What follows belongs to an exercise in optimizing a design on an open flow for small area; a production flow would make more cautious choices. At most, simulation tests tie the RTL to the original design; equivalence was not proved. Not every run is shown, and edits may drop behaviour that the tests do not exercise. For run 4, only the layout was checked, not whether the RTL still works. The clock input has no modelled driver; a real chip could not lean on it and would need a root buffer or a full tree. Power and IR drop assume default switching activity.

Fig. 1: run 1, selected gate families
The bar under the picture is 20 µm long.
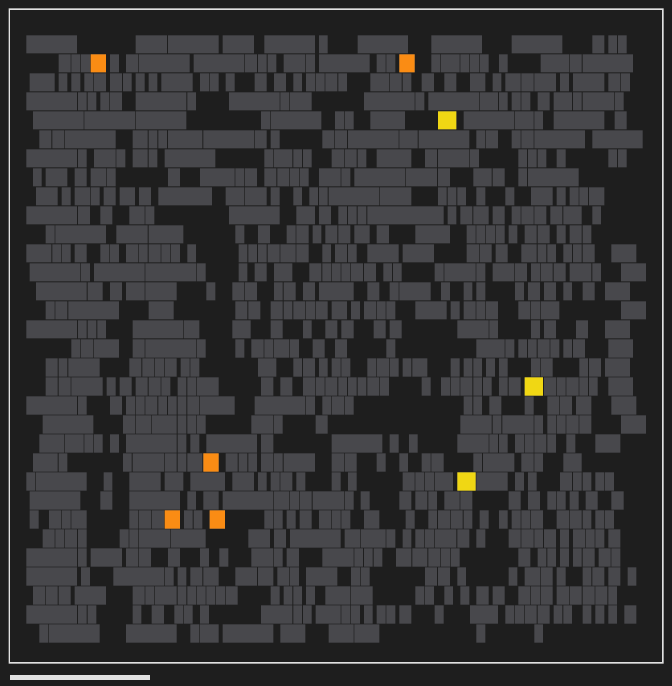
Fig. 2: run 1, wires after detailed routing
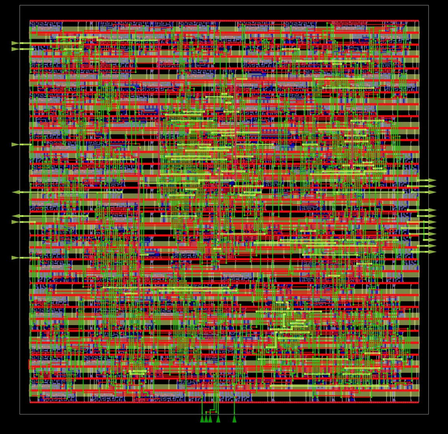
Fig. 3: run 1, routed metal, one color a layer
Only two layers are drawn.
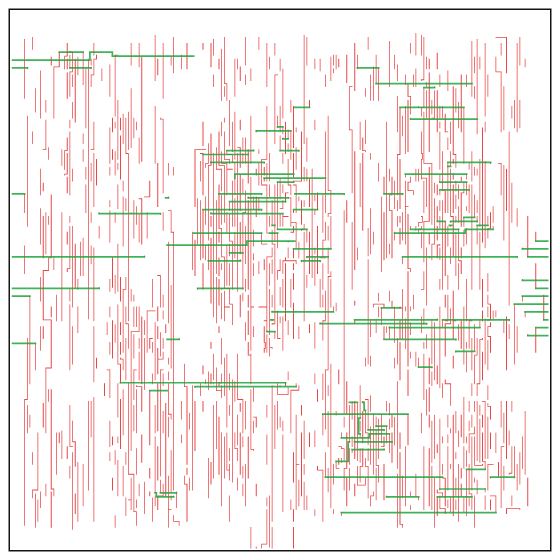
==> flow/design.v <==
module VendingMachine(
  input        clock,
  input        reset,
  input  [4:0] io_price,
  input        io_coin2Raw,
  input        io_coin5Raw,
  input        io_buyRaw,
  output       io_releaseCan,
  output       io_alarm,
  output [6:0] io_seg,
  output [3:0] io_an
);
  reg  [5:0] c2Deb, c5Deb, buyDeb;
  wire       coin2 = |c2Deb;
  always @(posedge clock)
    if (reset) c2Deb <= 6'h0;
    else if (io_coin2Raw) c2Deb <= 6'h3f;
    else if (c2Deb == 6'h2b) c2Deb <= 6'h0;
    else c2Deb <= {c2Deb[4:0], c2Deb[5] ^ c2Deb[4]};
  wire       coin5 = |c5Deb;
  always @(posedge clock)
    if (reset) c5Deb <= 6'h0;
    else if (io_coin5Raw) c5Deb <= 6'h3f;
    else if (c5Deb == 6'h2b) c5Deb <= 6'h0;
    else c5Deb <= {c5Deb[4:0], c5Deb[5] ^ c5Deb[4]};
  wire       buy = |buyDeb;
  always @(posedge clock)
    if (reset) buyDeb <= 6'h0;
    else if (io_buyRaw) buyDeb <= 6'h3f;
    else if (buyDeb == 6'h2b) buyDeb <= 6'h0;
    else buyDeb <= {buyDeb[4:0], buyDeb[5] ^ buyDeb[4]};
  reg  [2:0] st;
  reg  [6:0] sum;
  reg  [7:0] numCan;
  wire       coin  = coin2 | coin5;
  wire       empty = numCan == 8'h0;
  wire       sub   = st == 3'd1;
  wire       add   = st == 3'd4;
  wire       alarm = st == 3'd3;
  assign io_releaseCan = sub | st == 3'd2;
  assign io_alarm = alarm;
  always @(posedge clock) begin
    if (reset) st <= 3'd0;
    else case (st)
      3'd0: if (buy) st <= sum >= {2'b0, io_price} ? 3'd1 : 3'd3;
            else if (coin) st <= 3'd4;
            else if (empty) st <= 3'd6;
      3'd1: st <= 3'd2;
      3'd2, 3'd3: if (!buy) st <= 3'd0;
      3'd4: st <= 3'd5;
      3'd5: if (!coin) st <= 3'd0;
      default: ;
    endcase
    if (reset) sum <= 7'h0;
    else if (add) sum <= sum + (coin2 ? 7'd2 : coin5 ? 7'd5 : 7'd0);
    else if (sub) sum <= sum - {2'b0, io_price};
    if (reset) numCan <= 8'h3;
    else if (sub) numCan <= numCan - 8'h1;
  end
  reg  [7:0] scr;
  reg  [3:0] pos1, pos2;
  wire       scrWrap = scr == 8'd200;
  always @(posedge clock) begin
    if (reset) scr <= 8'h0;
    else if (alarm | empty) scr <= scrWrap ? 8'h0 : scr + 8'h1;
    if (reset) pos1 <= 4'h0;
    else if (scrWrap) pos1 <= pos1 == 4'd14 ? 4'h0 : pos1 + 4'h1;
    if (reset) pos2 <= 4'h0;
    else if (scrWrap) pos2 <= pos2 == 4'd11 ? 4'h0 : pos2 + 4'h1;
  end
  reg  [4:0] tick;
  reg  [1:0] sel;
  wire       tickWrap = tick == 5'd19;
  always @(posedge clock) begin
    if (reset) tick <= 5'h0;
    else tick <= tickWrap ? 5'h0 : tick + 5'h1;
    if (reset) sel <= 2'h0;
    else if (tickWrap) sel <= sel + 2'h1;
  end
  assign io_an = ~(4'h1 << sel);
  reg  [6:0] txt1;
  always @* begin
    case ({pos1, sel})
      6'd0: txt1 = 7'h54;
      6'd1: txt1 = 7'h00;
      6'd2: txt1 = 7'h00;
      6'd3: txt1 = 7'h00;
      6'd4: txt1 = 7'h3f;
      6'd5: txt1 = 7'h54;
      6'd6: txt1 = 7'h00;
      6'd7: txt1 = 7'h00;
      6'd8: txt1 = 7'h00;
      6'd9: txt1 = 7'h3f;
      6'd10: txt1 = 7'h54;
      6'd11: txt1 = 7'h00;
      6'd12: txt1 = 7'h39;
      6'd13: txt1 = 7'h00;
      6'd14: txt1 = 7'h3f;
      6'd15: txt1 = 7'h54;
      6'd16: txt1 = 7'h77;
      6'd17: txt1 = 7'h39;
      6'd18: txt1 = 7'h00;
      6'd19: txt1 = 7'h3f;
      6'd20: txt1 = 7'h54;
      6'd21: txt1 = 7'h77;
      6'd22: txt1 = 7'h39;
      6'd23: txt1 = 7'h00;
      6'd24: txt1 = 7'h6d;
      6'd25: txt1 = 7'h54;
      6'd26: txt1 = 7'h77;
      6'd27: txt1 = 7'h39;
      6'd28: txt1 = 7'h00;
      6'd29: txt1 = 7'h6d;
      6'd30: txt1 = 7'h54;
      6'd31: txt1 = 7'h77;
      6'd32: txt1 = 7'h38;
      6'd33: txt1 = 7'h00;
      6'd34: txt1 = 7'h6d;
      6'd35: txt1 = 7'h54;
      6'd36: txt1 = 7'h79;
      6'd37: txt1 = 7'h38;
      6'd38: txt1 = 7'h00;
      6'd39: txt1 = 7'h6d;
      6'd40: txt1 = 7'h71;
      6'd41: txt1 = 7'h79;
      6'd42: txt1 = 7'h38;
      6'd43: txt1 = 7'h00;
      6'd44: txt1 = 7'h78;
      6'd45: txt1 = 7'h71;
      6'd46: txt1 = 7'h79;
      6'd47: txt1 = 7'h38;
      6'd48: txt1 = 7'h00;
      6'd49: txt1 = 7'h78;
      6'd50: txt1 = 7'h71;
      6'd51: txt1 = 7'h79;
      6'd52: txt1 = 7'h00;
      6'd53: txt1 = 7'h00;
      6'd54: txt1 = 7'h78;
      6'd55: txt1 = 7'h71;
      6'd56: txt1 = 7'h00;
      6'd57: txt1 = 7'h00;
      6'd58: txt1 = 7'h00;
      6'd59: txt1 = 7'h78;
      default: txt1 = 7'h00;
    endcase
  end
  reg  [6:0] txt2;
  always @* begin
    case ({pos2, sel})
      6'd0: txt2 = 7'h6e;
      6'd1: txt2 = 7'h00;
      6'd2: txt2 = 7'h00;
      6'd3: txt2 = 7'h00;
      6'd4: txt2 = 7'h3f;
      6'd5: txt2 = 7'h6e;
      6'd6: txt2 = 7'h00;
      6'd7: txt2 = 7'h00;
      6'd8: txt2 = 7'h3e;
      6'd9: txt2 = 7'h3f;
      6'd10: txt2 = 7'h6e;
      6'd11: txt2 = 7'h00;
      6'd12: txt2 = 7'h00;
      6'd13: txt2 = 7'h3e;
      6'd14: txt2 = 7'h3f;
      6'd15: txt2 = 7'h6e;
      6'd16: txt2 = 7'h73;
      6'd17: txt2 = 7'h00;
      6'd18: txt2 = 7'h3e;
      6'd19: txt2 = 7'h3f;
      6'd20: txt2 = 7'h3f;
      6'd21: txt2 = 7'h73;
      6'd22: txt2 = 7'h00;
      6'd23: txt2 = 7'h3e;
      6'd24: txt2 = 7'h3f;
      6'd25: txt2 = 7'h3f;
      6'd26: txt2 = 7'h73;
      6'd27: txt2 = 7'h00;
      6'd28: txt2 = 7'h50;
      6'd29: txt2 = 7'h3f;
      6'd30: txt2 = 7'h3f;
      6'd31: txt2 = 7'h73;
      6'd32: txt2 = 7'h0b;
      6'd33: txt2 = 7'h50;
      6'd34: txt2 = 7'h3f;
      6'd35: txt2 = 7'h3f;
      6'd36: txt2 = 7'h00;
      6'd37: txt2 = 7'h0b;
      6'd38: txt2 = 7'h50;
      6'd39: txt2 = 7'h3f;
      6'd40: txt2 = 7'h00;
      6'd41: txt2 = 7'h00;
      6'd42: txt2 = 7'h0b;
      6'd43: txt2 = 7'h50;
      6'd44: txt2 = 7'h00;
      6'd45: txt2 = 7'h00;
      6'd46: txt2 = 7'h00;
      6'd47: txt2 = 7'h0b;
      default: txt2 = 7'h00;
    endcase
  end
  wire [6:0] nv = sel[1] ? sum : {2'b0, io_price};
  reg  [3:0] dig;
  always @* begin
    case ({nv, sel[0]})
      8'd0: dig = 4'd0;
      8'd1: dig = 4'd0;
      8'd2: dig = 4'd1;
      8'd3: dig = 4'd0;
      8'd4: dig = 4'd2;
      8'd5: dig = 4'd0;
      8'd6: dig = 4'd3;
      8'd7: dig = 4'd0;
      8'd8: dig = 4'd4;
      8'd9: dig = 4'd0;
      8'd10: dig = 4'd5;
      8'd11: dig = 4'd0;
      8'd12: dig = 4'd6;
      8'd13: dig = 4'd0;
      8'd14: dig = 4'd7;
      8'd15: dig = 4'd0;
      8'd16: dig = 4'd8;
      8'd17: dig = 4'd0;
      8'd18: dig = 4'd9;
      8'd19: dig = 4'd0;
      8'd20: dig = 4'd0;
      8'd21: dig = 4'd1;
      8'd22: dig = 4'd1;
      8'd23: dig = 4'd1;
      8'd24: dig = 4'd2;
      8'd25: dig = 4'd1;
      8'd26: dig = 4'd3;
      8'd27: dig = 4'd1;
      8'd28: dig = 4'd4;
      8'd29: dig = 4'd1;
      8'd30: dig = 4'd5;
      8'd31: dig = 4'd1;
      8'd32: dig = 4'd6;
      8'd33: dig = 4'd1;
      8'd34: dig = 4'd7;
      8'd35: dig = 4'd1;
      8'd36: dig = 4'd8;
      8'd37: dig = 4'd1;
      8'd38: dig = 4'd9;
      8'd39: dig = 4'd1;
      8'd40: dig = 4'd0;
      8'd41: dig = 4'd2;
      8'd42: dig = 4'd1;
      8'd43: dig = 4'd2;
      8'd44: dig = 4'd2;
      8'd45: dig = 4'd2;
      8'd46: dig = 4'd3;
      8'd47: dig = 4'd2;
      8'd48: dig = 4'd4;
      8'd49: dig = 4'd2;
      8'd50: dig = 4'd5;
      8'd51: dig = 4'd2;
      8'd52: dig = 4'd6;
      8'd53: dig = 4'd2;
      8'd54: dig = 4'd7;
      8'd55: dig = 4'd2;
      8'd56: dig = 4'd8;
      8'd57: dig = 4'd2;
      8'd58: dig = 4'd9;
      8'd59: dig = 4'd2;
      8'd60: dig = 4'd0;
      8'd61: dig = 4'd3;
      8'd62: dig = 4'd1;
      8'd63: dig = 4'd3;
      8'd64: dig = 4'd2;
      8'd65: dig = 4'd3;
      8'd66: dig = 4'd3;
      8'd67: dig = 4'd3;
      8'd68: dig = 4'd4;
      8'd69: dig = 4'd3;
      8'd70: dig = 4'd5;
      8'd71: dig = 4'd3;
      8'd72: dig = 4'd6;
      8'd73: dig = 4'd3;
      8'd74: dig = 4'd7;
      8'd75: dig = 4'd3;
      8'd76: dig = 4'd8;
      8'd77: dig = 4'd3;
      8'd78: dig = 4'd9;
      8'd79: dig = 4'd3;
      8'd80: dig = 4'd0;
      8'd81: dig = 4'd4;
      8'd82: dig = 4'd1;
      8'd83: dig = 4'd4;
      8'd84: dig = 4'd2;
      8'd85: dig = 4'd4;
      8'd86: dig = 4'd3;
      8'd87: dig = 4'd4;
      8'd88: dig = 4'd4;
      8'd89: dig = 4'd4;
      8'd90: dig = 4'd5;
      8'd91: dig = 4'd4;
      8'd92: dig = 4'd6;
      8'd93: dig = 4'd4;
      8'd94: dig = 4'd7;
      8'd95: dig = 4'd4;
      8'd96: dig = 4'd8;
      8'd97: dig = 4'd4;
      8'd98: dig = 4'd9;
      8'd99: dig = 4'd4;
      8'd100: dig = 4'd0;
      8'd101: dig = 4'd5;
      8'd102: dig = 4'd1;
      8'd103: dig = 4'd5;
      8'd104: dig = 4'd2;
      8'd105: dig = 4'd5;
      8'd106: dig = 4'd3;
      8'd107: dig = 4'd5;
      8'd108: dig = 4'd4;
      8'd109: dig = 4'd5;
      8'd110: dig = 4'd5;
      8'd111: dig = 4'd5;
      8'd112: dig = 4'd6;
      8'd113: dig = 4'd5;
      8'd114: dig = 4'd7;
      8'd115: dig = 4'd5;
      8'd116: dig = 4'd8;
      8'd117: dig = 4'd5;
      8'd118: dig = 4'd9;
      8'd119: dig = 4'd5;
      8'd120: dig = 4'd0;
      8'd121: dig = 4'd6;
      8'd122: dig = 4'd1;
      8'd123: dig = 4'd6;
      8'd124: dig = 4'd2;
      8'd125: dig = 4'd6;
      8'd126: dig = 4'd3;
      8'd127: dig = 4'd6;
      8'd128: dig = 4'd4;
      8'd129: dig = 4'd6;
      8'd130: dig = 4'd5;
      8'd131: dig = 4'd6;
      8'd132: dig = 4'd6;
      8'd133: dig = 4'd6;
      8'd134: dig = 4'd7;
      8'd135: dig = 4'd6;
      8'd136: dig = 4'd8;
      8'd137: dig = 4'd6;
      8'd138: dig = 4'd9;
      8'd139: dig = 4'd6;
      8'd140: dig = 4'd0;
      8'd141: dig = 4'd7;
      8'd142: dig = 4'd1;
      8'd143: dig = 4'd7;
      8'd144: dig = 4'd2;
      8'd145: dig = 4'd7;
      8'd146: dig = 4'd3;
      8'd147: dig = 4'd7;
      8'd148: dig = 4'd4;
      8'd149: dig = 4'd7;
      8'd150: dig = 4'd5;
      8'd151: dig = 4'd7;
      8'd152: dig = 4'd6;
      8'd153: dig = 4'd7;
      8'd154: dig = 4'd7;
      8'd155: dig = 4'd7;
      8'd156: dig = 4'd8;
      8'd157: dig = 4'd7;
      8'd158: dig = 4'd9;
      8'd159: dig = 4'd7;
      8'd160: dig = 4'd0;
      8'd161: dig = 4'd8;
      8'd162: dig = 4'd1;
      8'd163: dig = 4'd8;
      8'd164: dig = 4'd2;
      8'd165: dig = 4'd8;
      8'd166: dig = 4'd3;
      8'd167: dig = 4'd8;
      8'd168: dig = 4'd4;
      8'd169: dig = 4'd8;
      8'd170: dig = 4'd5;
      8'd171: dig = 4'd8;
      8'd172: dig = 4'd6;
      8'd173: dig = 4'd8;
      8'd174: dig = 4'd7;
      8'd175: dig = 4'd8;
      8'd176: dig = 4'd8;
      8'd177: dig = 4'd8;
      8'd178: dig = 4'd9;
      8'd179: dig = 4'd8;
      8'd180: dig = 4'd0;
      8'd181: dig = 4'd9;
      8'd182: dig = 4'd1;
      8'd183: dig = 4'd9;
      8'd184: dig = 4'd2;
      8'd185: dig = 4'd9;
      8'd186: dig = 4'd3;
      8'd187: dig = 4'd9;
      8'd188: dig = 4'd4;
      8'd189: dig = 4'd9;
      8'd190: dig = 4'd5;
      8'd191: dig = 4'd9;
      8'd192: dig = 4'd6;
      8'd193: dig = 4'd9;
      8'd194: dig = 4'd7;
      8'd195: dig = 4'd9;
      8'd196: dig = 4'd8;
      8'd197: dig = 4'd9;
      8'd198: dig = 4'd9;
      8'd199: dig = 4'd9;
      8'd200: dig = 4'd0;
      8'd201: dig = 4'd0;
      8'd202: dig = 4'd0;
      8'd203: dig = 4'd0;
      8'd204: dig = 4'd0;
      8'd205: dig = 4'd0;
      8'd206: dig = 4'd0;
      8'd207: dig = 4'd0;
      8'd208: dig = 4'd0;
      8'd209: dig = 4'd0;
      8'd210: dig = 4'd0;
      8'd211: dig = 4'd0;
      8'd212: dig = 4'd0;
      8'd213: dig = 4'd0;
      8'd214: dig = 4'd0;
      8'd215: dig = 4'd0;
      8'd216: dig = 4'd0;
      8'd217: dig = 4'd0;
      8'd218: dig = 4'd0;
      8'd219: dig = 4'd0;
      8'd220: dig = 4'd0;
      8'd221: dig = 4'd0;
      8'd222: dig = 4'd0;
      8'd223: dig = 4'd0;
      8'd224: dig = 4'd0;
      8'd225: dig = 4'd0;
      8'd226: dig = 4'd0;
      8'd227: dig = 4'd0;
      8'd228: dig = 4'd0;
      8'd229: dig = 4'd0;
      8'd230: dig = 4'd0;
      8'd231: dig = 4'd0;
      8'd232: dig = 4'd0;
      8'd233: dig = 4'd0;
      8'd234: dig = 4'd0;
      8'd235: dig = 4'd0;
      8'd236: dig = 4'd0;
      8'd237: dig = 4'd0;
      8'd238: dig = 4'd0;
      8'd239: dig = 4'd0;
      8'd240: dig = 4'd0;
      8'd241: dig = 4'd0;
      8'd242: dig = 4'd0;
      8'd243: dig = 4'd0;
      8'd244: dig = 4'd0;
      8'd245: dig = 4'd0;
      8'd246: dig = 4'd0;
      8'd247: dig = 4'd0;
      8'd248: dig = 4'd0;
      8'd249: dig = 4'd0;
      8'd250: dig = 4'd0;
      8'd251: dig = 4'd0;
      8'd252: dig = 4'd0;
      8'd253: dig = 4'd0;
      8'd254: dig = 4'd0;
      8'd255: dig = 4'd0;
      default: dig = 4'd0;
    endcase
  end
  reg  [6:0] num;
  always @* begin
    case (dig)
      4'd0: num = 7'h3f;
      4'd1: num = 7'h30;
      4'd2: num = 7'h5b;
      4'd3: num = 7'h4f;
      4'd4: num = 7'h66;
      4'd5: num = 7'h6d;
      4'd6: num = 7'h7d;
      4'd7: num = 7'h07;
      4'd8: num = 7'h7f;
      4'd9: num = 7'h67;
      default: num = 7'h00;
    endcase
  end
  assign io_seg = ~(alarm ? txt2 : empty ? txt1 : num);
endmodule
==> flow/run.sh <==
#!/bin/bash
# synth_recipe.tcl (not shown) runs the flow's synth.tcl, then flattens the netlist and writes it again
# the make line also repeats each setting of config.mk as NAME=value (left out here)
make -C /OpenROAD-flow-scripts/flow DESIGN_CONFIG=/design/flow/config.mk WORK_HOME=/design/flow/orfs CLKGATE_MAP_FILE= SYNTH_SCRIPT=/design/flow/synth_recipe.tcl finish
==> flow/config.mk <==
export PLATFORM = sky130hd
export DESIGN_NAME = VendingMachine
export DESIGN_NICKNAME = VendingMachine
export VERILOG_FILES = /design/flow/design.v
export SDC_FILE = /design/flow/constraint.sdc
export NUM_CORES = 4
export LEC_CHECK = 0
export ABC_AREA = 1
export CAP_MARGIN = 20
export CORE_MARGIN = 2
export CORE_UTILIZATION = 60
export SLEW_MARGIN = 20
==> flow/constraint.sdc <==
create_clock -name core_clock -period 10.0 [get_ports {clock}]
set_input_delay 2.0000 -clock core_clock [delete_from_list [all_inputs] [get_ports {clock}]]
set_output_delay 2.0000 -clock core_clock [all_outputs]
set_load 0.01 [all_outputs]
==> impl_metrics.yaml, run 1 <==
die:
  initial_core_util_pct: 61.9
  die_width_um: 93.3
  boundaryPins: 23
  rows: 32
power:
  internal_power_w: 0.000503
  comb_power_share_pct: 36.1
  total_power_w: 0.000809
  swShare_pct: 37.8
yosys:
  ys_top_cells_by_area: "dfxtp_1 25%, nand2_1 14%, ha_1 8.6%, inv_1 8.4%, a21oi_1 6.8%"
  synth_edf_count: 0
  synth_cells: 776
  syn_area_um2: 4790
  yosysMostFrequentCell: "nand2_1"
cts:
  htree_levels: 3
  cts_resized: 0
  cts.path.max_buffers: 2
  hold_buffers: 0
  clock_sinks: 59
sta:
  fin_crit_ns: 7.32
  fmax_mhz: 137
  finalCritPeriodShare_pct: 73.2
  finalHoldViolations: 0
  finalSetupTns_ns: 0
critical_path:
  critical_path_arrival_ns: 5.32
  crit_end: "io_seg[2]"
  startpoint: "io_price[3]"
  endpoint_kind: "output port"
  cp_slowest_cell: "clkdlybuf4s50_1"
  crit_cells: 19
  r2r_slack_ns: 7.59
  startpoint_type: "input pin"
drt:
  drtAntennaViolNets: 0
  drt_iter0_markers: 461
  drt-pass1-iter-count: 5
  drc_errors: 0
flow_run:
  maxCapViolCount: 0
final_layout:
  finalNetCount: 834
  mostFrequentLayoutCell: "nand2_1"
  final_cell_mix: "179 x nand2_1, 107 x inv_1, 80 x nor2_1, 65 x a21oi_1, 63 x nand3_1"
  post-route-util_pct: 67.9
run_status:
  outcome: "finished clean"
grt:
  grt_util_met2_pct: 45.9
  grt_use_met1_pct: 38.9
hold_path:
  whs_endpoint: "tick[0]"
placement:
  portBuffers: 22
Notes on Fig. 1 above:
[orange] AND and OR gates | cells: 5
[yellow] AND-OR and OR-AND gates | cells: 3

Notes on Fig. 2 above:
vias post-DR: 5069
M1 wire length: 5560 µm
met3 wire length: 734 µm
routed len/inst: 13.0 µm
Detail Route met2 WL: 5260 µm

Notes on Fig. 3 above:
[green] met3 | wire length: 734 µm
[red] met2 | wire length: 5260 µm

==> run 1: power by group through the flow <==
stage | registers [W] | clock network [W] | logic (W)
final | 0.000293 | 0.000224 | 0.000292
after detailed placement | 0.000298 | 0 | 0.000289
after floorplan | 0.000288 | 0 | 0.000212
after global placement | 0.000297 | 0 | 0.000281
after CTS | 0.000292 | 0.000228 | 0.000291
after global routing | 0.000297 | 0.000235 | 0.000334
==> run 1: state kept, by name, indices dropped and copies added, names as in the netlist <==
signal	flops
buyDeb	6
c2Deb	6
c5Deb	6
numCan	8
pos1	4
pos2	4
scr	8
sel	2
st	3
sum	7
tick	5
==> run 1: area by class of cell <==
type | instances | area [µm²] | area share [%]
Inverter | 112 | 420 | 8.01
Clock inverter | 6 | 63.8 | 1.22
Sequential cell | 59 | 1180 | 22.5
Timing Repair Buffer | 24 | 235 | 4.48
Multi-Input combinational cell | 583 | 3080 | 58.7
Tap cell | 102 | 128 | 2.43
Clock buffer | 10 | 138 | 2.62
==> run 1: cell families after synthesis <==
kind of cell	count (synthesis)	synth area share, %
simple gates	366	33.2
compound gates	173	20.1
buf+inv	134	10.9
flops	59	24.7
fa+ha+maj	35	9.46
xor+xnor	9	1.65
## Run 2: what changed since run 1
--- a/flow/config.mk
+++ b/flow/config.mk
@@ -11,2 +11,5 @@
 export CORE_UTILIZATION = 60
+export CTS_BUF_LIST = sky130_fd_sc_hd__clkbuf_8
+export CTS_CLUSTER_DIAMETER = 200
+export CTS_CLUSTER_SIZE = 40
 export SLEW_MARGIN = 20
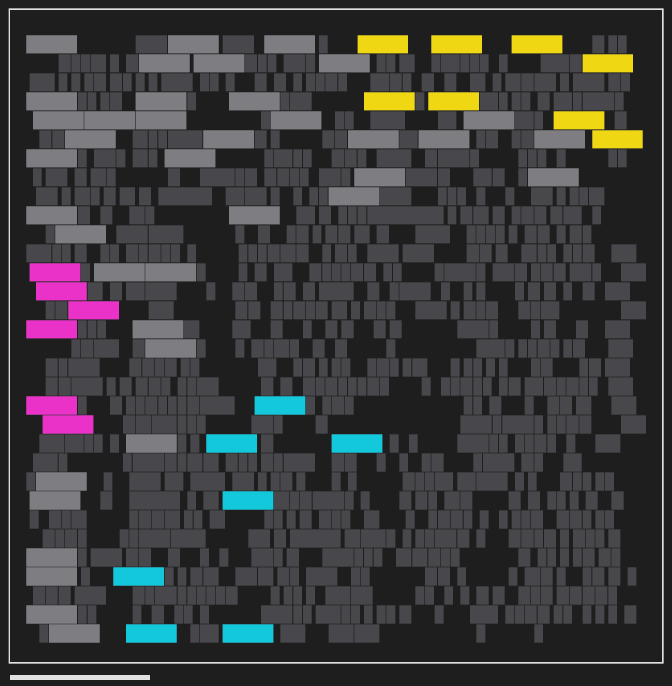
Fig. 4. Register map, names as in the netlist (run 2).
The bar under the picture is 20 µm long. Other sequential cells in the stronger gray, the rest of the logic in the fainter gray.
[cyan] `sum` | flops: 7
[yellow] `scr` | flops: 8
[magenta] `c2Deb` | flops: 6 | where: middle left

==> run 2 against run 1 <==
Worst hold slack did not move. Final area did not move. Cell count did not move. Wire length did not move. Synthesized area did not move. Critical path depth did not move. First-iteration DRC count did not move. Clock power barely moved. Synthesized cell count did not move. Maximum frequency did not move. Global-route usage did not move.
==> impl_metrics.yaml, run 2 <==
run_status:
  outcome: "finished clean"
yosys:
  yosysMostFrequentCell: "nand2_1"
  synth_edf_count: 0
  syn_area_um2: 4790
  synth_cells: 776
sta:
  fin_crit_ns: 7.32
  finalHoldViolations: 0
  fmax_mhz: 137
cts:
  cts_resized: 0
  htree_levels: 3
  clock_sinks: 59
die:
  die_width_um: 93.3
  rows: 32
  boundaryPins: 23
critical_path:
  cp_slowest_cell: "clkdlybuf4s50_1"
  r2r_slack_ns: 7.59
  critical_path_arrival_ns: 5.32
final_layout:
  final_cell_mix: "179 x nand2_1, 107 x inv_1, 80 x nor2_1, 65 x a21oi_1, 63 x nand3_1"
  seqCellArea_um2: 1180
power:
  powerComb_w: 0.000292
  pg_clk_w: 0.000224
  comb_power_share_pct: 36.1
drt:
  drtAntennaViolNets: 0
  wl_per_cell_um: 13.0
  vias: 5069
  drc_errors: 0
placement:
  portBuffers: 22
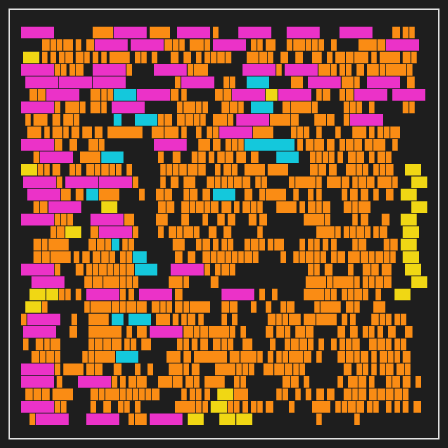
Fig. 5. Cell classes on the final placement (run 2).
[magenta] flip-flops | cells: 59
[yellow] other buffers and delay cells | cells: 24
[orange] all other logic | cells: 695
[cyan] clock drivers and dummy loads | cells: 16

==> run 2: cell counts in the layout (fill, tap and decap cells not counted) <==
Identical to the previous run, type by type.
==> run 2: worst max path at each step <==
stage	to	depth (start not counted)	start
after detailed placement	io_seg[2]	19	io_price[3]
after global placement	io_seg[1]	19	io_price[4]
after global routing	io_seg[2]	19	io_price[3]
final	io_seg[2]	19	io_price[3]
after CTS	io_seg[2]	19	io_price[3]
after floorplan	io_seg[1]	18	io_price[3]
==> run 2: cell type report <==
type / instances / area share, %
multi-input cells: 583 / 58.7
flip-flops and latches: 59 / 22.5
inverters: 112 / 8.01
repair buffers: 24 / 4.48
clock buffers: 10 / 2.62
well taps: 102 / 2.43
clock inverters: 6 / 1.22
==> run 2: cells by family after synthesis <==
kind of cell	after synthesis	synth area share, %
AND/OR/NAND/NOR	366	33.2
AO/OA/AOI/OAI	173	20.1
flip-flops	59	24.7
XOR/XNOR	9	1.65
adder cells (fa/ha/maj)	35	9.46
buffers and inverters	134	10.9
==> run 2: metal layers <==
metal | wire length, µm | share of wire, %
met2 | 5260 | 45
met1 | 5560 | 48
met3 | 734 | 6.3
met5 | 0 | 0
met4 | 113 | 0.97
## Run 3: what changed since run 2
==> flow/flow/run.sh (new file) <==
#!/bin/bash
# Own layout flow: the standard layout (standard.sh) with three changes:
#  - synthesis maps the logic with an area-only ABC script (no timing-driven
#    buffering or up-sizing; the 10 ns clock leaves ample slack),
#  - ports are buffered with sky130_fd_sc_hd__buf_1,
#  - the clock tree uses a few large clusters and no dummy loads.
# Each make run's full output goes to its own log file in the work folder.
set -euo pipefail
W=$PWD
F=$W/flow

# synthesis script: the standard flow's own, with the abc call pointed at our ABC script
{
  echo 'proc abc {args} {'
  echo '  set i [lsearch -exact $args -script]'
  echo "  if {\$i >= 0} { lset args [expr {\$i + 1}] $F/abc_min.script }"
  echo '  yosys abc {*}$args'
  echo '}'
  cat "$W/synth_recipe.tcl"
} > "$W/own_synth.tcl"

EXTRA=(
  "SYNTH_SCRIPT=$W/own_synth.tcl"
  "BUFFER_PORTS_ARGS=-buffer_cell sky130_fd_sc_hd__buf_1"
  "CTS_ARGS=-sink_clustering_enable -repair_clock_nets -dont_use_dummy_load -buf_list sky130_fd_sc_hd__clkbuf_8 -sink_clustering_size 30 -sink_clustering_max_diameter 150"
)

bash "$W/standard.sh" "${EXTRA[@]}" synth > "$W/synth.log" 2>&1
bash "$W/standard.sh" "${EXTRA[@]}" finish > "$W/layout.log" 2>&1
test -s "$W/out/final.def"
==> flow/flow/abc_min.script (new file) <==
strash
dch -f
map -a
topo
==> flow/standard.sh (new file) <==
#!/bin/bash
# synth_recipe.tcl (not shown) runs the flow's synth.tcl, then flattens the netlist and writes it again
# the make line also repeats each setting of config.mk as NAME=value (left out here)
make -C /OpenROAD-flow-scripts/flow DESIGN_CONFIG=/design/flow/config.mk WORK_HOME=/design/flow/orfs CLKGATE_MAP_FILE= SYNTH_SCRIPT=/design/flow/synth_recipe.tcl "${@:-finish}"
--- a/flow/config.mk
+++ b/flow/config.mk
@@ -7,3 +7,2 @@
 export LEC_CHECK = 0
-export ABC_AREA = 1
 export CAP_MARGIN = 20
@@ -11,5 +10,2 @@
 export CORE_UTILIZATION = 60
-export CTS_BUF_LIST = sky130_fd_sc_hd__clkbuf_8
-export CTS_CLUSTER_DIAMETER = 200
-export CTS_CLUSTER_SIZE = 40
 export SLEW_MARGIN = 20
removed: flow/run.sh
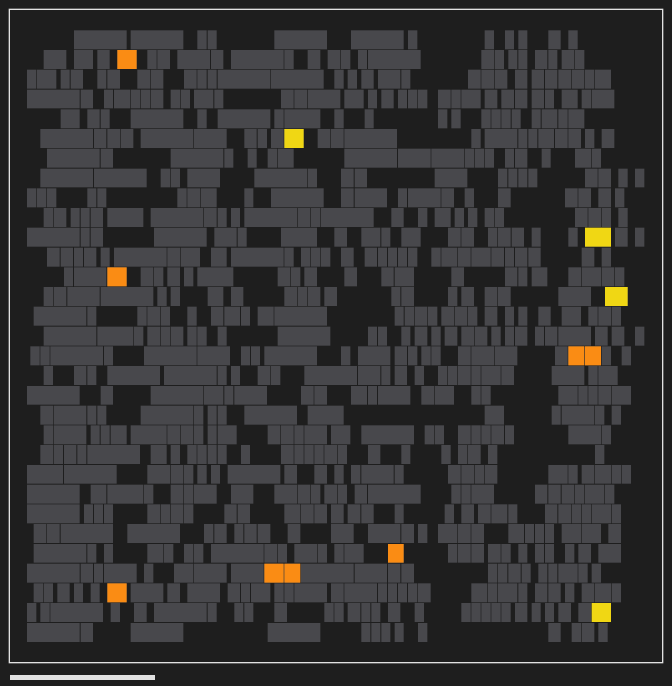
Fig. 6. Selected gate families (run 3).
The bar under the picture is 20 µm long.
[orange] AND and OR gates | cells: 8
[yellow] AND-OR and OR-AND gates | cells: 4

==> run 3 against run 2 <==
Critical path depth fell by 4. Die area fell by 7.4%. Wire length fell by 7.4%. Maximum frequency fell by 0.39%. Cell count fell by 8.8%. Clock power fell by 31%. Synthesized cell count fell by 12%. Sequential share of layout area rose by 2.3 points. Clock-buffer cell count fell by 1.
==> impl_metrics.yaml, run 3 <==
run_status:
  outcome: "finished clean"
critical_path:
  critical_path_arrival_ns: 5.34
  cp_slowest_cell: "a21oi_1"
  endpoint_kind: "output port"
  startpoint_type: "input pin"
power:
  p_seq_w: 0.000290
  comb_power_share_pct: 36.0
  powerComb_w: 0.000250
  internal_power_w: 0.000434
  swShare_pct: 37.5
drt:
  dr.max_layer_used: "met4"
  drt_iter0_markers: 282
  drtAntennaViolNets: 0
  wl_met3_um: 605
  wl_per_cell_um: 13.2
  vias: 4772
  wl_met1_um: 4860
yosys:
  synth_cells: 684
  syn_area_um2: 4410
  ys_top_cells_by_area: "dfxtp_1 27%, a21oi_1 11%, ha_1 9.4%, clkinv_1 9.1%, nand2_1 8.3%"
sta:
  fin_crit_ns: 7.34
  finalSetupTns_ns: 0
  finalCritPeriodShare_pct: 73.4
final_layout:
  dominant_cells: "multi-input combinational cells"
  num-nonclk-inverters: 107
  finalNetCount: 765
  seq_cells: 59
  buffers: 25
  nMultiInputCombCells: 518
  seq_area_share_pct: 24.8
  multiInputGateArea_um2: 2830
  final_cell_mix: "107 x clkinv_1, 98 x nand2_1, 95 x a21oi_1, 91 x nor2_1, 65 x o21ai_0"
  clk_share_pct: 2.60
die:
  die_width_um: 89.8
  num_tap_cells: 99
  initial_core_util_pct: 61.5
  rows: 31
grt:
  grt_use_met1_pct: 33.3
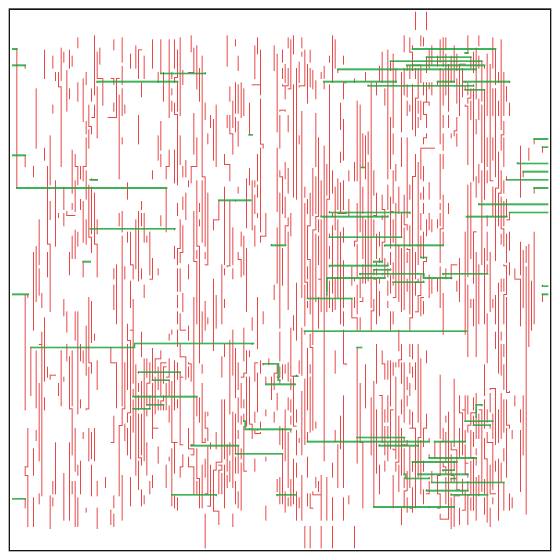
Fig. 7. Routed metal, one color a layer (run 3).
Only two layers are drawn.
[red] met2 | wire length: 5210 µm
[green] met3 | wire length: 606 µm

==> run 3: cell count changes after synthesis, sizes merged, moves of 5 or more <==
cell,previous run,this run
inv,112,0
a22oi,1,7
o211ai,5,10
clkinv,0,107
nand2,184,98
o311ai,0,5
a21oi,65,95
buf,8,0
nand3,65,30
nor3,13,19
clkbuf,14,0
==> run 3: cell families after synthesis <==
family | count (synthesis) | synth area share, %
compound gates | 217 | 27.8
xor+xnor | 5 | 0.992
fa+ha+maj | 35 | 10.3
buf+inv | 107 | 9.10
flops | 59 | 26.8
simple gates | 261 | 25.1
==> run 3: stage by stage <==
stage	power (W)	util (%)	cells	setup slack, ns
detailed placement	0.000538	64.7	808	2.74
floorplan	0.000474	-	684	2.80
CTS	0.000693	66.4	817	2.72
global placement	0.000531	64.7	808	2.90
finish	0.000695	66.4	817	2.66
global route	0.000743	66.4	817	2.30
==> run 3: path summary, 6_finish.rpt <==
kind	slack, ns	to	startpoint	cells past startpoint
setup reg to reg	7.34	sum[6]	c5Deb[4]	15
hold reg to reg	0.46	tick[0]	tick[0]	1
setup / recovery	2.66	io_seg[1]	io_price[4]	15
hold / removal	0.46	tick[0]	tick[0]	1
--- run 4 (changed files replaced; the others as in run 3) ---
removed: flow/flow/run.sh
removed: flow/flow/abc_min.script
removed: flow/standard.sh
==> flow/design.v <==
module debounceFsm(
  input         clock,
  input         reset,
  input         io_din,
  input  [26:0] io_countReg,
  output        io_dout,
  output        io_runTimer
);
  reg [1:0] stateReg;  
  wire [1:0] _GEN_2 = io_countReg == 27'h3a ? 2'h0 : stateReg;  
  wire [1:0] _GEN_3 = io_din ? 2'h1 : _GEN_2;  
  assign io_dout = stateReg == 2'h1 | stateReg == 2'h2;  
  assign io_runTimer = stateReg == 2'h2;  
  always @(posedge clock) begin
    if (reset) begin  
      stateReg <= 2'h0;  
    end else if (2'h0 == stateReg) begin  
      if (io_din) begin  
        stateReg <= 2'h1;  
      end
    end else if (2'h1 == stateReg) begin  
      if (~io_din) begin  
        stateReg <= 2'h2;  
      end
    end else if (2'h2 == stateReg) begin  
      stateReg <= _GEN_3;
    end
  end
endmodule
module Debouncer(
  input   clock,
  input   reset,
  input   io_in,
  output  io_out
);
  wire  fsm_clock;  
  wire  fsm_reset;  
  wire  fsm_io_din;  
  wire [26:0] fsm_io_countReg;  
  wire  fsm_io_dout;  
  wire  fsm_io_runTimer;  
  reg [26:0] countReg;  
  wire [26:0] _countReg_T_1 = countReg + 27'h1;  
  debounceFsm fsm (  
    .clock(fsm_clock),
    .reset(fsm_reset),
    .io_din(fsm_io_din),
    .io_countReg(fsm_io_countReg),
    .io_dout(fsm_io_dout),
    .io_runTimer(fsm_io_runTimer)
  );
  assign io_out = fsm_io_dout;  
  assign fsm_clock = clock;
  assign fsm_reset = reset;
  assign fsm_io_din = io_in;  
  assign fsm_io_countReg = countReg;  
  always @(posedge clock) begin
    if (reset) begin  
      countReg <= 27'h0;  
    end else if (fsm_io_runTimer) begin  
      countReg <= _countReg_T_1;  
    end else begin
      countReg <= 27'h0;  
    end
  end
endmodule
module dataPath(
  input        clock,
  input        reset,
  input  [4:0] io_price,
  input        io_coin2,
  input        io_coin5,
  input        io_sub,
  input        io_add,
  input        io_alarm,
  output [6:0] io_sum,
  output       io_coin,
  output       io_isEmpty,
  output [6:0] io_customOut_0,
  output [6:0] io_customOut_1,
  output [6:0] io_customOut_2,
  output [6:0] io_customOut_3
);
  reg [6:0] sumReg;  
  reg [7:0] numCanReg;  
  wire [2:0] _GEN_0 = io_coin5 ? 3'h5 : 3'h0;  
  wire [2:0] coinVal = io_coin2 ? 3'h2 : _GEN_0;  
  wire [6:0] _GEN_145 = {{4'd0}, coinVal};  
  wire [6:0] _sumReg_T_1 = sumReg + _GEN_145;  
  wire [6:0] _GEN_146 = {{2'd0}, io_price};  
  wire [6:0] _sumReg_T_3 = sumReg - _GEN_146;  
  wire [7:0] _numCanReg_T_1 = numCanReg - 8'h1;  
  reg [31:0] scrollReg;  
  reg [3:0] selector1;  
  reg [3:0] selector2;  
  reg [3:0] selector3;  
  reg [3:0] selector4;  
  wire [31:0] _scrollReg_T_1 = scrollReg + 32'h1;  
  wire  _T_8 = scrollReg == 32'hc8;  
  wire [3:0] _selector1_T_1 = selector1 + 4'h1;  
  wire [3:0] _selector2_T_1 = selector2 + 4'h1;  
  wire [3:0] _selector3_T_1 = selector3 + 4'h1;  
  wire [3:0] _selector4_T_1 = selector4 + 4'h1;  
  wire [31:0] _GEN_12 = scrollReg == 32'hc8 ? 32'h0 : _scrollReg_T_1;  
  wire [6:0] _GEN_20 = 4'h3 == selector1 ? 7'h54 : 7'h0;  
  wire [6:0] _GEN_21 = 4'h4 == selector1 ? 7'h3f : _GEN_20;  
  wire [6:0] _GEN_22 = 4'h5 == selector1 ? 7'h0 : _GEN_21;  
  wire [6:0] _GEN_23 = 4'h6 == selector1 ? 7'h39 : _GEN_22;  
  wire [6:0] _GEN_24 = 4'h7 == selector1 ? 7'h77 : _GEN_23;  
  wire [6:0] _GEN_25 = 4'h8 == selector1 ? 7'h54 : _GEN_24;  
  wire [6:0] _GEN_26 = 4'h9 == selector1 ? 7'h6d : _GEN_25;  
  wire [6:0] _GEN_27 = 4'ha == selector1 ? 7'h0 : _GEN_26;  
  wire [6:0] _GEN_28 = 4'hb == selector1 ? 7'h38 : _GEN_27;  
  wire [6:0] _GEN_29 = 4'hc == selector1 ? 7'h79 : _GEN_28;  
  wire [6:0] _GEN_30 = 4'hd == selector1 ? 7'h71 : _GEN_29;  
  wire [6:0] _GEN_31 = 4'he == selector1 ? 7'h78 : _GEN_30;  
  wire [6:0] _GEN_35 = 4'h3 == selector2 ? 7'h54 : 7'h0;  
  wire [6:0] _GEN_36 = 4'h4 == selector2 ? 7'h3f : _GEN_35;  
  wire [6:0] _GEN_37 = 4'h5 == selector2 ? 7'h0 : _GEN_36;  
  wire [6:0] _GEN_38 = 4'h6 == selector2 ? 7'h39 : _GEN_37;  
  wire [6:0] _GEN_39 = 4'h7 == selector2 ? 7'h77 : _GEN_38;  
  wire [6:0] _GEN_40 = 4'h8 == selector2 ? 7'h54 : _GEN_39;  
  wire [6:0] _GEN_41 = 4'h9 == selector2 ? 7'h6d : _GEN_40;  
  wire [6:0] _GEN_42 = 4'ha == selector2 ? 7'h0 : _GEN_41;  
  wire [6:0] _GEN_43 = 4'hb == selector2 ? 7'h38 : _GEN_42;  
  wire [6:0] _GEN_44 = 4'hc == selector2 ? 7'h79 : _GEN_43;  
  wire [6:0] _GEN_45 = 4'hd == selector2 ? 7'h71 : _GEN_44;  
  wire [6:0] _GEN_46 = 4'he == selector2 ? 7'h78 : _GEN_45;  
  wire [6:0] _GEN_50 = 4'h3 == selector3 ? 7'h54 : 7'h0;  
  wire [6:0] _GEN_51 = 4'h4 == selector3 ? 7'h3f : _GEN_50;  
  wire [6:0] _GEN_52 = 4'h5 == selector3 ? 7'h0 : _GEN_51;  
  wire [6:0] _GEN_53 = 4'h6 == selector3 ? 7'h39 : _GEN_52;  
  wire [6:0] _GEN_54 = 4'h7 == selector3 ? 7'h77 : _GEN_53;  
  wire [6:0] _GEN_55 = 4'h8 == selector3 ? 7'h54 : _GEN_54;  
  wire [6:0] _GEN_56 = 4'h9 == selector3 ? 7'h6d : _GEN_55;  
  wire [6:0] _GEN_57 = 4'ha == selector3 ? 7'h0 : _GEN_56;  
  wire [6:0] _GEN_58 = 4'hb == selector3 ? 7'h38 : _GEN_57;  
  wire [6:0] _GEN_59 = 4'hc == selector3 ? 7'h79 : _GEN_58;  
  wire [6:0] _GEN_60 = 4'hd == selector3 ? 7'h71 : _GEN_59;  
  wire [6:0] _GEN_61 = 4'he == selector3 ? 7'h78 : _GEN_60;  
  wire [6:0] _GEN_65 = 4'h3 == selector4 ? 7'h54 : 7'h0;  
  wire [6:0] _GEN_66 = 4'h4 == selector4 ? 7'h3f : _GEN_65;  
  wire [6:0] _GEN_67 = 4'h5 == selector4 ? 7'h0 : _GEN_66;  
  wire [6:0] _GEN_68 = 4'h6 == selector4 ? 7'h39 : _GEN_67;  
  wire [6:0] _GEN_69 = 4'h7 == selector4 ? 7'h77 : _GEN_68;  
  wire [6:0] _GEN_70 = 4'h8 == selector4 ? 7'h54 : _GEN_69;  
  wire [6:0] _GEN_71 = 4'h9 == selector4 ? 7'h6d : _GEN_70;  
  wire [6:0] _GEN_72 = 4'ha == selector4 ? 7'h0 : _GEN_71;  
  wire [6:0] _GEN_73 = 4'hb == selector4 ? 7'h38 : _GEN_72;  
  wire [6:0] _GEN_74 = 4'hc == selector4 ? 7'h79 : _GEN_73;  
  wire [6:0] _GEN_75 = 4'hd == selector4 ? 7'h71 : _GEN_74;  
  wire [6:0] _GEN_76 = 4'he == selector4 ? 7'h78 : _GEN_75;  
  wire [6:0] _GEN_79 = numCanReg == 8'h0 ? _GEN_31 : 7'h0;  
  wire [6:0] _GEN_80 = numCanReg == 8'h0 ? _GEN_46 : 7'h0;  
  wire [6:0] _GEN_81 = numCanReg == 8'h0 ? _GEN_61 : 7'h0;  
  wire [6:0] _GEN_82 = numCanReg == 8'h0 ? _GEN_76 : 7'h0;  
  reg [3:0] selector1_1;  
  reg [3:0] selector2_1;  
  reg [3:0] selector3_1;  
  reg [3:0] selector4_1;  
  wire [3:0] _selector1_T_3 = selector1_1 + 4'h1;  
  wire [3:0] _selector2_T_3 = selector2_1 + 4'h1;  
  wire [3:0] _selector3_T_3 = selector3_1 + 4'h1;  
  wire [3:0] _selector4_T_3 = selector4_1 + 4'h1;  
  wire [6:0] _GEN_95 = 4'h3 == selector1_1 ? 7'h6e : 7'h0;  
  wire [6:0] _GEN_96 = 4'h4 == selector1_1 ? 7'h3f : _GEN_95;  
  wire [6:0] _GEN_97 = 4'h5 == selector1_1 ? 7'h3e : _GEN_96;  
  wire [6:0] _GEN_98 = 4'h6 == selector1_1 ? 7'h0 : _GEN_97;  
  wire [6:0] _GEN_99 = 4'h7 == selector1_1 ? 7'h73 : _GEN_98;  
  wire [6:0] _GEN_100 = 4'h8 == selector1_1 ? 7'h3f : _GEN_99;  
  wire [6:0] _GEN_101 = 4'h9 == selector1_1 ? 7'h3f : _GEN_100;  
  wire [6:0] _GEN_102 = 4'ha == selector1_1 ? 7'h50 : _GEN_101;  
  wire [6:0] _GEN_103 = 4'hb == selector1_1 ? 7'hb : _GEN_102;  
  wire [6:0] _GEN_107 = 4'h3 == selector2_1 ? 7'h6e : 7'h0;  
  wire [6:0] _GEN_108 = 4'h4 == selector2_1 ? 7'h3f : _GEN_107;  
  wire [6:0] _GEN_109 = 4'h5 == selector2_1 ? 7'h3e : _GEN_108;  
  wire [6:0] _GEN_110 = 4'h6 == selector2_1 ? 7'h0 : _GEN_109;  
  wire [6:0] _GEN_111 = 4'h7 == selector2_1 ? 7'h73 : _GEN_110;  
  wire [6:0] _GEN_112 = 4'h8 == selector2_1 ? 7'h3f : _GEN_111;  
  wire [6:0] _GEN_113 = 4'h9 == selector2_1 ? 7'h3f : _GEN_112;  
  wire [6:0] _GEN_114 = 4'ha == selector2_1 ? 7'h50 : _GEN_113;  
  wire [6:0] _GEN_115 = 4'hb == selector2_1 ? 7'hb : _GEN_114;  
  wire [6:0] _GEN_119 = 4'h3 == selector3_1 ? 7'h6e : 7'h0;  
  wire [6:0] _GEN_120 = 4'h4 == selector3_1 ? 7'h3f : _GEN_119;  
  wire [6:0] _GEN_121 = 4'h5 == selector3_1 ? 7'h3e : _GEN_120;  
  wire [6:0] _GEN_122 = 4'h6 == selector3_1 ? 7'h0 : _GEN_121;  
  wire [6:0] _GEN_123 = 4'h7 == selector3_1 ? 7'h73 : _GEN_122;  
  wire [6:0] _GEN_124 = 4'h8 == selector3_1 ? 7'h3f : _GEN_123;  
  wire [6:0] _GEN_125 = 4'h9 == selector3_1 ? 7'h3f : _GEN_124;  
  wire [6:0] _GEN_126 = 4'ha == selector3_1 ? 7'h50 : _GEN_125;  
  wire [6:0] _GEN_127 = 4'hb == selector3_1 ? 7'hb : _GEN_126;  
  wire [6:0] _GEN_131 = 4'h3 == selector4_1 ? 7'h6e : 7'h0;  
  wire [6:0] _GEN_132 = 4'h4 == selector4_1 ? 7'h3f : _GEN_131;  
  wire [6:0] _GEN_133 = 4'h5 == selector4_1 ? 7'h3e : _GEN_132;  
  wire [6:0] _GEN_134 = 4'h6 == selector4_1 ? 7'h0 : _GEN_133;  
  wire [6:0] _GEN_135 = 4'h7 == selector4_1 ? 7'h73 : _GEN_134;  
  wire [6:0] _GEN_136 = 4'h8 == selector4_1 ? 7'h3f : _GEN_135;  
  wire [6:0] _GEN_137 = 4'h9 == selector4_1 ? 7'h3f : _GEN_136;  
  wire [6:0] _GEN_138 = 4'ha == selector4_1 ? 7'h50 : _GEN_137;  
  wire [6:0] _GEN_139 = 4'hb == selector4_1 ? 7'hb : _GEN_138;  
  assign io_sum = sumReg;  
  assign io_coin = io_coin2 | io_coin5;  
  assign io_isEmpty = numCanReg == 8'h0;  
  assign io_customOut_0 = io_alarm ? _GEN_139 : _GEN_82;  
  assign io_customOut_1 = io_alarm ? _GEN_127 : _GEN_81;  
  assign io_customOut_2 = io_alarm ? _GEN_115 : _GEN_80;  
  assign io_customOut_3 = io_alarm ? _GEN_103 : _GEN_79;  
  always @(posedge clock) begin
    if (reset) begin  
      sumReg <= 7'h0;  
    end else if (!(~io_sub & ~io_add)) begin  
      if (io_add) begin  
        sumReg <= _sumReg_T_1;  
      end else if (io_sub) begin  
        sumReg <= _sumReg_T_3;  
      end
    end
    if (reset) begin  
      numCanReg <= 8'h3;  
    end else if (!(~io_sub & ~io_add)) begin  
      if (!(io_add)) begin  
        if (io_sub) begin  
          numCanReg <= _numCanReg_T_1;  
        end
      end
    end
    if (reset) begin  
      scrollReg <= 32'h0;  
    end else if (io_alarm) begin  
      scrollReg <= _GEN_12;
    end else if (numCanReg == 8'h0) begin  
      scrollReg <= _GEN_12;
    end
    if (reset) begin  
      selector1 <= 4'h0;  
    end else if (scrollReg == 32'hc8) begin  
      if (selector1 == 4'he) begin  
        selector1 <= 4'h0;  
      end else begin
        selector1 <= _selector1_T_1;  
      end
    end
    if (reset) begin  
      selector2 <= 4'h1;  
    end else if (scrollReg == 32'hc8) begin  
      if (selector2 == 4'he) begin  
        selector2 <= 4'h0;  
      end else begin
        selector2 <= _selector2_T_1;  
      end
    end
    if (reset) begin  
      selector3 <= 4'h2;  
    end else if (scrollReg == 32'hc8) begin  
      if (selector3 == 4'he) begin  
        selector3 <= 4'h0;  
      end else begin
        selector3 <= _selector3_T_1;  
      end
    end
    if (reset) begin  
      selector4 <= 4'h3;  
    end else if (scrollReg == 32'hc8) begin  
      if (selector4 == 4'he) begin  
        selector4 <= 4'h0;  
      end else begin
        selector4 <= _selector4_T_1;  
      end
    end
    if (reset) begin  
      selector1_1 <= 4'h0;  
    end else if (_T_8) begin  
      if (selector1_1 == 4'hb) begin  
        selector1_1 <= 4'h0;  
      end else begin
        selector1_1 <= _selector1_T_3;  
      end
    end
    if (reset) begin  
      selector2_1 <= 4'h1;  
    end else if (_T_8) begin  
      if (selector2_1 == 4'hb) begin  
        selector2_1 <= 4'h0;  
      end else begin
        selector2_1 <= _selector2_T_3;  
      end
    end
    if (reset) begin  
      selector3_1 <= 4'h2;  
    end else if (_T_8) begin  
      if (selector3_1 == 4'hb) begin  
        selector3_1 <= 4'h0;  
      end else begin
        selector3_1 <= _selector3_T_3;  
      end
    end
    if (reset) begin  
      selector4_1 <= 4'h3;  
    end else if (_T_8) begin  
      if (selector4_1 == 4'hb) begin  
        selector4_1 <= 4'h0;  
      end else begin
        selector4_1 <= _selector4_T_3;  
      end
    end
  end
endmodule
module fsm(
  input        clock,
  input        reset,
  input  [4:0] io_price,
  input  [7:0] io_sum,
  input        io_buy,
  input        io_coin,
  input        io_empty,
  output       io_sub,
  output       io_add,
  output       io_alarm,
  output       io_releaseCan
);
  reg [2:0] stateReg;  
  wire [7:0] _GEN_13 = {{3'd0}, io_price};  
  wire [2:0] _GEN_0 = io_empty ? 3'h6 : stateReg;  
  wire [2:0] _GEN_1 = io_coin ? 3'h4 : _GEN_0;  
  wire [2:0] _GEN_4 = ~io_buy ? 3'h0 : stateReg;  
  wire [2:0] _GEN_6 = ~io_coin ? 3'h0 : stateReg;  
  wire [2:0] _GEN_7 = 3'h5 == stateReg ? _GEN_6 : stateReg;  
  wire [2:0] _GEN_8 = 3'h4 == stateReg ? 3'h5 : _GEN_7;  
  wire [2:0] _GEN_9 = 3'h3 == stateReg ? _GEN_4 : _GEN_8;  
  wire  _io_sub_T = stateReg == 3'h1;  
  assign io_sub = stateReg == 3'h1;  
  assign io_add = stateReg == 3'h4;  
  assign io_alarm = stateReg == 3'h3;  
  assign io_releaseCan = stateReg == 3'h2 | _io_sub_T;  
  always @(posedge clock) begin
    if (reset) begin  
      stateReg <= 3'h0;  
    end else if (3'h0 == stateReg) begin  
      if (io_buy & io_sum >= _GEN_13) begin  
        stateReg <= 3'h1;  
      end else if (io_buy & io_sum < _GEN_13) begin  
        stateReg <= 3'h3;  
      end else begin
        stateReg <= _GEN_1;
      end
    end else if (3'h1 == stateReg) begin  
      stateReg <= 3'h2;  
    end else if (3'h2 == stateReg) begin  
      stateReg <= _GEN_4;
    end else begin
      stateReg <= _GEN_9;
    end
  end
endmodule
module BcdTable(
  input  [7:0] io_address,
  output [7:0] io_data
);
  wire [7:0] _GEN_1 = 7'h1 == io_address[6:0] ? 8'h1 : 8'h0;  
  wire [7:0] _GEN_2 = 7'h2 == io_address[6:0] ? 8'h2 : _GEN_1;  
  wire [7:0] _GEN_3 = 7'h3 == io_address[6:0] ? 8'h3 : _GEN_2;  
  wire [7:0] _GEN_4 = 7'h4 == io_address[6:0] ? 8'h4 : _GEN_3;  
  wire [7:0] _GEN_5 = 7'h5 == io_address[6:0] ? 8'h5 : _GEN_4;  
  wire [7:0] _GEN_6 = 7'h6 == io_address[6:0] ? 8'h6 : _GEN_5;  
  wire [7:0] _GEN_7 = 7'h7 == io_address[6:0] ? 8'h7 : _GEN_6;  
  wire [7:0] _GEN_8 = 7'h8 == io_address[6:0] ? 8'h8 : _GEN_7;  
  wire [7:0] _GEN_9 = 7'h9 == io_address[6:0] ? 8'h9 : _GEN_8;  
  wire [7:0] _GEN_10 = 7'ha == io_address[6:0] ? 8'h10 : _GEN_9;  
  wire [7:0] _GEN_11 = 7'hb == io_address[6:0] ? 8'h11 : _GEN_10;  
  wire [7:0] _GEN_12 = 7'hc == io_address[6:0] ? 8'h12 : _GEN_11;  
  wire [7:0] _GEN_13 = 7'hd == io_address[6:0] ? 8'h13 : _GEN_12;  
  wire [7:0] _GEN_14 = 7'he == io_address[6:0] ? 8'h14 : _GEN_13;  
  wire [7:0] _GEN_15 = 7'hf == io_address[6:0] ? 8'h15 : _GEN_14;  
  wire [7:0] _GEN_16 = 7'h10 == io_address[6:0] ? 8'h16 : _GEN_15;  
  wire [7:0] _GEN_17 = 7'h11 == io_address[6:0] ? 8'h17 : _GEN_16;  
  wire [7:0] _GEN_18 = 7'h12 == io_address[6:0] ? 8'h18 : _GEN_17;  
  wire [7:0] _GEN_19 = 7'h13 == io_address[6:0] ? 8'h19 : _GEN_18;  
  wire [7:0] _GEN_20 = 7'h14 == io_address[6:0] ? 8'h20 : _GEN_19;  
  wire [7:0] _GEN_21 = 7'h15 == io_address[6:0] ? 8'h21 : _GEN_20;  
  wire [7:0] _GEN_22 = 7'h16 == io_address[6:0] ? 8'h22 : _GEN_21;  
  wire [7:0] _GEN_23 = 7'h17 == io_address[6:0] ? 8'h23 : _GEN_22;  
  wire [7:0] _GEN_24 = 7'h18 == io_address[6:0] ? 8'h24 : _GEN_23;  
  wire [7:0] _GEN_25 = 7'h19 == io_address[6:0] ? 8'h25 : _GEN_24;  
  wire [7:0] _GEN_26 = 7'h1a == io_address[6:0] ? 8'h26 : _GEN_25;  
  wire [7:0] _GEN_27 = 7'h1b == io_address[6:0] ? 8'h27 : _GEN_26;  
  wire [7:0] _GEN_28 = 7'h1c == io_address[6:0] ? 8'h28 : _GEN_27;  
  wire [7:0] _GEN_29 = 7'h1d == io_address[6:0] ? 8'h29 : _GEN_28;  
  wire [7:0] _GEN_30 = 7'h1e == io_address[6:0] ? 8'h30 : _GEN_29;  
  wire [7:0] _GEN_31 = 7'h1f == io_address[6:0] ? 8'h31 : _GEN_30;  
  wire [7:0] _GEN_32 = 7'h20 == io_address[6:0] ? 8'h32 : _GEN_31;  
  wire [7:0] _GEN_33 = 7'h21 == io_address[6:0] ? 8'h33 : _GEN_32;  
  wire [7:0] _GEN_34 = 7'h22 == io_address[6:0] ? 8'h34 : _GEN_33;  
  wire [7:0] _GEN_35 = 7'h23 == io_address[6:0] ? 8'h35 : _GEN_34;  
  wire [7:0] _GEN_36 = 7'h24 == io_address[6:0] ? 8'h36 : _GEN_35;  
  wire [7:0] _GEN_37 = 7'h25 == io_address[6:0] ? 8'h37 : _GEN_36;  
  wire [7:0] _GEN_38 = 7'h26 == io_address[6:0] ? 8'h38 : _GEN_37;  
  wire [7:0] _GEN_39 = 7'h27 == io_address[6:0] ? 8'h39 : _GEN_38;  
  wire [7:0] _GEN_40 = 7'h28 == io_address[6:0] ? 8'h40 : _GEN_39;  
  wire [7:0] _GEN_41 = 7'h29 == io_address[6:0] ? 8'h41 : _GEN_40;  
  wire [7:0] _GEN_42 = 7'h2a == io_address[6:0] ? 8'h42 : _GEN_41;  
  wire [7:0] _GEN_43 = 7'h2b == io_address[6:0] ? 8'h43 : _GEN_42;  
  wire [7:0] _GEN_44 = 7'h2c == io_address[6:0] ? 8'h44 : _GEN_43;  
  wire [7:0] _GEN_45 = 7'h2d == io_address[6:0] ? 8'h45 : _GEN_44;  
  wire [7:0] _GEN_46 = 7'h2e == io_address[6:0] ? 8'h46 : _GEN_45;  
  wire [7:0] _GEN_47 = 7'h2f == io_address[6:0] ? 8'h47 : _GEN_46;  
  wire [7:0] _GEN_48 = 7'h30 == io_address[6:0] ? 8'h48 : _GEN_47;  
  wire [7:0] _GEN_49 = 7'h31 == io_address[6:0] ? 8'h49 : _GEN_48;  
  wire [7:0] _GEN_50 = 7'h32 == io_address[6:0] ? 8'h50 : _GEN_49;  
  wire [7:0] _GEN_51 = 7'h33 == io_address[6:0] ? 8'h51 : _GEN_50;  
  wire [7:0] _GEN_52 = 7'h34 == io_address[6:0] ? 8'h52 : _GEN_51;  
  wire [7:0] _GEN_53 = 7'h35 == io_address[6:0] ? 8'h53 : _GEN_52;  
  wire [7:0] _GEN_54 = 7'h36 == io_address[6:0] ? 8'h54 : _GEN_53;  
  wire [7:0] _GEN_55 = 7'h37 == io_address[6:0] ? 8'h55 : _GEN_54;  
  wire [7:0] _GEN_56 = 7'h38 == io_address[6:0] ? 8'h56 : _GEN_55;  
  wire [7:0] _GEN_57 = 7'h39 == io_address[6:0] ? 8'h57 : _GEN_56;  
  wire [7:0] _GEN_58 = 7'h3a == io_address[6:0] ? 8'h58 : _GEN_57;  
  wire [7:0] _GEN_59 = 7'h3b == io_address[6:0] ? 8'h59 : _GEN_58;  
  wire [7:0] _GEN_60 = 7'h3c == io_address[6:0] ? 8'h60 : _GEN_59;  
  wire [7:0] _GEN_61 = 7'h3d == io_address[6:0] ? 8'h61 : _GEN_60;  
  wire [7:0] _GEN_62 = 7'h3e == io_address[6:0] ? 8'h62 : _GEN_61;  
  wire [7:0] _GEN_63 = 7'h3f == io_address[6:0] ? 8'h63 : _GEN_62;  
  wire [7:0] _GEN_64 = 7'h40 == io_address[6:0] ? 8'h64 : _GEN_63;  
  wire [7:0] _GEN_65 = 7'h41 == io_address[6:0] ? 8'h65 : _GEN_64;  
  wire [7:0] _GEN_66 = 7'h42 == io_address[6:0] ? 8'h66 : _GEN_65;  
  wire [7:0] _GEN_67 = 7'h43 == io_address[6:0] ? 8'h67 : _GEN_66;  
  wire [7:0] _GEN_68 = 7'h44 == io_address[6:0] ? 8'h68 : _GEN_67;  
  wire [7:0] _GEN_69 = 7'h45 == io_address[6:0] ? 8'h69 : _GEN_68;  
  wire [7:0] _GEN_70 = 7'h46 == io_address[6:0] ? 8'h70 : _GEN_69;  
  wire [7:0] _GEN_71 = 7'h47 == io_address[6:0] ? 8'h71 : _GEN_70;  
  wire [7:0] _GEN_72 = 7'h48 == io_address[6:0] ? 8'h72 : _GEN_71;  
  wire [7:0] _GEN_73 = 7'h49 == io_address[6:0] ? 8'h73 : _GEN_72;  
  wire [7:0] _GEN_74 = 7'h4a == io_address[6:0] ? 8'h74 : _GEN_73;  
  wire [7:0] _GEN_75 = 7'h4b == io_address[6:0] ? 8'h75 : _GEN_74;  
  wire [7:0] _GEN_76 = 7'h4c == io_address[6:0] ? 8'h76 : _GEN_75;  
  wire [7:0] _GEN_77 = 7'h4d == io_address[6:0] ? 8'h77 : _GEN_76;  
  wire [7:0] _GEN_78 = 7'h4e == io_address[6:0] ? 8'h78 : _GEN_77;  
  wire [7:0] _GEN_79 = 7'h4f == io_address[6:0] ? 8'h79 : _GEN_78;  
  wire [7:0] _GEN_80 = 7'h50 == io_address[6:0] ? 8'h80 : _GEN_79;  
  wire [7:0] _GEN_81 = 7'h51 == io_address[6:0] ? 8'h81 : _GEN_80;  
  wire [7:0] _GEN_82 = 7'h52 == io_address[6:0] ? 8'h82 : _GEN_81;  
  wire [7:0] _GEN_83 = 7'h53 == io_address[6:0] ? 8'h83 : _GEN_82;  
  wire [7:0] _GEN_84 = 7'h54 == io_address[6:0] ? 8'h84 : _GEN_83;  
  wire [7:0] _GEN_85 = 7'h55 == io_address[6:0] ? 8'h85 : _GEN_84;  
  wire [7:0] _GEN_86 = 7'h56 == io_address[6:0] ? 8'h86 : _GEN_85;  
  wire [7:0] _GEN_87 = 7'h57 == io_address[6:0] ? 8'h87 : _GEN_86;  
  wire [7:0] _GEN_88 = 7'h58 == io_address[6:0] ? 8'h88 : _GEN_87;  
  wire [7:0] _GEN_89 = 7'h59 == io_address[6:0] ? 8'h89 : _GEN_88;  
  wire [7:0] _GEN_90 = 7'h5a == io_address[6:0] ? 8'h90 : _GEN_89;  
  wire [7:0] _GEN_91 = 7'h5b == io_address[6:0] ? 8'h91 : _GEN_90;  
  wire [7:0] _GEN_92 = 7'h5c == io_address[6:0] ? 8'h92 : _GEN_91;  
  wire [7:0] _GEN_93 = 7'h5d == io_address[6:0] ? 8'h93 : _GEN_92;  
  wire [7:0] _GEN_94 = 7'h5e == io_address[6:0] ? 8'h94 : _GEN_93;  
  wire [7:0] _GEN_95 = 7'h5f == io_address[6:0] ? 8'h95 : _GEN_94;  
  wire [7:0] _GEN_96 = 7'h60 == io_address[6:0] ? 8'h96 : _GEN_95;  
  wire [7:0] _GEN_97 = 7'h61 == io_address[6:0] ? 8'h97 : _GEN_96;  
  wire [7:0] _GEN_98 = 7'h62 == io_address[6:0] ? 8'h98 : _GEN_97;  
  assign io_data = 7'h63 == io_address[6:0] ? 8'h99 : _GEN_98;  
endmodule
module SevenSegDec(
  input  [3:0] io_in,
  output [6:0] io_out,
  input        io_custom,
  input  [6:0] io_customIn
);
  wire [6:0] _GEN_0 = 4'hf == io_in ? 7'h71 : 7'h0;  
  wire [6:0] _GEN_1 = 4'he == io_in ? 7'h79 : _GEN_0;  
  wire [6:0] _GEN_2 = 4'hd == io_in ? 7'h5e : _GEN_1;  
  wire [6:0] _GEN_3 = 4'hc == io_in ? 7'h39 : _GEN_2;  
  wire [6:0] _GEN_4 = 4'hb == io_in ? 7'h7c : _GEN_3;  
  wire [6:0] _GEN_5 = 4'ha == io_in ? 7'h77 : _GEN_4;  
  wire [6:0] _GEN_6 = 4'h9 == io_in ? 7'h67 : _GEN_5;  
  wire [6:0] _GEN_7 = 4'h8 == io_in ? 7'h7f : _GEN_6;  
  wire [6:0] _GEN_8 = 4'h7 == io_in ? 7'h7 : _GEN_7;  
  wire [6:0] _GEN_9 = 4'h6 == io_in ? 7'h7d : _GEN_8;  
  wire [6:0] _GEN_10 = 4'h5 == io_in ? 7'h6d : _GEN_9;  
  wire [6:0] _GEN_11 = 4'h4 == io_in ? 7'h66 : _GEN_10;  
  wire [6:0] _GEN_12 = 4'h3 == io_in ? 7'h4f : _GEN_11;  
  wire [6:0] _GEN_13 = 4'h2 == io_in ? 7'h5b : _GEN_12;  
  wire [6:0] _GEN_14 = 4'h1 == io_in ? 7'h30 : _GEN_13;  
  wire [6:0] _GEN_15 = 4'h0 == io_in ? 7'h3f : _GEN_14;  
  wire [6:0] sevSeg = io_custom ? io_customIn : _GEN_15;  
  assign io_out = ~sevSeg;  
endmodule
module DisplayMultiplexer(
  input        clock,
  input        reset,
  input  [6:0] io_customIn_0,
  input  [6:0] io_customIn_1,
  input  [6:0] io_customIn_2,
  input  [6:0] io_customIn_3,
  input  [6:0] io_sum,
  input  [4:0] io_price,
  output [6:0] io_seg,
  output [3:0] io_an
);
  wire [7:0] table__io_address;  
  wire [7:0] table__io_data;  
  wire [3:0] decoder_io_in;  
  wire [6:0] decoder_io_out;  
  wire  decoder_io_custom;  
  wire [6:0] decoder_io_customIn;  
  reg [1:0] selectReg;  
  reg [16:0] tickCounterReg;  
  wire  tick = tickCounterReg == 17'h13;  
  wire [16:0] _tickCounterReg_T_1 = tickCounterReg + 17'h1;  
  wire [1:0] _selectReg_T_1 = selectReg + 2'h1;  
  wire [6:0] _GEN_2 = 2'h3 == selectReg ? io_sum : 7'h0;  
  wire [3:0] _GEN_3 = 2'h3 == selectReg ? table__io_data[7:4] : 4'h0;  
  wire [6:0] _GEN_4 = 2'h2 == selectReg ? io_sum : _GEN_2;  
  wire [3:0] _GEN_5 = 2'h2 == selectReg ? table__io_data[3:0] : _GEN_3;  
  wire [6:0] _GEN_6 = 2'h1 == selectReg ? {{2'd0}, io_price} : _GEN_4;  
  wire [3:0] _GEN_7 = 2'h1 == selectReg ? table__io_data[7:4] : _GEN_5;  
  wire [6:0] _GEN_8 = 2'h0 == selectReg ? {{2'd0}, io_price} : _GEN_6;  
  wire [6:0] _GEN_11 = 2'h1 == selectReg ? io_customIn_1 : io_customIn_0;  
  wire [6:0] _GEN_12 = 2'h2 == selectReg ? io_customIn_2 : _GEN_11;  
  wire [6:0] _GEN_13 = 2'h3 == selectReg ? io_customIn_3 : _GEN_12;  
  wire [3:0] _io_an_T = 4'h1 << selectReg;  
  BcdTable table_ (  
    .io_address(table__io_address),
    .io_data(table__io_data)
  );
  SevenSegDec decoder (  
    .io_in(decoder_io_in),
    .io_out(decoder_io_out),
    .io_custom(decoder_io_custom),
    .io_customIn(decoder_io_customIn)
  );
  assign io_seg = decoder_io_out;  
  assign io_an = ~_io_an_T;  
  assign table__io_address = {{1'd0}, _GEN_8};
  assign decoder_io_in = 2'h0 == selectReg ? table__io_data[3:0] : _GEN_7;  
  assign decoder_io_custom = io_customIn_0 != 7'h0 | io_customIn_1 != 7'h0 | io_customIn_2 != 7'h0 | io_customIn_3 != 7'h0
    ;  
  assign decoder_io_customIn = io_customIn_0 != 7'h0 | io_customIn_1 != 7'h0 | io_customIn_2 != 7'h0 | io_customIn_3 != 7'h0
     ? _GEN_13 : 7'h0;  
  always @(posedge clock) begin
    if (reset) begin  
      selectReg <= 2'h0;  
    end else if (tick) begin  
      selectReg <= _selectReg_T_1;  
    end
    if (reset) begin  
      tickCounterReg <= 17'h0;  
    end else if (tick) begin  
      tickCounterReg <= 17'h0;  
    end else begin
      tickCounterReg <= _tickCounterReg_T_1;  
    end
  end
endmodule
module VendingMachine(
  input        clock,
  input        reset,
  input  [4:0] io_price,
  input        io_coin2Raw,
  input        io_coin5Raw,
  input        io_buyRaw,
  output       io_releaseCan,
  output       io_alarm,
  output [6:0] io_seg,
  output [3:0] io_an
);
  wire  coin2Deb_clock;  
  wire  coin2Deb_reset;  
  wire  coin2Deb_io_in;  
  wire  coin2Deb_io_out;  
  wire  coin5Deb_clock;  
  wire  coin5Deb_reset;  
  wire  coin5Deb_io_in;  
  wire  coin5Deb_io_out;  
  wire  buyDeb_clock;  
  wire  buyDeb_reset;  
  wire  buyDeb_io_in;  
  wire  buyDeb_io_out;  
  wire  dataPath_clock;  
  wire  dataPath_reset;  
  wire [4:0] dataPath_io_price;  
  wire  dataPath_io_coin2;  
  wire  dataPath_io_coin5;  
  wire  dataPath_io_sub;  
  wire  dataPath_io_add;  
  wire  dataPath_io_alarm;  
  wire [6:0] dataPath_io_sum;  
  wire  dataPath_io_coin;  
  wire  dataPath_io_isEmpty;  
  wire [6:0] dataPath_io_customOut_0;  
  wire [6:0] dataPath_io_customOut_1;  
  wire [6:0] dataPath_io_customOut_2;  
  wire [6:0] dataPath_io_customOut_3;  
  wire  fsm_clock;  
  wire  fsm_reset;  
  wire [4:0] fsm_io_price;  
  wire [7:0] fsm_io_sum;  
  wire  fsm_io_buy;  
  wire  fsm_io_coin;  
  wire  fsm_io_empty;  
  wire  fsm_io_sub;  
  wire  fsm_io_add;  
  wire  fsm_io_alarm;  
  wire  fsm_io_releaseCan;  
  wire  dispMux_clock;  
  wire  dispMux_reset;  
  wire [6:0] dispMux_io_customIn_0;  
  wire [6:0] dispMux_io_customIn_1;  
  wire [6:0] dispMux_io_customIn_2;  
  wire [6:0] dispMux_io_customIn_3;  
  wire [6:0] dispMux_io_sum;  
  wire [4:0] dispMux_io_price;  
  wire [6:0] dispMux_io_seg;  
  wire [3:0] dispMux_io_an;  
  Debouncer coin2Deb (  
    .clock(coin2Deb_clock),
    .reset(coin2Deb_reset),
    .io_in(coin2Deb_io_in),
    .io_out(coin2Deb_io_out)
  );
  Debouncer coin5Deb (  
    .clock(coin5Deb_clock),
    .reset(coin5Deb_reset),
    .io_in(coin5Deb_io_in),
    .io_out(coin5Deb_io_out)
  );
  Debouncer buyDeb (  
    .clock(buyDeb_clock),
    .reset(buyDeb_reset),
    .io_in(buyDeb_io_in),
    .io_out(buyDeb_io_out)
  );
  dataPath dataPath (  
    .clock(dataPath_clock),
    .reset(dataPath_reset),
    .io_price(dataPath_io_price),
    .io_coin2(dataPath_io_coin2),
    .io_coin5(dataPath_io_coin5),
    .io_sub(dataPath_io_sub),
    .io_add(dataPath_io_add),
    .io_alarm(dataPath_io_alarm),
    .io_sum(dataPath_io_sum),
    .io_coin(dataPath_io_coin),
    .io_isEmpty(dataPath_io_isEmpty),
    .io_customOut_0(dataPath_io_customOut_0),
    .io_customOut_1(dataPath_io_customOut_1),
    .io_customOut_2(dataPath_io_customOut_2),
    .io_customOut_3(dataPath_io_customOut_3)
  );
  fsm fsm (  
    .clock(fsm_clock),
    .reset(fsm_reset),
    .io_price(fsm_io_price),
    .io_sum(fsm_io_sum),
    .io_buy(fsm_io_buy),
    .io_coin(fsm_io_coin),
    .io_empty(fsm_io_empty),
    .io_sub(fsm_io_sub),
    .io_add(fsm_io_add),
    .io_alarm(fsm_io_alarm),
    .io_releaseCan(fsm_io_releaseCan)
  );
  DisplayMultiplexer dispMux (  
    .clock(dispMux_clock),
    .reset(dispMux_reset),
    .io_customIn_0(dispMux_io_customIn_0),
    .io_customIn_1(dispMux_io_customIn_1),
    .io_customIn_2(dispMux_io_customIn_2),
    .io_customIn_3(dispMux_io_customIn_3),
    .io_sum(dispMux_io_sum),
    .io_price(dispMux_io_price),
    .io_seg(dispMux_io_seg),
    .io_an(dispMux_io_an)
  );
  assign io_releaseCan = fsm_io_releaseCan;  
  assign io_alarm = fsm_io_alarm;  
  assign io_seg = dispMux_io_seg;  
  assign io_an = dispMux_io_an;  
  assign coin2Deb_clock = clock;
  assign coin2Deb_reset = reset;
  assign coin2Deb_io_in = io_coin2Raw;  
  assign coin5Deb_clock = clock;
  assign coin5Deb_reset = reset;
  assign coin5Deb_io_in = io_coin5Raw;  
  assign buyDeb_clock = clock;
  assign buyDeb_reset = reset;
  assign buyDeb_io_in = io_buyRaw;  
  assign dataPath_clock = clock;
  assign dataPath_reset = reset;
  assign dataPath_io_price = io_price;  
  assign dataPath_io_coin2 = coin2Deb_io_out;  
  assign dataPath_io_coin5 = coin5Deb_io_out;  
  assign dataPath_io_sub = fsm_io_sub;  
  assign dataPath_io_add = fsm_io_add;  
  assign dataPath_io_alarm = fsm_io_alarm;  
  assign fsm_clock = clock;
  assign fsm_reset = reset;
  assign fsm_io_price = io_price;  
  assign fsm_io_sum = {{1'd0}, dataPath_io_sum};  
  assign fsm_io_buy = buyDeb_io_out;  
  assign fsm_io_coin = dataPath_io_coin;  
  assign fsm_io_empty = dataPath_io_isEmpty;  
  assign dispMux_clock = clock;
  assign dispMux_reset = reset;
  assign dispMux_io_customIn_0 = dataPath_io_customOut_0;  
  assign dispMux_io_customIn_1 = dataPath_io_customOut_1;  
  assign dispMux_io_customIn_2 = dataPath_io_customOut_2;  
  assign dispMux_io_customIn_3 = dataPath_io_customOut_3;  
  assign dispMux_io_sum = dataPath_io_sum;  
  assign dispMux_io_price = io_price;  
endmodule
==> flow/run.sh <==
#!/bin/bash
# synth_recipe.tcl (not shown) runs the flow's synth.tcl, then flattens the netlist and writes it again
# the make line also repeats each setting of config.mk as NAME=value (left out here)
make -C /OpenROAD-flow-scripts/flow DESIGN_CONFIG=/design/flow/config.mk WORK_HOME=/design/flow/orfs CLKGATE_MAP_FILE= SYNTH_SCRIPT=/design/flow/synth_recipe.tcl finish
==> flow/config.mk <==
export PLATFORM = sky130hd
export DESIGN_NAME = VendingMachine
export DESIGN_NICKNAME = VendingMachine
export VERILOG_FILES = /design/flow/design.v
export SDC_FILE = /design/flow/constraint.sdc
export NUM_CORES = 4
export LEC_CHECK = 0
export CAP_MARGIN = 20
export CORE_MARGIN = 2
export CORE_UTILIZATION = 40
export SLEW_MARGIN = 20
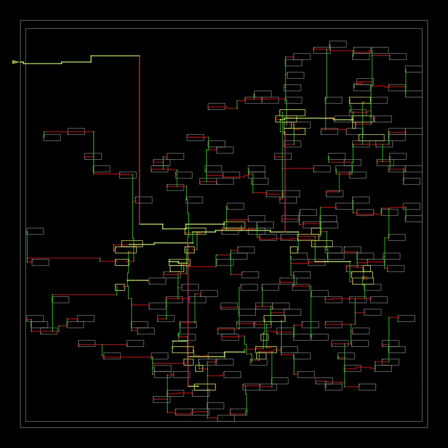
Fig. 8. The clock network (run 4).
Sink Count: 188
CTS buffer count: 17
Worst-Skew Late Latency: 0.44 ns

==> run 4 against run 3 <==
Sequential power grew to 3.0 times the previous value. Worst setup slack worse by 0.27 ns. Clock power grew to 4.6 times the previous value. Worst hold slack better by 0.0084 ns. Die area grew to 3.9 times the previous value. Combinational power is 88% higher. Global-route usage is 8.0 points lower. Critical path type unchanged. Critical endpoint is now io_seg[0]. Largest cell class unchanged.
==> impl_metrics.yaml, run 4 <==
run_status:
  outcome: "finished clean"
final_layout:
  final_cell_mix: "238 x nor2_1, 188 x dfxtp_1, 122 x a21oi_1, 120 x nand2_1, 94 x o21ai_0"
  finalNetCount: 1613
  clk_share_pct: 4.76
  regMostFlops: "dataPath.scrollReg"
  nMultiInputCombCells: 1257
  mostFrequentLayoutCell: "nor2_1"
critical_path:
  ff2ff_path_depth: 9
  endpoint_kind: "output port"
  critical_path_arrival_ns: 5.61
  worstReg2RegStart: "fsm.stateReg[0]"
sta:
  finalSetupTns_ns: 0
  fin_ws_ns: 2.39
  fin_crit_ns: 7.61
  finalCritPeriodShare_pct: 76.1
drt:
  drt_iter0_markers: 949
  drtAntennaViolNets: 0
  drt-pass1-iter-count: 5
die:
  rows: 63
  initial_core_util_pct: 40.7
hold_path:
  worstHoldStart: "dispMux.tickCounterReg[0]"
cts:
  hold_buffers: 0
yosys:
  synth_edf_count: 0
  syn_area_um2: 12100
power:
  comb_power_share_pct: 22.9
  internal_power_w: 0.00136
placement:
  portBuffers: 22
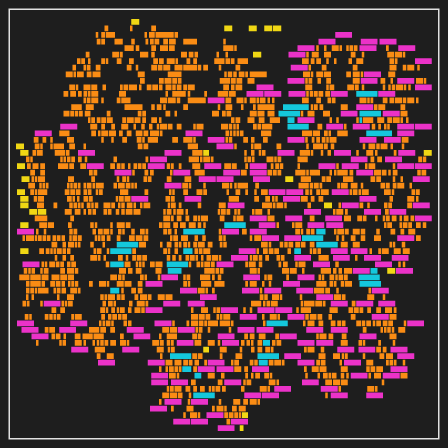
Fig. 9. Cell classes on the final placement (run 4).
[cyan] clock drivers and dummy loads | cells: 32
[yellow] other buffers and delay cells | cells: 25
[orange] all other logic | cells: 1318
[magenta] flip-flops | cells: 188

## run 4: final timing paths
| check | to |
|---|---|
| worst max-delay path | io_seg[0] |
| worst min-delay path | dispMux.tickCounterReg[0] |
| worst max register to register | dataPath.scrollReg[31] |
| worst min register to register | dispMux.tickCounterReg[0] |
## run 4: cells by family (layout without fill, tap and decap cells)
logic type / Yosys count / in the layout / share of synthesized area, %
and+or+nand+nor: 694 / 694 / 28.3
AOI/OAI and AO/OA: 378 / 378 / 20.3
DFF: 188 / 188 / 31.2
buffers and inverters: 149 / 118 / 4.86
xor gates and xnor gates: 122 / 122 / 8.86
adders and majority gates: 53 / 53 / 5.62
muxes: 10 / 10 / 0.851
## run 4: per-stage QoR
stage	std cells	power [W]	hold slack, ns	util, %	cell area, µm²
6_report	1953	0.00205	0.468	44.0	13100
5_1_grt	1953	0.00216	0.510	44.0	13100
4_1_cts	1953	0.00207	0.473	44.0	13100
3_5_place_dp	1921	0.00134	0.455	41.9	12400
3_3_place_gp	1921	0.00134	0.440	41.9	12400
2_1_floorplan	1594	0.00120	0.430	-	12100
## run 4: metal layers
layer	share of wire, %	track usage [%]
met1	49	25.9
met2	45	29.4
met3	4.7	3.26
met4	1.4	5.40
met5	0	0
==> run 5: too many edits to list; what changed since run 4 <==
flow/design.v: 707 -> 855 lines; modules unchanged: 0
  VendingMachine: edited, 157 -> 55 lines
  disp: new, 16 lines
  deb_next: new, 37 lines
  ctrl_next: new, 237 lines
  scroll_next: new, 134 lines
  tick_next: new, 53 lines
  txt1: new, 97 lines
  txt2: new, 69 lines
  numseg: new, 157 lines
  removed: debounceFsm, Debouncer, dataPath, fsm, BcdTable, SevenSegDec, DisplayMultiplexer
==> module VendingMachine as of run 5 <==
module VendingMachine(
  input        clock,
  input        reset,
  input  [4:0] io_price,
  input        io_coin2Raw,
  input        io_coin5Raw,
  input        io_buyRaw,
  output       io_releaseCan,
  output       io_alarm,
  output [6:0] io_seg,
  output [3:0] io_an
);
  reg  [5:0] c2Deb, c5Deb, buyDeb;
  reg  [2:0] st;
  reg  [6:0] sum;
  reg  [7:0] numCan;
  reg  [7:0] scr;
  reg  [3:0] pos1, pos2;
  reg  [4:0] tick;
  reg  [1:0] sel;
  wire [5:0] c2Deb_n, c5Deb_n, buyDeb_n;
  wire [2:0] st_n;
  wire [6:0] sum_n;
  wire [7:0] numCan_n, scr_n;
  wire [3:0] pos1_n, pos2_n;
  wire [4:0] tick_n;
  wire [1:0] sel_n;
  wire       coin2, coin5, buy, alarm, empty;
  deb_next u_c2(.x(c2Deb), .raw(io_coin2Raw), .reset(reset), .nx(c2Deb_n), .on(coin2));
  deb_next u_c5(.x(c5Deb), .raw(io_coin5Raw), .reset(reset), .nx(c5Deb_n), .on(coin5));
  deb_next u_buy(.x(buyDeb), .raw(io_buyRaw), .reset(reset), .nx(buyDeb_n), .on(buy));
  ctrl_next u_ctrl(.st(st), .sum(sum), .numCan(numCan), .coin2(coin2), .coin5(coin5),
    .buy(buy), .price(io_price), .reset(reset), .st_n(st_n), .sum_n(sum_n),
    .numCan_n(numCan_n), .releaseCan(io_releaseCan), .alarm(alarm), .empty(empty));
  scroll_next u_scroll(.scr(scr), .pos1(pos1), .pos2(pos2), .alarm(alarm), .empty(empty),
    .reset(reset), .scr_n(scr_n), .pos1_n(pos1_n), .pos2_n(pos2_n));
  tick_next u_tick(.tick(tick), .sel(sel), .reset(reset), .tick_n(tick_n), .sel_n(sel_n),
    .an(io_an));
  disp u_disp(.alarm(alarm), .empty(empty), .pos1(pos1), .pos2(pos2), .sel(sel),
    .sum(sum), .price(io_price), .seg(io_seg));
  assign io_alarm = alarm;
  always @(posedge clock) begin
    c2Deb  <= c2Deb_n;
    c5Deb  <= c5Deb_n;
    buyDeb <= buyDeb_n;
    st     <= st_n;
    sum    <= sum_n;
    numCan <= numCan_n;
    scr    <= scr_n;
    pos1   <= pos1_n;
    pos2   <= pos2_n;
    tick   <= tick_n;
    sel    <= sel_n;
  end
endmodule
==> module txt1 as of run 5 <==
module txt1(pos, sel, y);
  input [3:0] pos;
  wire [3:0] pos;
  input [1:0] sel;
  wire [1:0] sel;
  output [6:0] y;
  wire [6:0] y;
  wire _00_;
  wire _01_;
  wire _02_;
  wire _03_;
  wire _04_;
  wire _05_;
  wire _06_;
  wire _07_;
  wire _08_;
  wire _09_;
  wire _10_;
  wire _11_;
  wire _12_;
  wire _13_;
  wire _14_;
  wire _15_;
  wire _16_;
  wire _17_;
  wire _18_;
  wire _19_;
  wire _20_;
  wire _21_;
  wire _22_;
  wire _23_;
  wire _24_;
  wire _25_;
  wire _26_;
  wire _27_;
  wire _28_;
  wire _29_;
  wire _30_;
  wire _31_;
  wire _32_;
  wire _33_;
  wire _34_;
  wire _35_;
  wire _36_;
  wire _37_;
  wire _38_;
  wire _39_;
  wire _40_;
  assign _00_ = (~(pos[0]));
  assign _01_ = (~(pos[1]));
  assign _02_ = (~(_01_)) | (~(sel[1]));
  assign _03_ = (~(_02_));
  assign _04_ = (~(pos[2]));
  assign _05_ = (~(_00_)&~(_03_)) | (~(_04_));
  assign _06_ = (~(_02_)) | (~(pos[2]));
  assign _07_ = (~(_05_)) | (~(_06_));
  assign _08_ = (~(sel[1])&~(_01_));
  assign _09_ = ((_04_)&~(_08_)) | (~(_04_)&(_08_));
  assign _10_ = (~(sel[0]));
  assign _11_ = (~(pos[0])&~(_10_));
  assign _12_ = (~(sel[0])&~(_00_));
  assign _13_ = (~(_09_)&~(_12_)) | (~(_11_)&~(_12_));
  assign _14_ = (~(_11_));
  assign _15_ = (~(_14_)&~(_09_));
  assign _16_ = (~(_15_));
  assign _17_ = (~(_07_)&~(_13_)) | (~(_16_));
  assign _18_ = ((pos[3])&~(_06_)) | (~(pos[3])&(_06_));
  assign _19_ = (~(_13_));
  assign _20_ = (~(_18_)&~(_19_));
  assign _21_ = (~(_17_)&~(_20_));
  assign y[5] = (~(_21_));
  assign _22_ = (~(pos[3])&~(_14_));
  assign _23_ = (~(_13_)) | (~(_09_));
  assign _24_ = (~(_18_)&~(_23_));
  assign _25_ = (~(_22_)&~(_24_)) | (~(_08_));
  assign _26_ = (~(_08_)&~(_03_));
  assign _27_ = (~(_26_));
  assign _28_ = (~(pos[3])&~(_11_)&~(_27_));
  assign _29_ = (~(pos[2])&~(_12_));
  assign _30_ = (~(_29_)&~(_22_)) | (~(pos[3])&~(pos[2]));
  assign _31_ = (~(_02_)&~(_30_));
  assign _32_ = (~(_28_)&~(_31_));
  assign y[2] = (~(_25_)) | (~(_32_));
  assign _33_ = (~(y[5])&~(y[2]));
  assign _34_ = (~(y[2])) | (~(y[5]));
  assign _35_ = (~(_34_));
  assign _36_ = (~(_15_)&~(_28_));
  assign y[4] = (~(_33_)&~(_35_)) | (~(_36_));
  assign _37_ = (~(_17_));
  assign y[3] = (~(_18_)&~(_23_)) | (~(_37_));
  assign y[1] = (~(_36_)&~(_34_));
  assign _38_ = (~(_19_)) | (~(_26_));
  assign _39_ = (~(_13_)) | (~(_27_));
  assign y[0] = (~(pos[3])&~(_21_)) | (~(_38_)&~(_21_)) | (~(_39_)&~(_21_));
  assign _40_ = (~(pos[3])&~(_37_)) | (~(_27_)&~(_30_));
  assign y[6] = (~(_40_)&~(_33_));
endmodule
==> module txt2 as of run 5 <==
module txt2(pos, sel, y);
  input [3:0] pos;
  wire [3:0] pos;
  input [1:0] sel;
  wire [1:0] sel;
  output [6:0] y;
  wire [6:0] y;
  wire _00_;
  wire _01_;
  wire _02_;
  wire _03_;
  wire _04_;
  wire _05_;
  wire _06_;
  wire _07_;
  wire _08_;
  wire _09_;
  wire _10_;
  wire _11_;
  wire _12_;
  wire _13_;
  wire _14_;
  wire _15_;
  wire _16_;
  wire _17_;
  wire _18_;
  wire _19_;
  wire _20_;
  wire _21_;
  wire _22_;
  wire _23_;
  wire _24_;
  wire _25_;
  wire _26_;
  assign _00_ = (~(pos[3]));
  assign _01_ = (~(sel[1]));
  assign _02_ = (~(pos[1])&~(_01_));
  assign _03_ = (~(sel[0]));
  assign _04_ = (~(_02_));
  assign _05_ = (~(_01_)) | (~(pos[1]));
  assign _06_ = (~(_04_)) | (~(_05_));
  assign _07_ = (~(pos[0])&~(_03_)&~(_06_));
  assign _08_ = (~(_02_)&~(_07_));
  assign _09_ = (~(pos[2])&~(_08_));
  assign _10_ = (~(_00_)&~(_09_));
  assign _11_ = (~(_03_)) | (~(pos[0]));
  assign _12_ = (~(pos[2]));
  assign _13_ = (~(_05_)&~(_00_)) | (~(_11_)&~(_00_)) | (~(_12_)&~(_00_));
  assign _14_ = (~(_09_)) | (~(_00_));
  assign _15_ = (~(_11_));
  assign _16_ = (~(_06_)&~(_07_)) | (~(_15_)&~(_07_));
  assign _17_ = (~(_14_)) | (~(_16_));
  assign y[1] = (~(_13_)&~(_17_));
  assign _18_ = (~(y[1]));
  assign y[5] = (~(_10_)&~(_18_));
  assign _19_ = (~(pos[0])&~(_03_)) | (~(_00_));
  assign _20_ = (~(_15_)&~(_19_));
  assign _21_ = (~(_20_)) | (~(_04_)) | (~(_05_));
  assign _22_ = (~(y[5])) | (~(_21_));
  assign _23_ = (~(_08_)) | (~(pos[2]));
  assign _24_ = (~(_23_)) | (~(_00_));
  assign _25_ = (~(_00_)&~(_09_)) | (~(_24_));
  assign y[4] = (~(_22_)) | (~(_25_));
  assign _26_ = (~(_12_)&~(_21_));
  assign y[3] = (~(_26_)&~(_18_));
  assign y[2] = (~(_10_)&~(_26_)&~(_18_));
  assign y[0] = (~(_20_)&~(_18_)) | (~(_23_)&~(_18_));
  assign y[6] = (~(_16_)&~(_25_)) | (~(_21_));
endmodule
==> module deb_next as of run 5 <==
module deb_next(x, raw, reset, nx, on);
  input [5:0] x;
  wire [5:0] x;
  input raw;
  wire raw;
  input reset;
  wire reset;
  output [5:0] nx;
  wire [5:0] nx;
  output on;
  wire on;
  wire _00_;
  wire _01_;
  wire _02_;
  wire _03_;
  wire _04_;
  wire _05_;
  wire _06_;
  wire _07_;
  wire _08_;
  assign _00_ = (~(x[3])&~(x[2])&~(x[1])&~(x[4]));
  assign _01_ = (~(x[0])&~(_00_));
  assign _02_ = (~(_01_)) | (~(x[5]));
  assign _03_ = (~(raw));
  assign _04_ = (~(x[5]));
  assign _05_ = (~(_04_)) | (~(x[0]));
  assign nx[0] = (~(_02_)&~(reset)) | (~(_03_)&~(reset)) | (~(_05_)&~(reset));
  assign nx[4] = (~(raw)&~(reset)&(x[3]));
  assign _06_ = (~(raw)&~(x[2]));
  assign nx[3] = (~(reset)&~(_06_));
  assign _07_ = (~(raw)&~(x[1]));
  assign nx[2] = (~(reset)&~(_07_));
  assign _08_ = (~(x[0]));
  assign nx[1] = (~(_03_)&~(reset)) | (~(_08_)&~(reset));
  assign nx[5] = (~(raw)&~(reset)&(x[4]));
  assign on = (~(_00_)) | (~(_08_)) | (~(_04_));
endmodule
==> module tick_next as of run 5 <==
module tick_next(tick, sel, reset, tick_n, sel_n, an);
  input [4:0] tick;
  wire [4:0] tick;
  input [1:0] sel;
  wire [1:0] sel;
  input reset;
  wire reset;
  output [4:0] tick_n;
  wire [4:0] tick_n;
  output [1:0] sel_n;
  wire [1:0] sel_n;
  output [3:0] an;
  wire [3:0] an;
  wire _00_;
  wire _01_;
  wire _02_;
  wire _03_;
  wire _04_;
  wire _05_;
  wire _06_;
  wire _07_;
  wire _08_;
  wire _09_;
  wire _10_;
  wire _11_;
  wire _12_;
  wire _13_;
  assign _00_ = (~(tick[1]));
  assign _01_ = (~(tick[2]));
  assign _02_ = (~(tick[4])&~(_01_));
  assign _03_ = (~(_02_));
  assign _04_ = (~(_00_)&~(tick[0])&~(tick[3])&~(_03_));
  assign tick_n[2] = (~(reset)&~(_00_)&~(_04_));
  assign _05_ = (~(tick[0]));
  assign tick_n[1] = (~(reset)&~(_05_));
  assign _06_ = (~(_01_)&~(reset)) | (~(tick[4])&~(reset));
  assign tick_n[0] = (~(_03_)) | (~(_06_));
  assign _07_ = (~(sel[1]));
  assign _08_ = (~(sel[0]));
  assign an[0] = (~(_07_)) | (~(_08_));
  assign an[1] = (~(_07_)) | (~(sel[0]));
  assign _09_ = (~(reset));
  assign _10_ = (~(sel[0])&~(_04_)) | (~(_09_));
  assign sel_n[0] = (~(sel[0])&~(_10_)) | (~(_04_)&~(_10_));
  assign an[2] = (~(_08_)) | (~(sel[1]));
  assign an[3] = (~(sel[1])) | (~(sel[0]));
  assign _11_ = (~(_04_)) | (~(sel[0]));
  assign _12_ = (~(_07_)&~(_11_)) | (~(_09_));
  assign sel_n[1] = (~(_07_)&~(_12_)) | (~(_11_)&~(_12_));
  assign _13_ = (~(tick[3]));
  assign tick_n[4] = (~(reset)&~(_13_));
  assign tick_n[3] = (~(reset)&~(_01_)&~(_04_));
endmodule
==> module disp as of run 5 <==
module disp(
  input        alarm,
  input        empty,
  input  [3:0] pos1,
  input  [3:0] pos2,
  input  [1:0] sel,
  input  [6:0] sum,
  input  [4:0] price,
  output [6:0] seg
);
  wire [6:0] t1, t2, num;
  txt1 u_t1(.pos(pos1), .sel(sel), .y(t1));
  txt2 u_t2(.pos(pos2), .sel(sel), .y(t2));
  numseg u_num(.sel(sel), .sum(sum), .price(price), .o(num));
  assign seg = ~(alarm ? t2 : empty ? t1 : num);
endmodule
--- a/flow/config.mk
+++ b/flow/config.mk
@@ -6,6 +6,7 @@
 export NUM_CORES = 4
 export LEC_CHECK = 0
+export ABC_AREA = 1
 export CAP_MARGIN = 20
 export CORE_MARGIN = 2
-export CORE_UTILIZATION = 40
+export CORE_UTILIZATION = 60
 export SLEW_MARGIN = 20
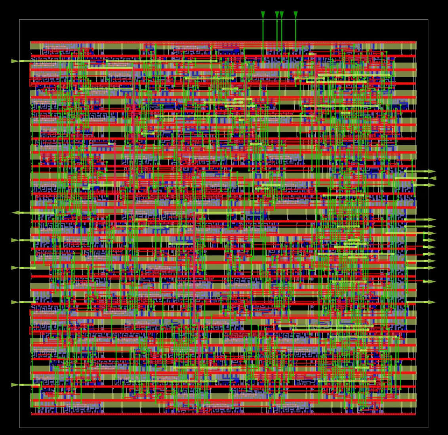
Fig. 10. Wires after detailed routing (run 5).
Top Layer Used: met4
WL final: 7510 µm
Detail Route met2 WL: 3470 µm

==> run 5 against run 4 <==
Largest power group unchanged. Cell count is 68% lower. Critical path type unchanged. Critical path depth is 15 higher. Clock power is 75% lower. Synthesized cell count is 68% lower.
==> impl_metrics.yaml, run 5 <==
power:
  comb_power_share_pct: 23.8
  maxPowerGroup: "sequential cells"
  powerComb_w: 0.000140
  total_power_w: 0.000585
  swShare_pct: 32.0
final_layout:
  mostFrequentLayoutCell: "nand2_1"
  final_cell_mix: "114 x nand2_1, 73 x inv_1, 59 x dfxtp_1, 46 x nor2_1"
  finalNetCount: 566
sta:
  finalHoldViolations: 0
  finalCritPeriodShare_pct: 76.2
  fin_crit_ns: 7.62
  finalSetupTns_ns: 0
yosys:
  synth.area.mux_share_pct: 0
  synthXorXnorAreaFrac_pct: 1.24
  ys_top_cells_by_area: "dfxtp_1 34%, nand2_1 12%, inv_1 7.8%, nor2_1 4.9%, a21oi_1 4.7%"
  synth_top_family_by_area: "simple AND/OR/NAND/NOR gates"
  yosysMostFrequentCell: "nand2_1"
  synth_fa_ha_area_share_pct: 4.61
  syn_area_um2: 3520
  synth_edf_count: 0
  synth_cells: 517
drt:
  wl_per_cell_um: 12.1
  wl_met1_um: 3530
  drt-pass1-iter-count: 5
  drc_errors: 0
  drtAntennaViolNets: 0
  drt_iter0_markers: 163
cts:
  hold_buffers: 0
  htree_levels: 3
  cts_buffers: 9
flow_run:
  maxCapViolCount: 0
run_status:
  outcome: "finished clean"
grt:
  top_usage_layer: "met2"
  grt_util_met2_pct: 42.6
critical_path:
  endpoint_kind: "output port"
  startpoint: "io_price[4]"
  startpoint_type: "input pin"
  ff2ff_path_depth: 14
  critical_path_arrival_ns: 5.62
  r2r_end: "sum[4]"
  r2r_slack_ns: 7.90
  worstReg2RegStart: "st[2]"
placement:
  portBuffers: 22
  post-place-ws_ns: 2.41
  place_area_um2: 3800
  placed_cells: 604
die:
  die_width_um: 80.6
  rows: 27
  boundaryPins: 23
hold_path:
  hold_depth: 2
  whs_endpoint: "tick[1]"
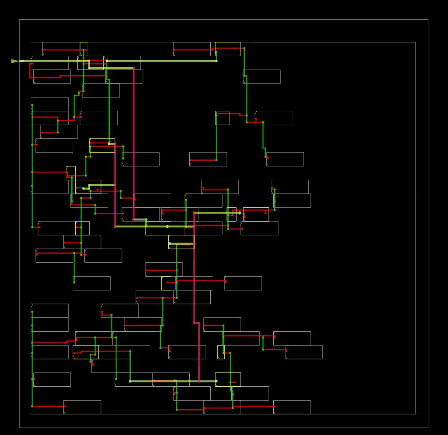
Fig. 11. The clock network (run 5).
Worst-Skew Late Latency: 0.33 ns
Sink Count: 59
Worst Skew: 0.00487 ns
Seq Cell Count: 59
clk pwr: 0.000179 W

run 5: cell types whose count changed after synthesis, moves of 34 or more:
cell      previous run  this run
a21oi_1            122        33
nor3_1              39         5
nand3_1             76        33
nor2_1             239        46
o21ai_0             94        24
ha_1                51        13
dfxtp_1            188        59
clkbuf_1            71         5
xor2_1              78         3
xnor2_1             44         2
run 5: layout make-up:
cell class              count  area, µm²  area share [%]
clock buffers              11        131            3.32
clock inverters             5       30.0           0.758
well taps                  72       90.1            2.27
repair buffers             24        235            5.94
flip-flops and latches     59       1180            29.8
inverters                  89        342            8.63
multi-input cells         360       1950            49.3
run 5: critical path, cell delays in order:
cell and delay [ns]:
clkdlybuf4s50_1 0.53, nand2_1 0.09, nand2_1 0.08, nor2_1 0.04, o21ai_1 0.21, inv_1 0.07
ha_1 0.21, nand3b_1 0.19, nand3_1 0.10, nand3_1 0.10, ha_1 0.31, inv_1 0.06
o21ai_1 0.22, nand3_2 0.13, nand2_1 0.07, nand2_1 0.05, nand3_2 0.07, nand2_2 0.08
inv_2 0.07, nand2_1 0.06, nand2_1 0.08, nand3_1 0.08, nand2_1 0.08, nand2_1 0.04
nand2_1 0.06, clkdlybuf4s50_1 0.53
==> run 6: too many edits to list; what changed since run 5 <==
flow/design.v: 855 -> 741 lines; modules unchanged: 2
  deb_next: edited, 37 -> 35 lines
  ctrl_next: edited, 237 -> 211 lines
  scroll_next: edited, 134 -> 110 lines
  tick_next: edited, 53 -> 43 lines
  txt1: edited, 97 -> 87 lines
  txt2: edited, 69 -> 57 lines
  numseg: edited, 157 -> 127 lines
==> module ctrl_next as of run 6 <==
module ctrl_next(st, sum, numCan, coin2, coin5, buy, price, reset, st_n, sum_n, numCan_n, releaseCan, alarm, empty);
  input [2:0] st;
  wire [2:0] st;
  input [6:0] sum;
  wire [6:0] sum;
  input [7:0] numCan;
  wire [7:0] numCan;
  input coin2;
  wire coin2;
  input coin5;
  wire coin5;
  input buy;
  wire buy;
  input [4:0] price;
  wire [4:0] price;
  input reset;
  wire reset;
  output [2:0] st_n;
  wire [2:0] st_n;
  output [6:0] sum_n;
  wire [6:0] sum_n;
  output [7:0] numCan_n;
  wire [7:0] numCan_n;
  output releaseCan;
  wire releaseCan;
  output alarm;
  wire alarm;
  output empty;
  wire empty;
  wire _000_;
  wire _001_;
  wire _002_;
  wire _003_;
  wire _004_;
  wire _005_;
  wire _006_;
  wire _007_;
  wire _008_;
  wire _009_;
  wire _010_;
  wire _011_;
  wire _012_;
  wire _013_;
  wire _014_;
  wire _015_;
  wire _016_;
  wire _017_;
  wire _018_;
  wire _019_;
  wire _020_;
  wire _021_;
  wire _022_;
  wire _023_;
  wire _024_;
  wire _025_;
  wire _026_;
  wire _027_;
  wire _028_;
  wire _029_;
  wire _030_;
  wire _031_;
  wire _032_;
  wire _033_;
  wire _034_;
  wire _035_;
  wire _036_;
  wire _037_;
  wire _038_;
  wire _039_;
  wire _040_;
  wire _041_;
  wire _042_;
  wire _043_;
  wire _044_;
  wire _045_;
  wire _046_;
  wire _047_;
  wire _048_;
  wire _049_;
  wire _050_;
  wire _051_;
  wire _052_;
  wire _053_;
  wire _054_;
  wire _055_;
  wire _056_;
  wire _057_;
  wire _058_;
  wire _059_;
  wire _060_;
  wire _061_;
  wire _062_;
  wire _063_;
  wire _064_;
  wire _065_;
  wire _066_;
  wire _067_;
  wire _068_;
  wire _069_;
  wire _070_;
  wire _071_;
  wire _072_;
  wire _073_;
  wire _074_;
  wire _075_;
  wire _076_;
  wire _077_;
  wire _078_;
  wire _079_;
  assign _033_ = (~(buy));
  assign _034_ = (~(sum[3]));
  assign _035_ = (~(st[2])&~(price[3]));
  assign _036_ = (~(st[2]));
  assign _037_ = (~(_036_)&~(coin5));
  assign _038_ = (~(_036_)&(coin2));
  assign _039_ = ((_037_)) | ((_038_));
  assign _040_ = (~(_036_)&~(_039_)) | (~(price[2])&~(_039_));
  assign _041_ = (~(st[2])&~(price[1]));
  assign _042_ = (~(_041_));
  assign _043_ = (~(st[2])&~(price[0]));
  assign _044_ = (~(sum[0])&~(_043_));
  assign _045_ = (~(_037_)&~(_041_)&~(_044_));
  assign _046_ = (~(_044_)&~(_038_)&~(_045_)) | (~(_041_)&~(_038_)&~(_045_));
  assign _047_ = (~(sum[1])&~(_046_));
  assign _048_ = (~(_042_)&~(_047_)) | (~(_046_)&~(_047_));
  assign _049_ = (~(_040_)&~(_048_));
  assign _050_ = ((_040_)&(_048_));
  assign _051_ = (~(sum[2])&~(_050_));
  assign _052_ = (~(_049_)&~(_051_));
  assign _053_ = (~(_035_)&~(_052_));
  assign _054_ = (~(_035_)) | (~(_052_));
  assign _055_ = (~(_034_)&~(_053_)) | (~(_054_));
  assign _056_ = (~(sum[4])&~(_055_));
  assign _057_ = (~(sum[4])) | (~(_055_));
  assign _058_ = (~(price[4])&~(_056_)) | (~(_057_));
  assign _059_ = (~(sum[6])&~(sum[5])&~(_033_)&~(_058_));
  assign _060_ = ((coin2)) | ((coin5)) | ((buy));
  assign _061_ = (~(numCan[6])&~(numCan[4])&~(numCan[1])&~(numCan[7]));
  assign _062_ = (~(numCan[2])&~(numCan[5])&~(numCan[0]));
  assign _063_ = (~(numCan[3]));
  assign _064_ = (~(_061_)) | (~(_062_)) | (~(_063_));
  assign _065_ = (~(st[0]));
  assign _066_ = (~(_065_)&~(st[1]));
  assign _067_ = (~(_060_)&~(_064_)) | (~(_066_));
  assign _068_ = (~(reset));
  assign _069_ = (~(st[1])&~(_036_)) | (~(_068_));
  assign _070_ = (~(st[1])&~(_069_)) | (~(_033_)&~(_069_)) | (~(_036_)&~(_069_));
  assign st_n[1] = ((_059_)&(_070_)) | ((_067_)&(_070_));
  assign empty = (~(_064_));
  assign _071_ = (~(st[1]));
  assign _072_ = (~(_060_)&~(empty)) | (~(_071_));
  assign _073_ = (~(_059_)&~(_072_));
  assign st_n[0] = (~(_065_)&~(_073_)) | (~(_070_));
  assign _074_ = (~(numCan[1]));
  assign releaseCan = (~(st[0])&~(st[2]));
  assign _075_ = (~(_071_)) | (~(releaseCan));
  assign _076_ = (~(numCan[0])&~(_075_));
  assign _077_ = (~(_074_)) | (~(_076_));
  assign _078_ = (~(numCan[2])&~(_077_));
  assign _079_ = (~(_063_)) | (~(_078_));
  assign _000_ = (~(numCan[4])&~(_079_));
  assign _001_ = (~(_000_));
  assign _002_ = (~(numCan[5])&~(_001_));
  assign _003_ = (~(_002_));
  assign _004_ = (~(numCan[6])&~(_003_));
  assign _005_ = (~(numCan[6])&~(_004_)) | (~(_003_)&~(_004_));
  assign numCan_n[6] = (~(reset)&~(_005_));
  assign _006_ = (~(numCan[5])&~(_002_)) | (~(_001_)&~(_002_));
  assign numCan_n[5] = (~(reset)&~(_006_));
  assign _007_ = (~(numCan[4])&~(_000_)) | (~(_079_)&~(_000_));
  assign numCan_n[4] = (~(reset)&~(_007_));
  assign _008_ = ((_063_)&(_079_)) | ((_078_)&(_079_));
  assign numCan_n[3] = (~(reset)&~(_008_));
  assign _009_ = (~(numCan[2])&~(_078_)) | (~(_077_)&~(_078_));
  assign numCan_n[2] = (~(reset)&~(_009_));
  assign numCan_n[1] = (~(_074_)&~(_076_)) | (~(_068_)) | (~(_077_));
  assign numCan_n[0] = ((numCan[0])&(_075_)) | ((reset)) | ((_076_));
  assign _010_ = (~(sum[5]));
  assign _011_ = (~(_058_)&~(_075_));
  assign _012_ = (~(_065_)) | (~(_071_));
  assign _013_ = (~(_036_)&~(_012_)&~(_057_));
  assign _014_ = (~(_011_)&~(_013_));
  assign _015_ = (~(_010_)&~(_014_));
  assign sum_n[5] = (~(_010_)&~(reset)&~(_015_)) | (~(_014_)&~(reset)&~(_015_));
  assign _016_ = (~(st[2])&~(price[4]));
  assign _017_ = (~(_055_)&~(_016_));
  assign _018_ = (~(_055_)&~(_017_)&~(_012_)) | (~(_016_)&~(_017_)&~(_012_));
  assign _019_ = (~(sum[4])&~(_018_));
  assign sum_n[4] = (~(sum[4])&~(reset)&~(_019_)) | (~(_018_)&~(reset)&~(_019_));
  assign _020_ = (~(_053_)&~(_012_));
  assign _021_ = (~(_054_)&~(sum[3])) | (~(_020_)&~(sum[3]));
  assign sum_n[3] = (~(_054_)&~(_021_)&~(reset)) | (~(_020_)&~(_021_)&~(reset)) | (~(sum[3])&~(_021_)&~(reset));
  assign _022_ = (~(_049_)&~(_050_)&~(_012_));
  assign _023_ = (~(sum[2])&~(_022_));
  assign sum_n[2] = (~(sum[2])&~(_023_)&~(reset)) | (~(_022_)&~(_023_)&~(reset));
  assign _024_ = (~(_046_)&~(_012_));
  assign _025_ = (~(sum[1])&~(_024_));
  assign sum_n[1] = (~(sum[1])&~(_025_)&~(reset)) | (~(_024_)&~(_025_)&~(reset));
  assign _026_ = (~(_039_)&~(_043_)&~(_012_));
  assign _027_ = (~(sum[0])&~(_026_));
  assign sum_n[0] = (~(sum[0])&~(_027_)&~(reset)) | (~(_026_)&~(_027_)&~(reset));
  assign alarm = (~(_065_)&~(st[2])&~(_071_));
  assign _028_ = (~(coin2)&~(coin5)&~(_036_));
  assign _029_ = ((_065_)) | ((buy)) | ((_072_));
  assign st_n[2] = (~(_066_)&~(_036_)&~(reset)) | (~(_066_)&~(_029_)&~(reset)) | (~(_028_)&~(_036_)&~(reset)) | (~(_028_)&~(_029_)&~(reset));
  assign _030_ = (~(numCan[7])&~(_004_));
  assign numCan_n[7] = (~(numCan[7])&~(reset)&~(_030_)) | (~(_004_)&~(reset)&~(_030_));
  assign _031_ = ((_010_)&(_011_)) | ((sum[5])&(_013_));
  assign _032_ = (~(sum[6])&~(_031_)) | (~(_068_));
  assign sum_n[6] = (~(sum[6])&~(_032_)) | (~(_031_)&~(_032_));
endmodule
==> flow/flow/run.sh (new file) <==
#!/bin/bash
# Own layout flow: the standard layout (standard.sh) with three changes:
#  - synthesis maps the logic with an area-only ABC script, amap (no timing-driven
#    buffering or up-sizing; the 10 ns clock leaves ample slack),
#  - ports are buffered with sky130_fd_sc_hd__buf_1,
#  - the clock tree keeps only 5 of its leaf buffers (collapse_clock.tcl).
# Each make run's full output goes to its own log file in the work folder.
set -euo pipefail
W=$PWD
F=$W/flow

# synthesis script: the standard flow's own, with the abc call pointed at our ABC script
{
  echo 'proc abc {args} {'
  echo '  set i [lsearch -exact $args -script]'
  echo "  if {\$i >= 0} { lset args [expr {\$i + 1}] $F/abc_min.script }"
  echo '  yosys abc {*}$args'
  echo '}'
  cat "$W/synth_recipe.tcl"
} > "$W/own_synth.tcl"

EXTRA=(
  "SYNTH_SCRIPT=$W/own_synth.tcl"
  "BUFFER_PORTS_ARGS=-buffer_cell sky130_fd_sc_hd__buf_1"
  "CTS_ARGS=-sink_clustering_enable -repair_clock_nets -dont_use_dummy_load -buf_list sky130_fd_sc_hd__clkbuf_8 -root_buf sky130_fd_sc_hd__clkbuf_8 -apply_ndr none"
  "POST_CTS_TCL=$F/collapse_clock.tcl"
)

bash "$W/standard.sh" "${EXTRA[@]}" synth > "$W/synth.log" 2>&1
bash "$W/standard.sh" "${EXTRA[@]}" finish > "$W/layout.log" 2>&1
test -s "$W/out/final.def"
==> flow/flow/abc_min.script (new file) <==
strash; dch -f; amap; mfs2; strash; dch -f; amap; topo
==> flow/flow/collapse_clock.tcl (new file) <==
# POST_CTS hook: the design has few registers, so keep only K of the H-tree's
# leaf buffers (the K that best cover the registers), drive every register
# from its nearest kept leaf buffer, and delete the other leaf buffers.
set K [expr {[info exists ::env(CLOCK_LEAVES)] ? $::env(CLOCK_LEAVES) : 5}]
set block [ord::get_db_block]
set root [$block findInst clkbuf_0_clock]
set rootOut [[$root findITerm X] getNet]
set leaves {}
set sinks {}
foreach it [$rootOut getITerms] {
  set inst [$it getInst]
  if {$inst eq $root} { continue }
  if {[string match "sky130_fd_sc_hd__clkbuf_*" [[$inst getMaster] getName]]} {
    lappend leaves $inst
    foreach s [[[$inst findITerm X] getNet] getITerms] {
      if {[$s getInst] ne $inst} { lappend sinks $s }
    }
  } else {
    lappend sinks $it
  }
}
proc loc {inst} {
  set b [$inst getBBox]
  return [list [expr {([$b xMin] + [$b xMax]) / 2}] [expr {([$b yMin] + [$b yMax]) / 2}]]
}
proc dist {a b} { expr {abs([lindex $a 0] - [lindex $b 0]) + abs([lindex $a 1] - [lindex $b 1])} }
proc combos {lst k} {
  if {$k == 0} { return [list {}] }
  if {[llength $lst] < $k} { return {} }
  set out {}
  set first [lindex $lst 0]
  foreach c [combos [lrange $lst 1 end] [expr {$k - 1}]] { lappend out [concat [list $first] $c] }
  foreach c [combos [lrange $lst 1 end] $k] { lappend out $c }
  return $out
}
set sinkLoc {}
foreach s $sinks { lappend sinkLoc [loc [$s getInst]] }
if {$K > [llength $leaves]} { set K [llength $leaves] }
set best {}
set bestCost -1
foreach c [combos $leaves $K] {
  set cost 0
  foreach sl $sinkLoc {
    set m -1
    foreach l $c { set d [dist $sl [loc $l]]; if {$m < 0 || $d < $m} { set m $d } }
    incr cost $m
  }
  if {$bestCost < 0 || $cost < $bestCost} { set bestCost $cost; set best $c }
}
# reassign every sink to its nearest kept leaf
foreach s $sinks sl $sinkLoc {
  set m -1
  set to {}
  foreach l $best { set d [dist $sl [loc $l]]; if {$m < 0 || $d < $m} { set m $d; set to $l } }
  set net [[$to findITerm X] getNet]
  if {[$s getNet] ne $net} { $s disconnect; $s connect $net }
}
set removed 0
foreach l $leaves {
  if {[lsearch -exact $best $l] >= 0} { continue }
  set out [[$l findITerm X] getNet]
  [$l findITerm A] disconnect
  [$l findITerm X] disconnect
  odb::dbInst_destroy $l
  odb::dbNet_destroy $out
  incr removed
}
puts "collapse_clock: kept [llength $best] of [llength $leaves] leaf buffers, removed $removed, [llength $sinks] sinks"
detailed_placement
estimate_parasitics -placement
==> flow/standard.sh (new file) <==
#!/bin/bash
# synth_recipe.tcl (not shown) runs the flow's synth.tcl, then flattens the netlist and writes it again
# the make line also repeats each setting of config.mk as NAME=value (left out here)
make -C /OpenROAD-flow-scripts/flow DESIGN_CONFIG=/design/flow/config.mk WORK_HOME=/design/flow/orfs CLKGATE_MAP_FILE= SYNTH_SCRIPT=/design/flow/synth_recipe.tcl "${@:-finish}"
--- a/flow/config.mk
+++ b/flow/config.mk
@@ -6,5 +6,4 @@
 export NUM_CORES = 4
 export LEC_CHECK = 0
-export ABC_AREA = 1
 export CAP_MARGIN = 20
 export CORE_MARGIN = 2
removed: flow/run.sh
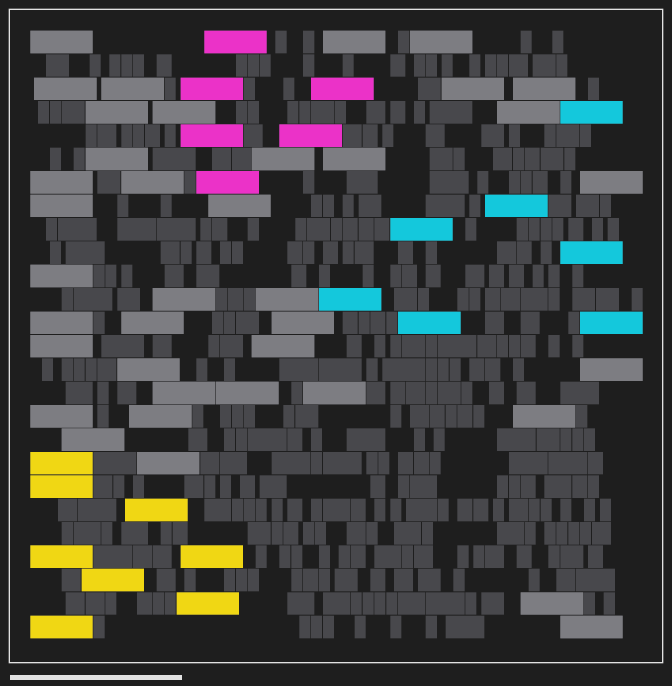
Fig. 12. Register map, names as in the netlist (run 6).
The bar under the picture is 20 µm long. Other sequential cells in the stronger gray, the rest of the logic in the fainter gray.
[magenta] `c2Deb` | flops: 6
[yellow] `scr` | flops: 8 | where: lower left
[cyan] `sum` | flops: 7

==> run 6 against run 5 <==
Power is 14% lower. Worst setup slack worse by 0.42 ns. Cell count is 16% lower. Die area is 12% lower. Sequential cell count stayed put. Combinational power is 16% lower. Synthesized cell count is 19% lower. Largest power group unchanged.
==> impl_metrics.yaml, run 6 <==
placement:
  place_area_um2: 3280
  placed_cells: 512
critical_path:
  startpoint: "io_price[4]"
  critical_path_arrival_ns: 6.04
  r2r_slack_ns: 6.62
  r2r_end: "sum[6]"
  ff2ff_path_depth: 15
  slowest_delay_ns: 0.43
  crit_end: "io_seg[2]"
  endpoint_kind: "output port"
yosys:
  synth.area.mux_share_pct: 0
  synth-simple-area-share_pct: 24.5
  synth_top_family_by_area: "simple AND/OR/NAND/NOR gates"
  synth_fa_ha_area_share_pct: 8.90
  synth_cells: 418
  syn_area_um2: 3090
  synth-compound-area-share_pct: 20.6
drt:
  drt-pass1-iter-count: 4
  drtAntennaViolNets: 0
  drt_iter0_markers: 163
final_layout:
  fin_cells: 518
  multiInputGateArea_um2: 1680
  post-route-util_pct: 66.7
  final_cell_mix: "103 x nor2_1, 62 x clkinv_1, 59 x dfxtp_1, 29 x nand2_1"
  finalNetCount: 482
cts:
  clk_latency_ns: 0.31
  clock_sinks: 59
die:
  boundaryPins: 23
  initial_core_util_pct: 61.4
power:
  total_power_w: 0.000505
  pg_clk_w: 0.000123
  comb_power_share_pct: 23.3
  powerComb_w: 0.000118
sta:
  fmax_mhz: 124
  fin_crit_ns: 8.04
  finalHoldViolations: 0
  finalSetupTns_ns: 0
  worst_hold_slack_ns: 0.422
  clock_skew_ns: 0.0272
hold_path:
  whs_endpoint: "tick[1]"
  hold_depth: 2
run_status:
  outcome: "finished clean"
flow_run:
  maxCapViolCount: 0
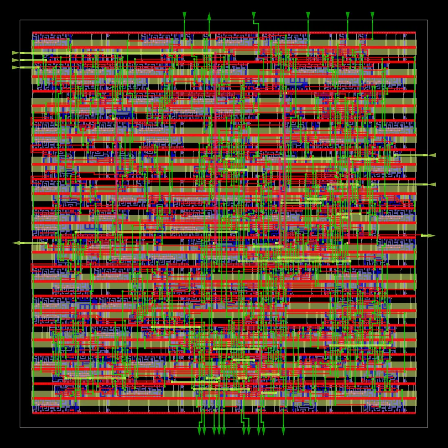
Fig. 13. Wires after detailed routing (run 6).
WL final: 6330 µm
routed len/inst: 12.2 µm
met3 wire length: 241 µm
vias post-DR: 2863

-- run 6: cell count changes in the layout (fill, tap and decap cells not counted), sizes merged, moves of 11 or more --
cell | previous run | this run
nor2 | 56 | 103
inv | 88 | 0
nand3 | 41 | 4
o21ai | 33 | 18
clkinv | 4 | 62
nand2 | 124 | 29
o22ai | 8 | 19
a21oi | 33 | 17
a211oi | 0 | 14
buf | 2 | 24
clkdlybuf4s50 | 22 | 0
-- run 6: final cells by class --
| type | count | share of cell area (%) |
|---|---|---|
| sequential | 59 | 35.1 |
| timing repair buffer | 24 | 2.90 |
| tap | 70 | 2.61 |
| clock buffer | 6 | 2.46 |
| inverter | 62 | 6.92 |
| multi-input combinational | 297 | 50.0 |
-- run 6: critical path, delay by kind of cell --
family / cells / cell delay, ns
buffers and inverters: 3 / 0.43
and+or+nand+nor: 6 / 0.73
adders and majority gates: 1 / 0.20
AOI/OAI and AO/OA: 15 / 2.67
-- run 6: routing by layer --
metal / vias up / GRT usage, % / wire, µm
met5: - / 0 / 0
met4: 0 / 6.24 / 124
met3: 12 / 1.98 / 241
met2: 57 / 36.4 / 2810
met1: 1279 / 30.6 / 3150
li1: 1515 / - / -
## Run 7: large edit since run 6, in outline
flow/design.v: 741 -> 746 lines; modules unchanged: 1
  VendingMachine: edited, 55 -> 68 lines
  deb_next: edited, 35 -> 35 lines
  ctrl_next: edited, 211 -> 211 lines
  scroll_next: edited, 110 -> 108 lines
  tick_next: edited, 43 -> 43 lines
  txt1: edited, 87 -> 77 lines
  txt2: edited, 57 -> 57 lines
  numseg: edited, 127 -> 131 lines
==> module scroll_next as of run 7 <==
module scroll_next(scr, pos1, pos2, alarm, empty, reset, scr_n, pos1_n, pos2_n);
  input [7:0] scr;
  wire [7:0] scr;
  input [3:0] pos1;
  wire [3:0] pos1;
  input [3:0] pos2;
  wire [3:0] pos2;
  input alarm;
  wire alarm;
  input empty;
  wire empty;
  input reset;
  wire reset;
  output [7:0] scr_n;
  wire [7:0] scr_n;
  output [3:0] pos1_n;
  wire [3:0] pos1_n;
  output [3:0] pos2_n;
  wire [3:0] pos2_n;
  wire _00_;
  wire _01_;
  wire _02_;
  wire _03_;
  wire _04_;
  wire _05_;
  wire _06_;
  wire _07_;
  wire _08_;
  wire _09_;
  wire _10_;
  wire _11_;
  wire _12_;
  wire _13_;
  wire _14_;
  wire _15_;
  wire _16_;
  wire _17_;
  wire _18_;
  wire _19_;
  wire _20_;
  wire _21_;
  wire _22_;
  wire _23_;
  wire _24_;
  wire _25_;
  wire _26_;
  wire _27_;
  wire _28_;
  wire _29_;
  wire _30_;
  wire _31_;
  wire _32_;
  wire _33_;
  wire _34_;
  wire _35_;
  assign _00_ = (~(reset));
  assign _01_ = (~(scr[3])) | (~(scr[7])) | (~(scr[6]));
  assign _02_ = (~(_01_)&(pos2[0]));
  assign _03_ = (~(pos2[1])) | (~(_02_));
  assign _04_ = (~(_00_)) | (~(_03_));
  assign _05_ = (~(pos2[3])&~(_03_)&~(reset));
  assign _06_ = (~(pos2[2])&~(_05_));
  assign pos2_n[2] = (~(pos2[2])&~(_06_)) | (~(_04_)&~(_06_));
  assign _07_ = (~(pos2[1])&~(_02_));
  assign pos2_n[1] = (~(_04_)&~(_07_));
  assign _08_ = (~(_01_));
  assign _09_ = (~(pos2[0])&~(_08_));
  assign pos2_n[0] = (~(reset)&~(_09_)&~(_02_));
  assign _10_ = (~(pos1[1]));
  assign _11_ = (~(pos1[0])) | (~(_08_));
  assign _12_ = (~(_10_)&~(_11_));
  assign _13_ = ((pos1[2])&(_12_));
  assign _14_ = (~(pos1[2])&~(_12_));
  assign _15_ = (~(pos1[2])) | (~(pos1[1])) | (~(pos1[3]));
  assign _16_ = (~(_01_)&~(_15_)) | (~(_00_));
  assign pos1_n[2] = (~(_13_)&~(_14_)&~(_16_));
  assign pos1_n[1] = (~(_10_)&~(_12_)&~(_16_)) | (~(_11_)&~(_12_)&~(_16_));
  assign _17_ = (~(pos1[0])&~(_08_)) | (~(_11_));
  assign pos1_n[0] = (~(_16_)&~(_17_));
  assign _18_ = (~(alarm)&~(empty));
  assign _19_ = (~(_18_)&(scr[0]));
  assign _20_ = ((scr[1])&(_19_)&(scr[2]));
  assign _21_ = ((scr[3])&(_20_)&(scr[4]));
  assign _22_ = ((scr[5])&(_21_));
  assign _23_ = (~(scr[6])&~(_22_));
  assign _24_ = (~(_01_)&~(_18_)) | (~(_00_));
  assign _25_ = ((scr[5])&(_21_)&(scr[6]));
  assign scr_n[6] = (~(_23_)&~(_24_)&~(_25_));
  assign _26_ = (~(scr[5])&~(_21_));
  assign scr_n[5] = (~(_24_)&~(_26_)&~(_22_));
  assign _27_ = ((scr[3])&(_20_));
  assign _28_ = (~(scr[4])&~(_27_));
  assign scr_n[4] = (~(_24_)&~(_28_)&~(_21_));
  assign _29_ = (~(scr[3])&~(_20_));
  assign scr_n[3] = (~(_24_)&~(_29_)&~(_27_));
  assign _30_ = ((scr[1])&(_19_));
  assign _31_ = (~(scr[2])&~(_30_));
  assign scr_n[2] = (~(_24_)&~(_31_)&~(_20_));
  assign _32_ = (~(scr[1])&~(_19_));
  assign scr_n[1] = (~(_24_)&~(_32_)&~(_30_));
  assign _33_ = (~(alarm)&~(empty)&~(scr[0]));
  assign scr_n[0] = (~(_24_)&~(_33_)&~(_19_));
  assign pos2_n[3] = ((_00_)&(_03_)&(pos2[3])) | ((pos2[2])&(_05_));
  assign _34_ = (~(pos1[3])&~(_13_));
  assign pos1_n[3] = (~(_16_)&~(_34_));
  assign _35_ = (~(scr[7])&~(_25_));
  assign scr_n[7] = (~(_24_)&~(_35_));
endmodule
--- a/flow/flow/run.sh
+++ b/flow/flow/run.sh
@@ -1,5 +1,5 @@
 #!/bin/bash
 # Own layout flow: the standard layout (standard.sh) with three changes:
-#  - synthesis maps the logic with an area-only ABC script, amap (no timing-driven
+#  - synthesis maps the logic with an area-only ABC script (dc2, dch, amap; no timing-driven
 #    buffering or up-sizing; the 10 ns clock leaves ample slack),
 #  - ports are buffered with sky130_fd_sc_hd__buf_1,
==> flow/flow/abc_min.script (replaced) <==
strash; dc2; dc2; dch -f; amap; topo
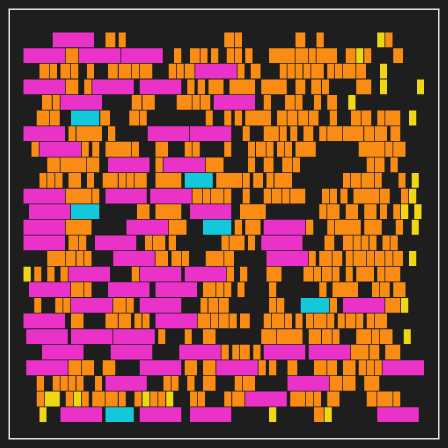
Fig. 14. Cell classes on the final placement (run 7).
[cyan] cells driving clock nets | cells: 6
[orange] all other logic | cells: 347
[yellow] other buffers and delay cells | cells: 23
[magenta] flip-flops | cells: 59

==> run 7 against run 6 <==
Still clean. Maximum frequency rose by 6.3%. Synthesized area fell by 3.4%. Clock skew fell by 0.014 ns. Worst hold slack improved by 0.010 ns. Combinational power rose by 35%. Cell count fell by 3.1%. Sequential cell count did not move. Critical endpoint is now io_seg[6]. Largest cell class unchanged. Largest power group unchanged.
==> impl_metrics.yaml, run 7 <==
critical_path:
  startpoint_type: "flip-flop"
  crit_end: "io_seg[6]"
  r2r_end: "sum[6]"
  ff2ff_path_depth: 17
  r2r_slack_ns: 6.38
yosys:
  synth-compound-area-share_pct: 17.9
  synth.area.mux_share_pct: 0
  yosysMostFrequentCell: "nor2_1"
  synth_edf_count: 0
drt:
  wl_met2_um: 2810
  drc_errors: 0
  vias: 2750
  wl_met1_um: 3080
  drtAntennaViolNets: 0
  dr.max_layer_used: "met4"
  wl_met3_um: 238
sta:
  finalHoldViolations: 0
  finalCritPeriodShare_pct: 75.7
  finalSetupTns_ns: 0
  fin_crit_ns: 7.57
  clock_skew_ns: 0.0130
run_status:
  outcome: "finished clean"
final_layout:
  multiInputGateArea_um2: 1610
  mostFrequentLayoutCell: "nor2_1"
  num-nonclk-inverters: 53
  final-nonclk-buf-share_pct: 2.78
  seq_cells: 59
  multi_input_area_share_pct: 49.6
cts:
  clock_sinks: 59
grt:
  grt_util_met2_pct: 42.7
power:
  p_seq_w: 0.000279
  comb_power_share_pct: 28.4
  internal_power_w: 0.000370
  pg_clk_w: 0.000122
die:
  boundaryPins: 23
  rows: 25
hold_path:
  whs_endpoint: "tick[1]"
  hold_depth: 2
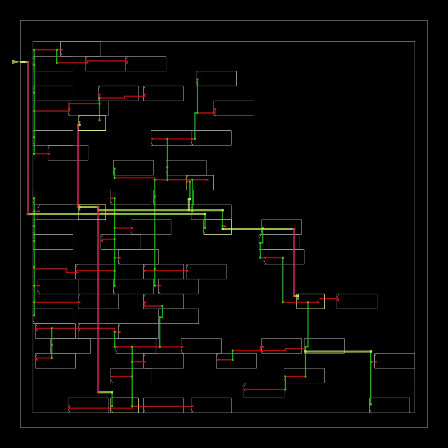
Fig. 15. The clock network (run 7).
clkbuf count: 6
Worst-Skew Late Latency: 0.31 ns

run 7: stage by stage:
step	cells	util, %	setup WS [ns]	area [µm²]	hold slack [ns]
finish	502	68.3	2.43	3250	0.432
global route	502	68.3	1.79	3250	0.443
detailed placement	496	66.5	2.58	3160	0.417
global placement	496	66.5	2.79	3160	0.413
floorplan	406	-	3.17	2990	0.398
run 7: worst max-delay path, cell delays in order, from the launching register on:
cell      delay (ns)
dfxtp_1         0.62
clkinv_1        0.40
nor2_1          0.29
nand3_1         0.15
nor2_1          0.16
clkinv_1        0.08
a31oi_1         0.30
nor2_1          0.09
a21oi_1         0.26
nor3_1          0.10
o21ai_0         0.29
ha_1            0.20
or2_0           0.13
nand2_1         0.09
o32ai_1         0.19
clkinv_1        0.14
ha_1            0.21
nor2_1          0.10
a21oi_1         0.05
o22ai_1         0.26
ha_1            0.23
nor2b_1         0.06
a21oi_1         0.18
o21ai_0         0.14
a222oi_1        0.28
clkinv_1        0.11
buf_1           0.14
run 7: cell families (layout without fill, tap and decap cells):
family | count (synthesis) | count (layout)
and+or+nand+nor | 192 | 192
DFF | 59 | 59
buffers and inverters | 53 | 82
adders and majority gates | 18 | 18
AOI/OAI and AO/OA | 84 | 84

-- separate check: timing with driven ports --
How much do the figures lean on ideal ports? The routed layouts below were timed once more, with nothing changed but the port constraints.
Step 1 sets driving cells, clkbuf_16 on the clock port and buf_2 on the other inputs (assumed; they add their load-dependent delay and slew).
Step 2 also shifts input and output timing later by t, the mid clock arrival at the registers, as if the neighbouring blocks saw the same clock.
Slacks: ideal ports / drivers / drivers and shift; pairs: ideal ports / drivers.
run | shift t [ns] | slack for setup (ns) | hold WS [ns] | clock arrival spread, ns
run 1 | 0.365 | 2.684 / 2.663 / 2.663 | 0.460 / 0.460 / 0.460 | 0.014 / 0.014
run 2 | 0.365 | 2.684 / 2.663 / 2.663 | 0.460 / 0.460 / 0.460 | 0.014 / 0.014
run 3 | 0.344 | 2.656 / 2.634 / 2.634 | 0.460 / 0.460 / 0.460 | 0.013 / 0.013
run 4 | 0.484 | 2.389 / 2.365 / 2.365 | 0.468 / 0.468 / 0.468 | 0.015 / 0.015
run 5 | 0.359 | 2.376 / 2.352 / 2.352 | 0.437 / 0.437 / 0.437 | 0.006 / 0.006
run 6 | 0.331 | 1.960 / 1.936 / 1.936 | 0.422 / 0.422 / 0.422 | 0.028 / 0.028
run 7 | 0.335 | 2.434 / 2.406 / 2.461 | 0.432 / 0.432 / 0.432 | 0.013 / 0.014
After both steps every run listed still meets setup and hold.
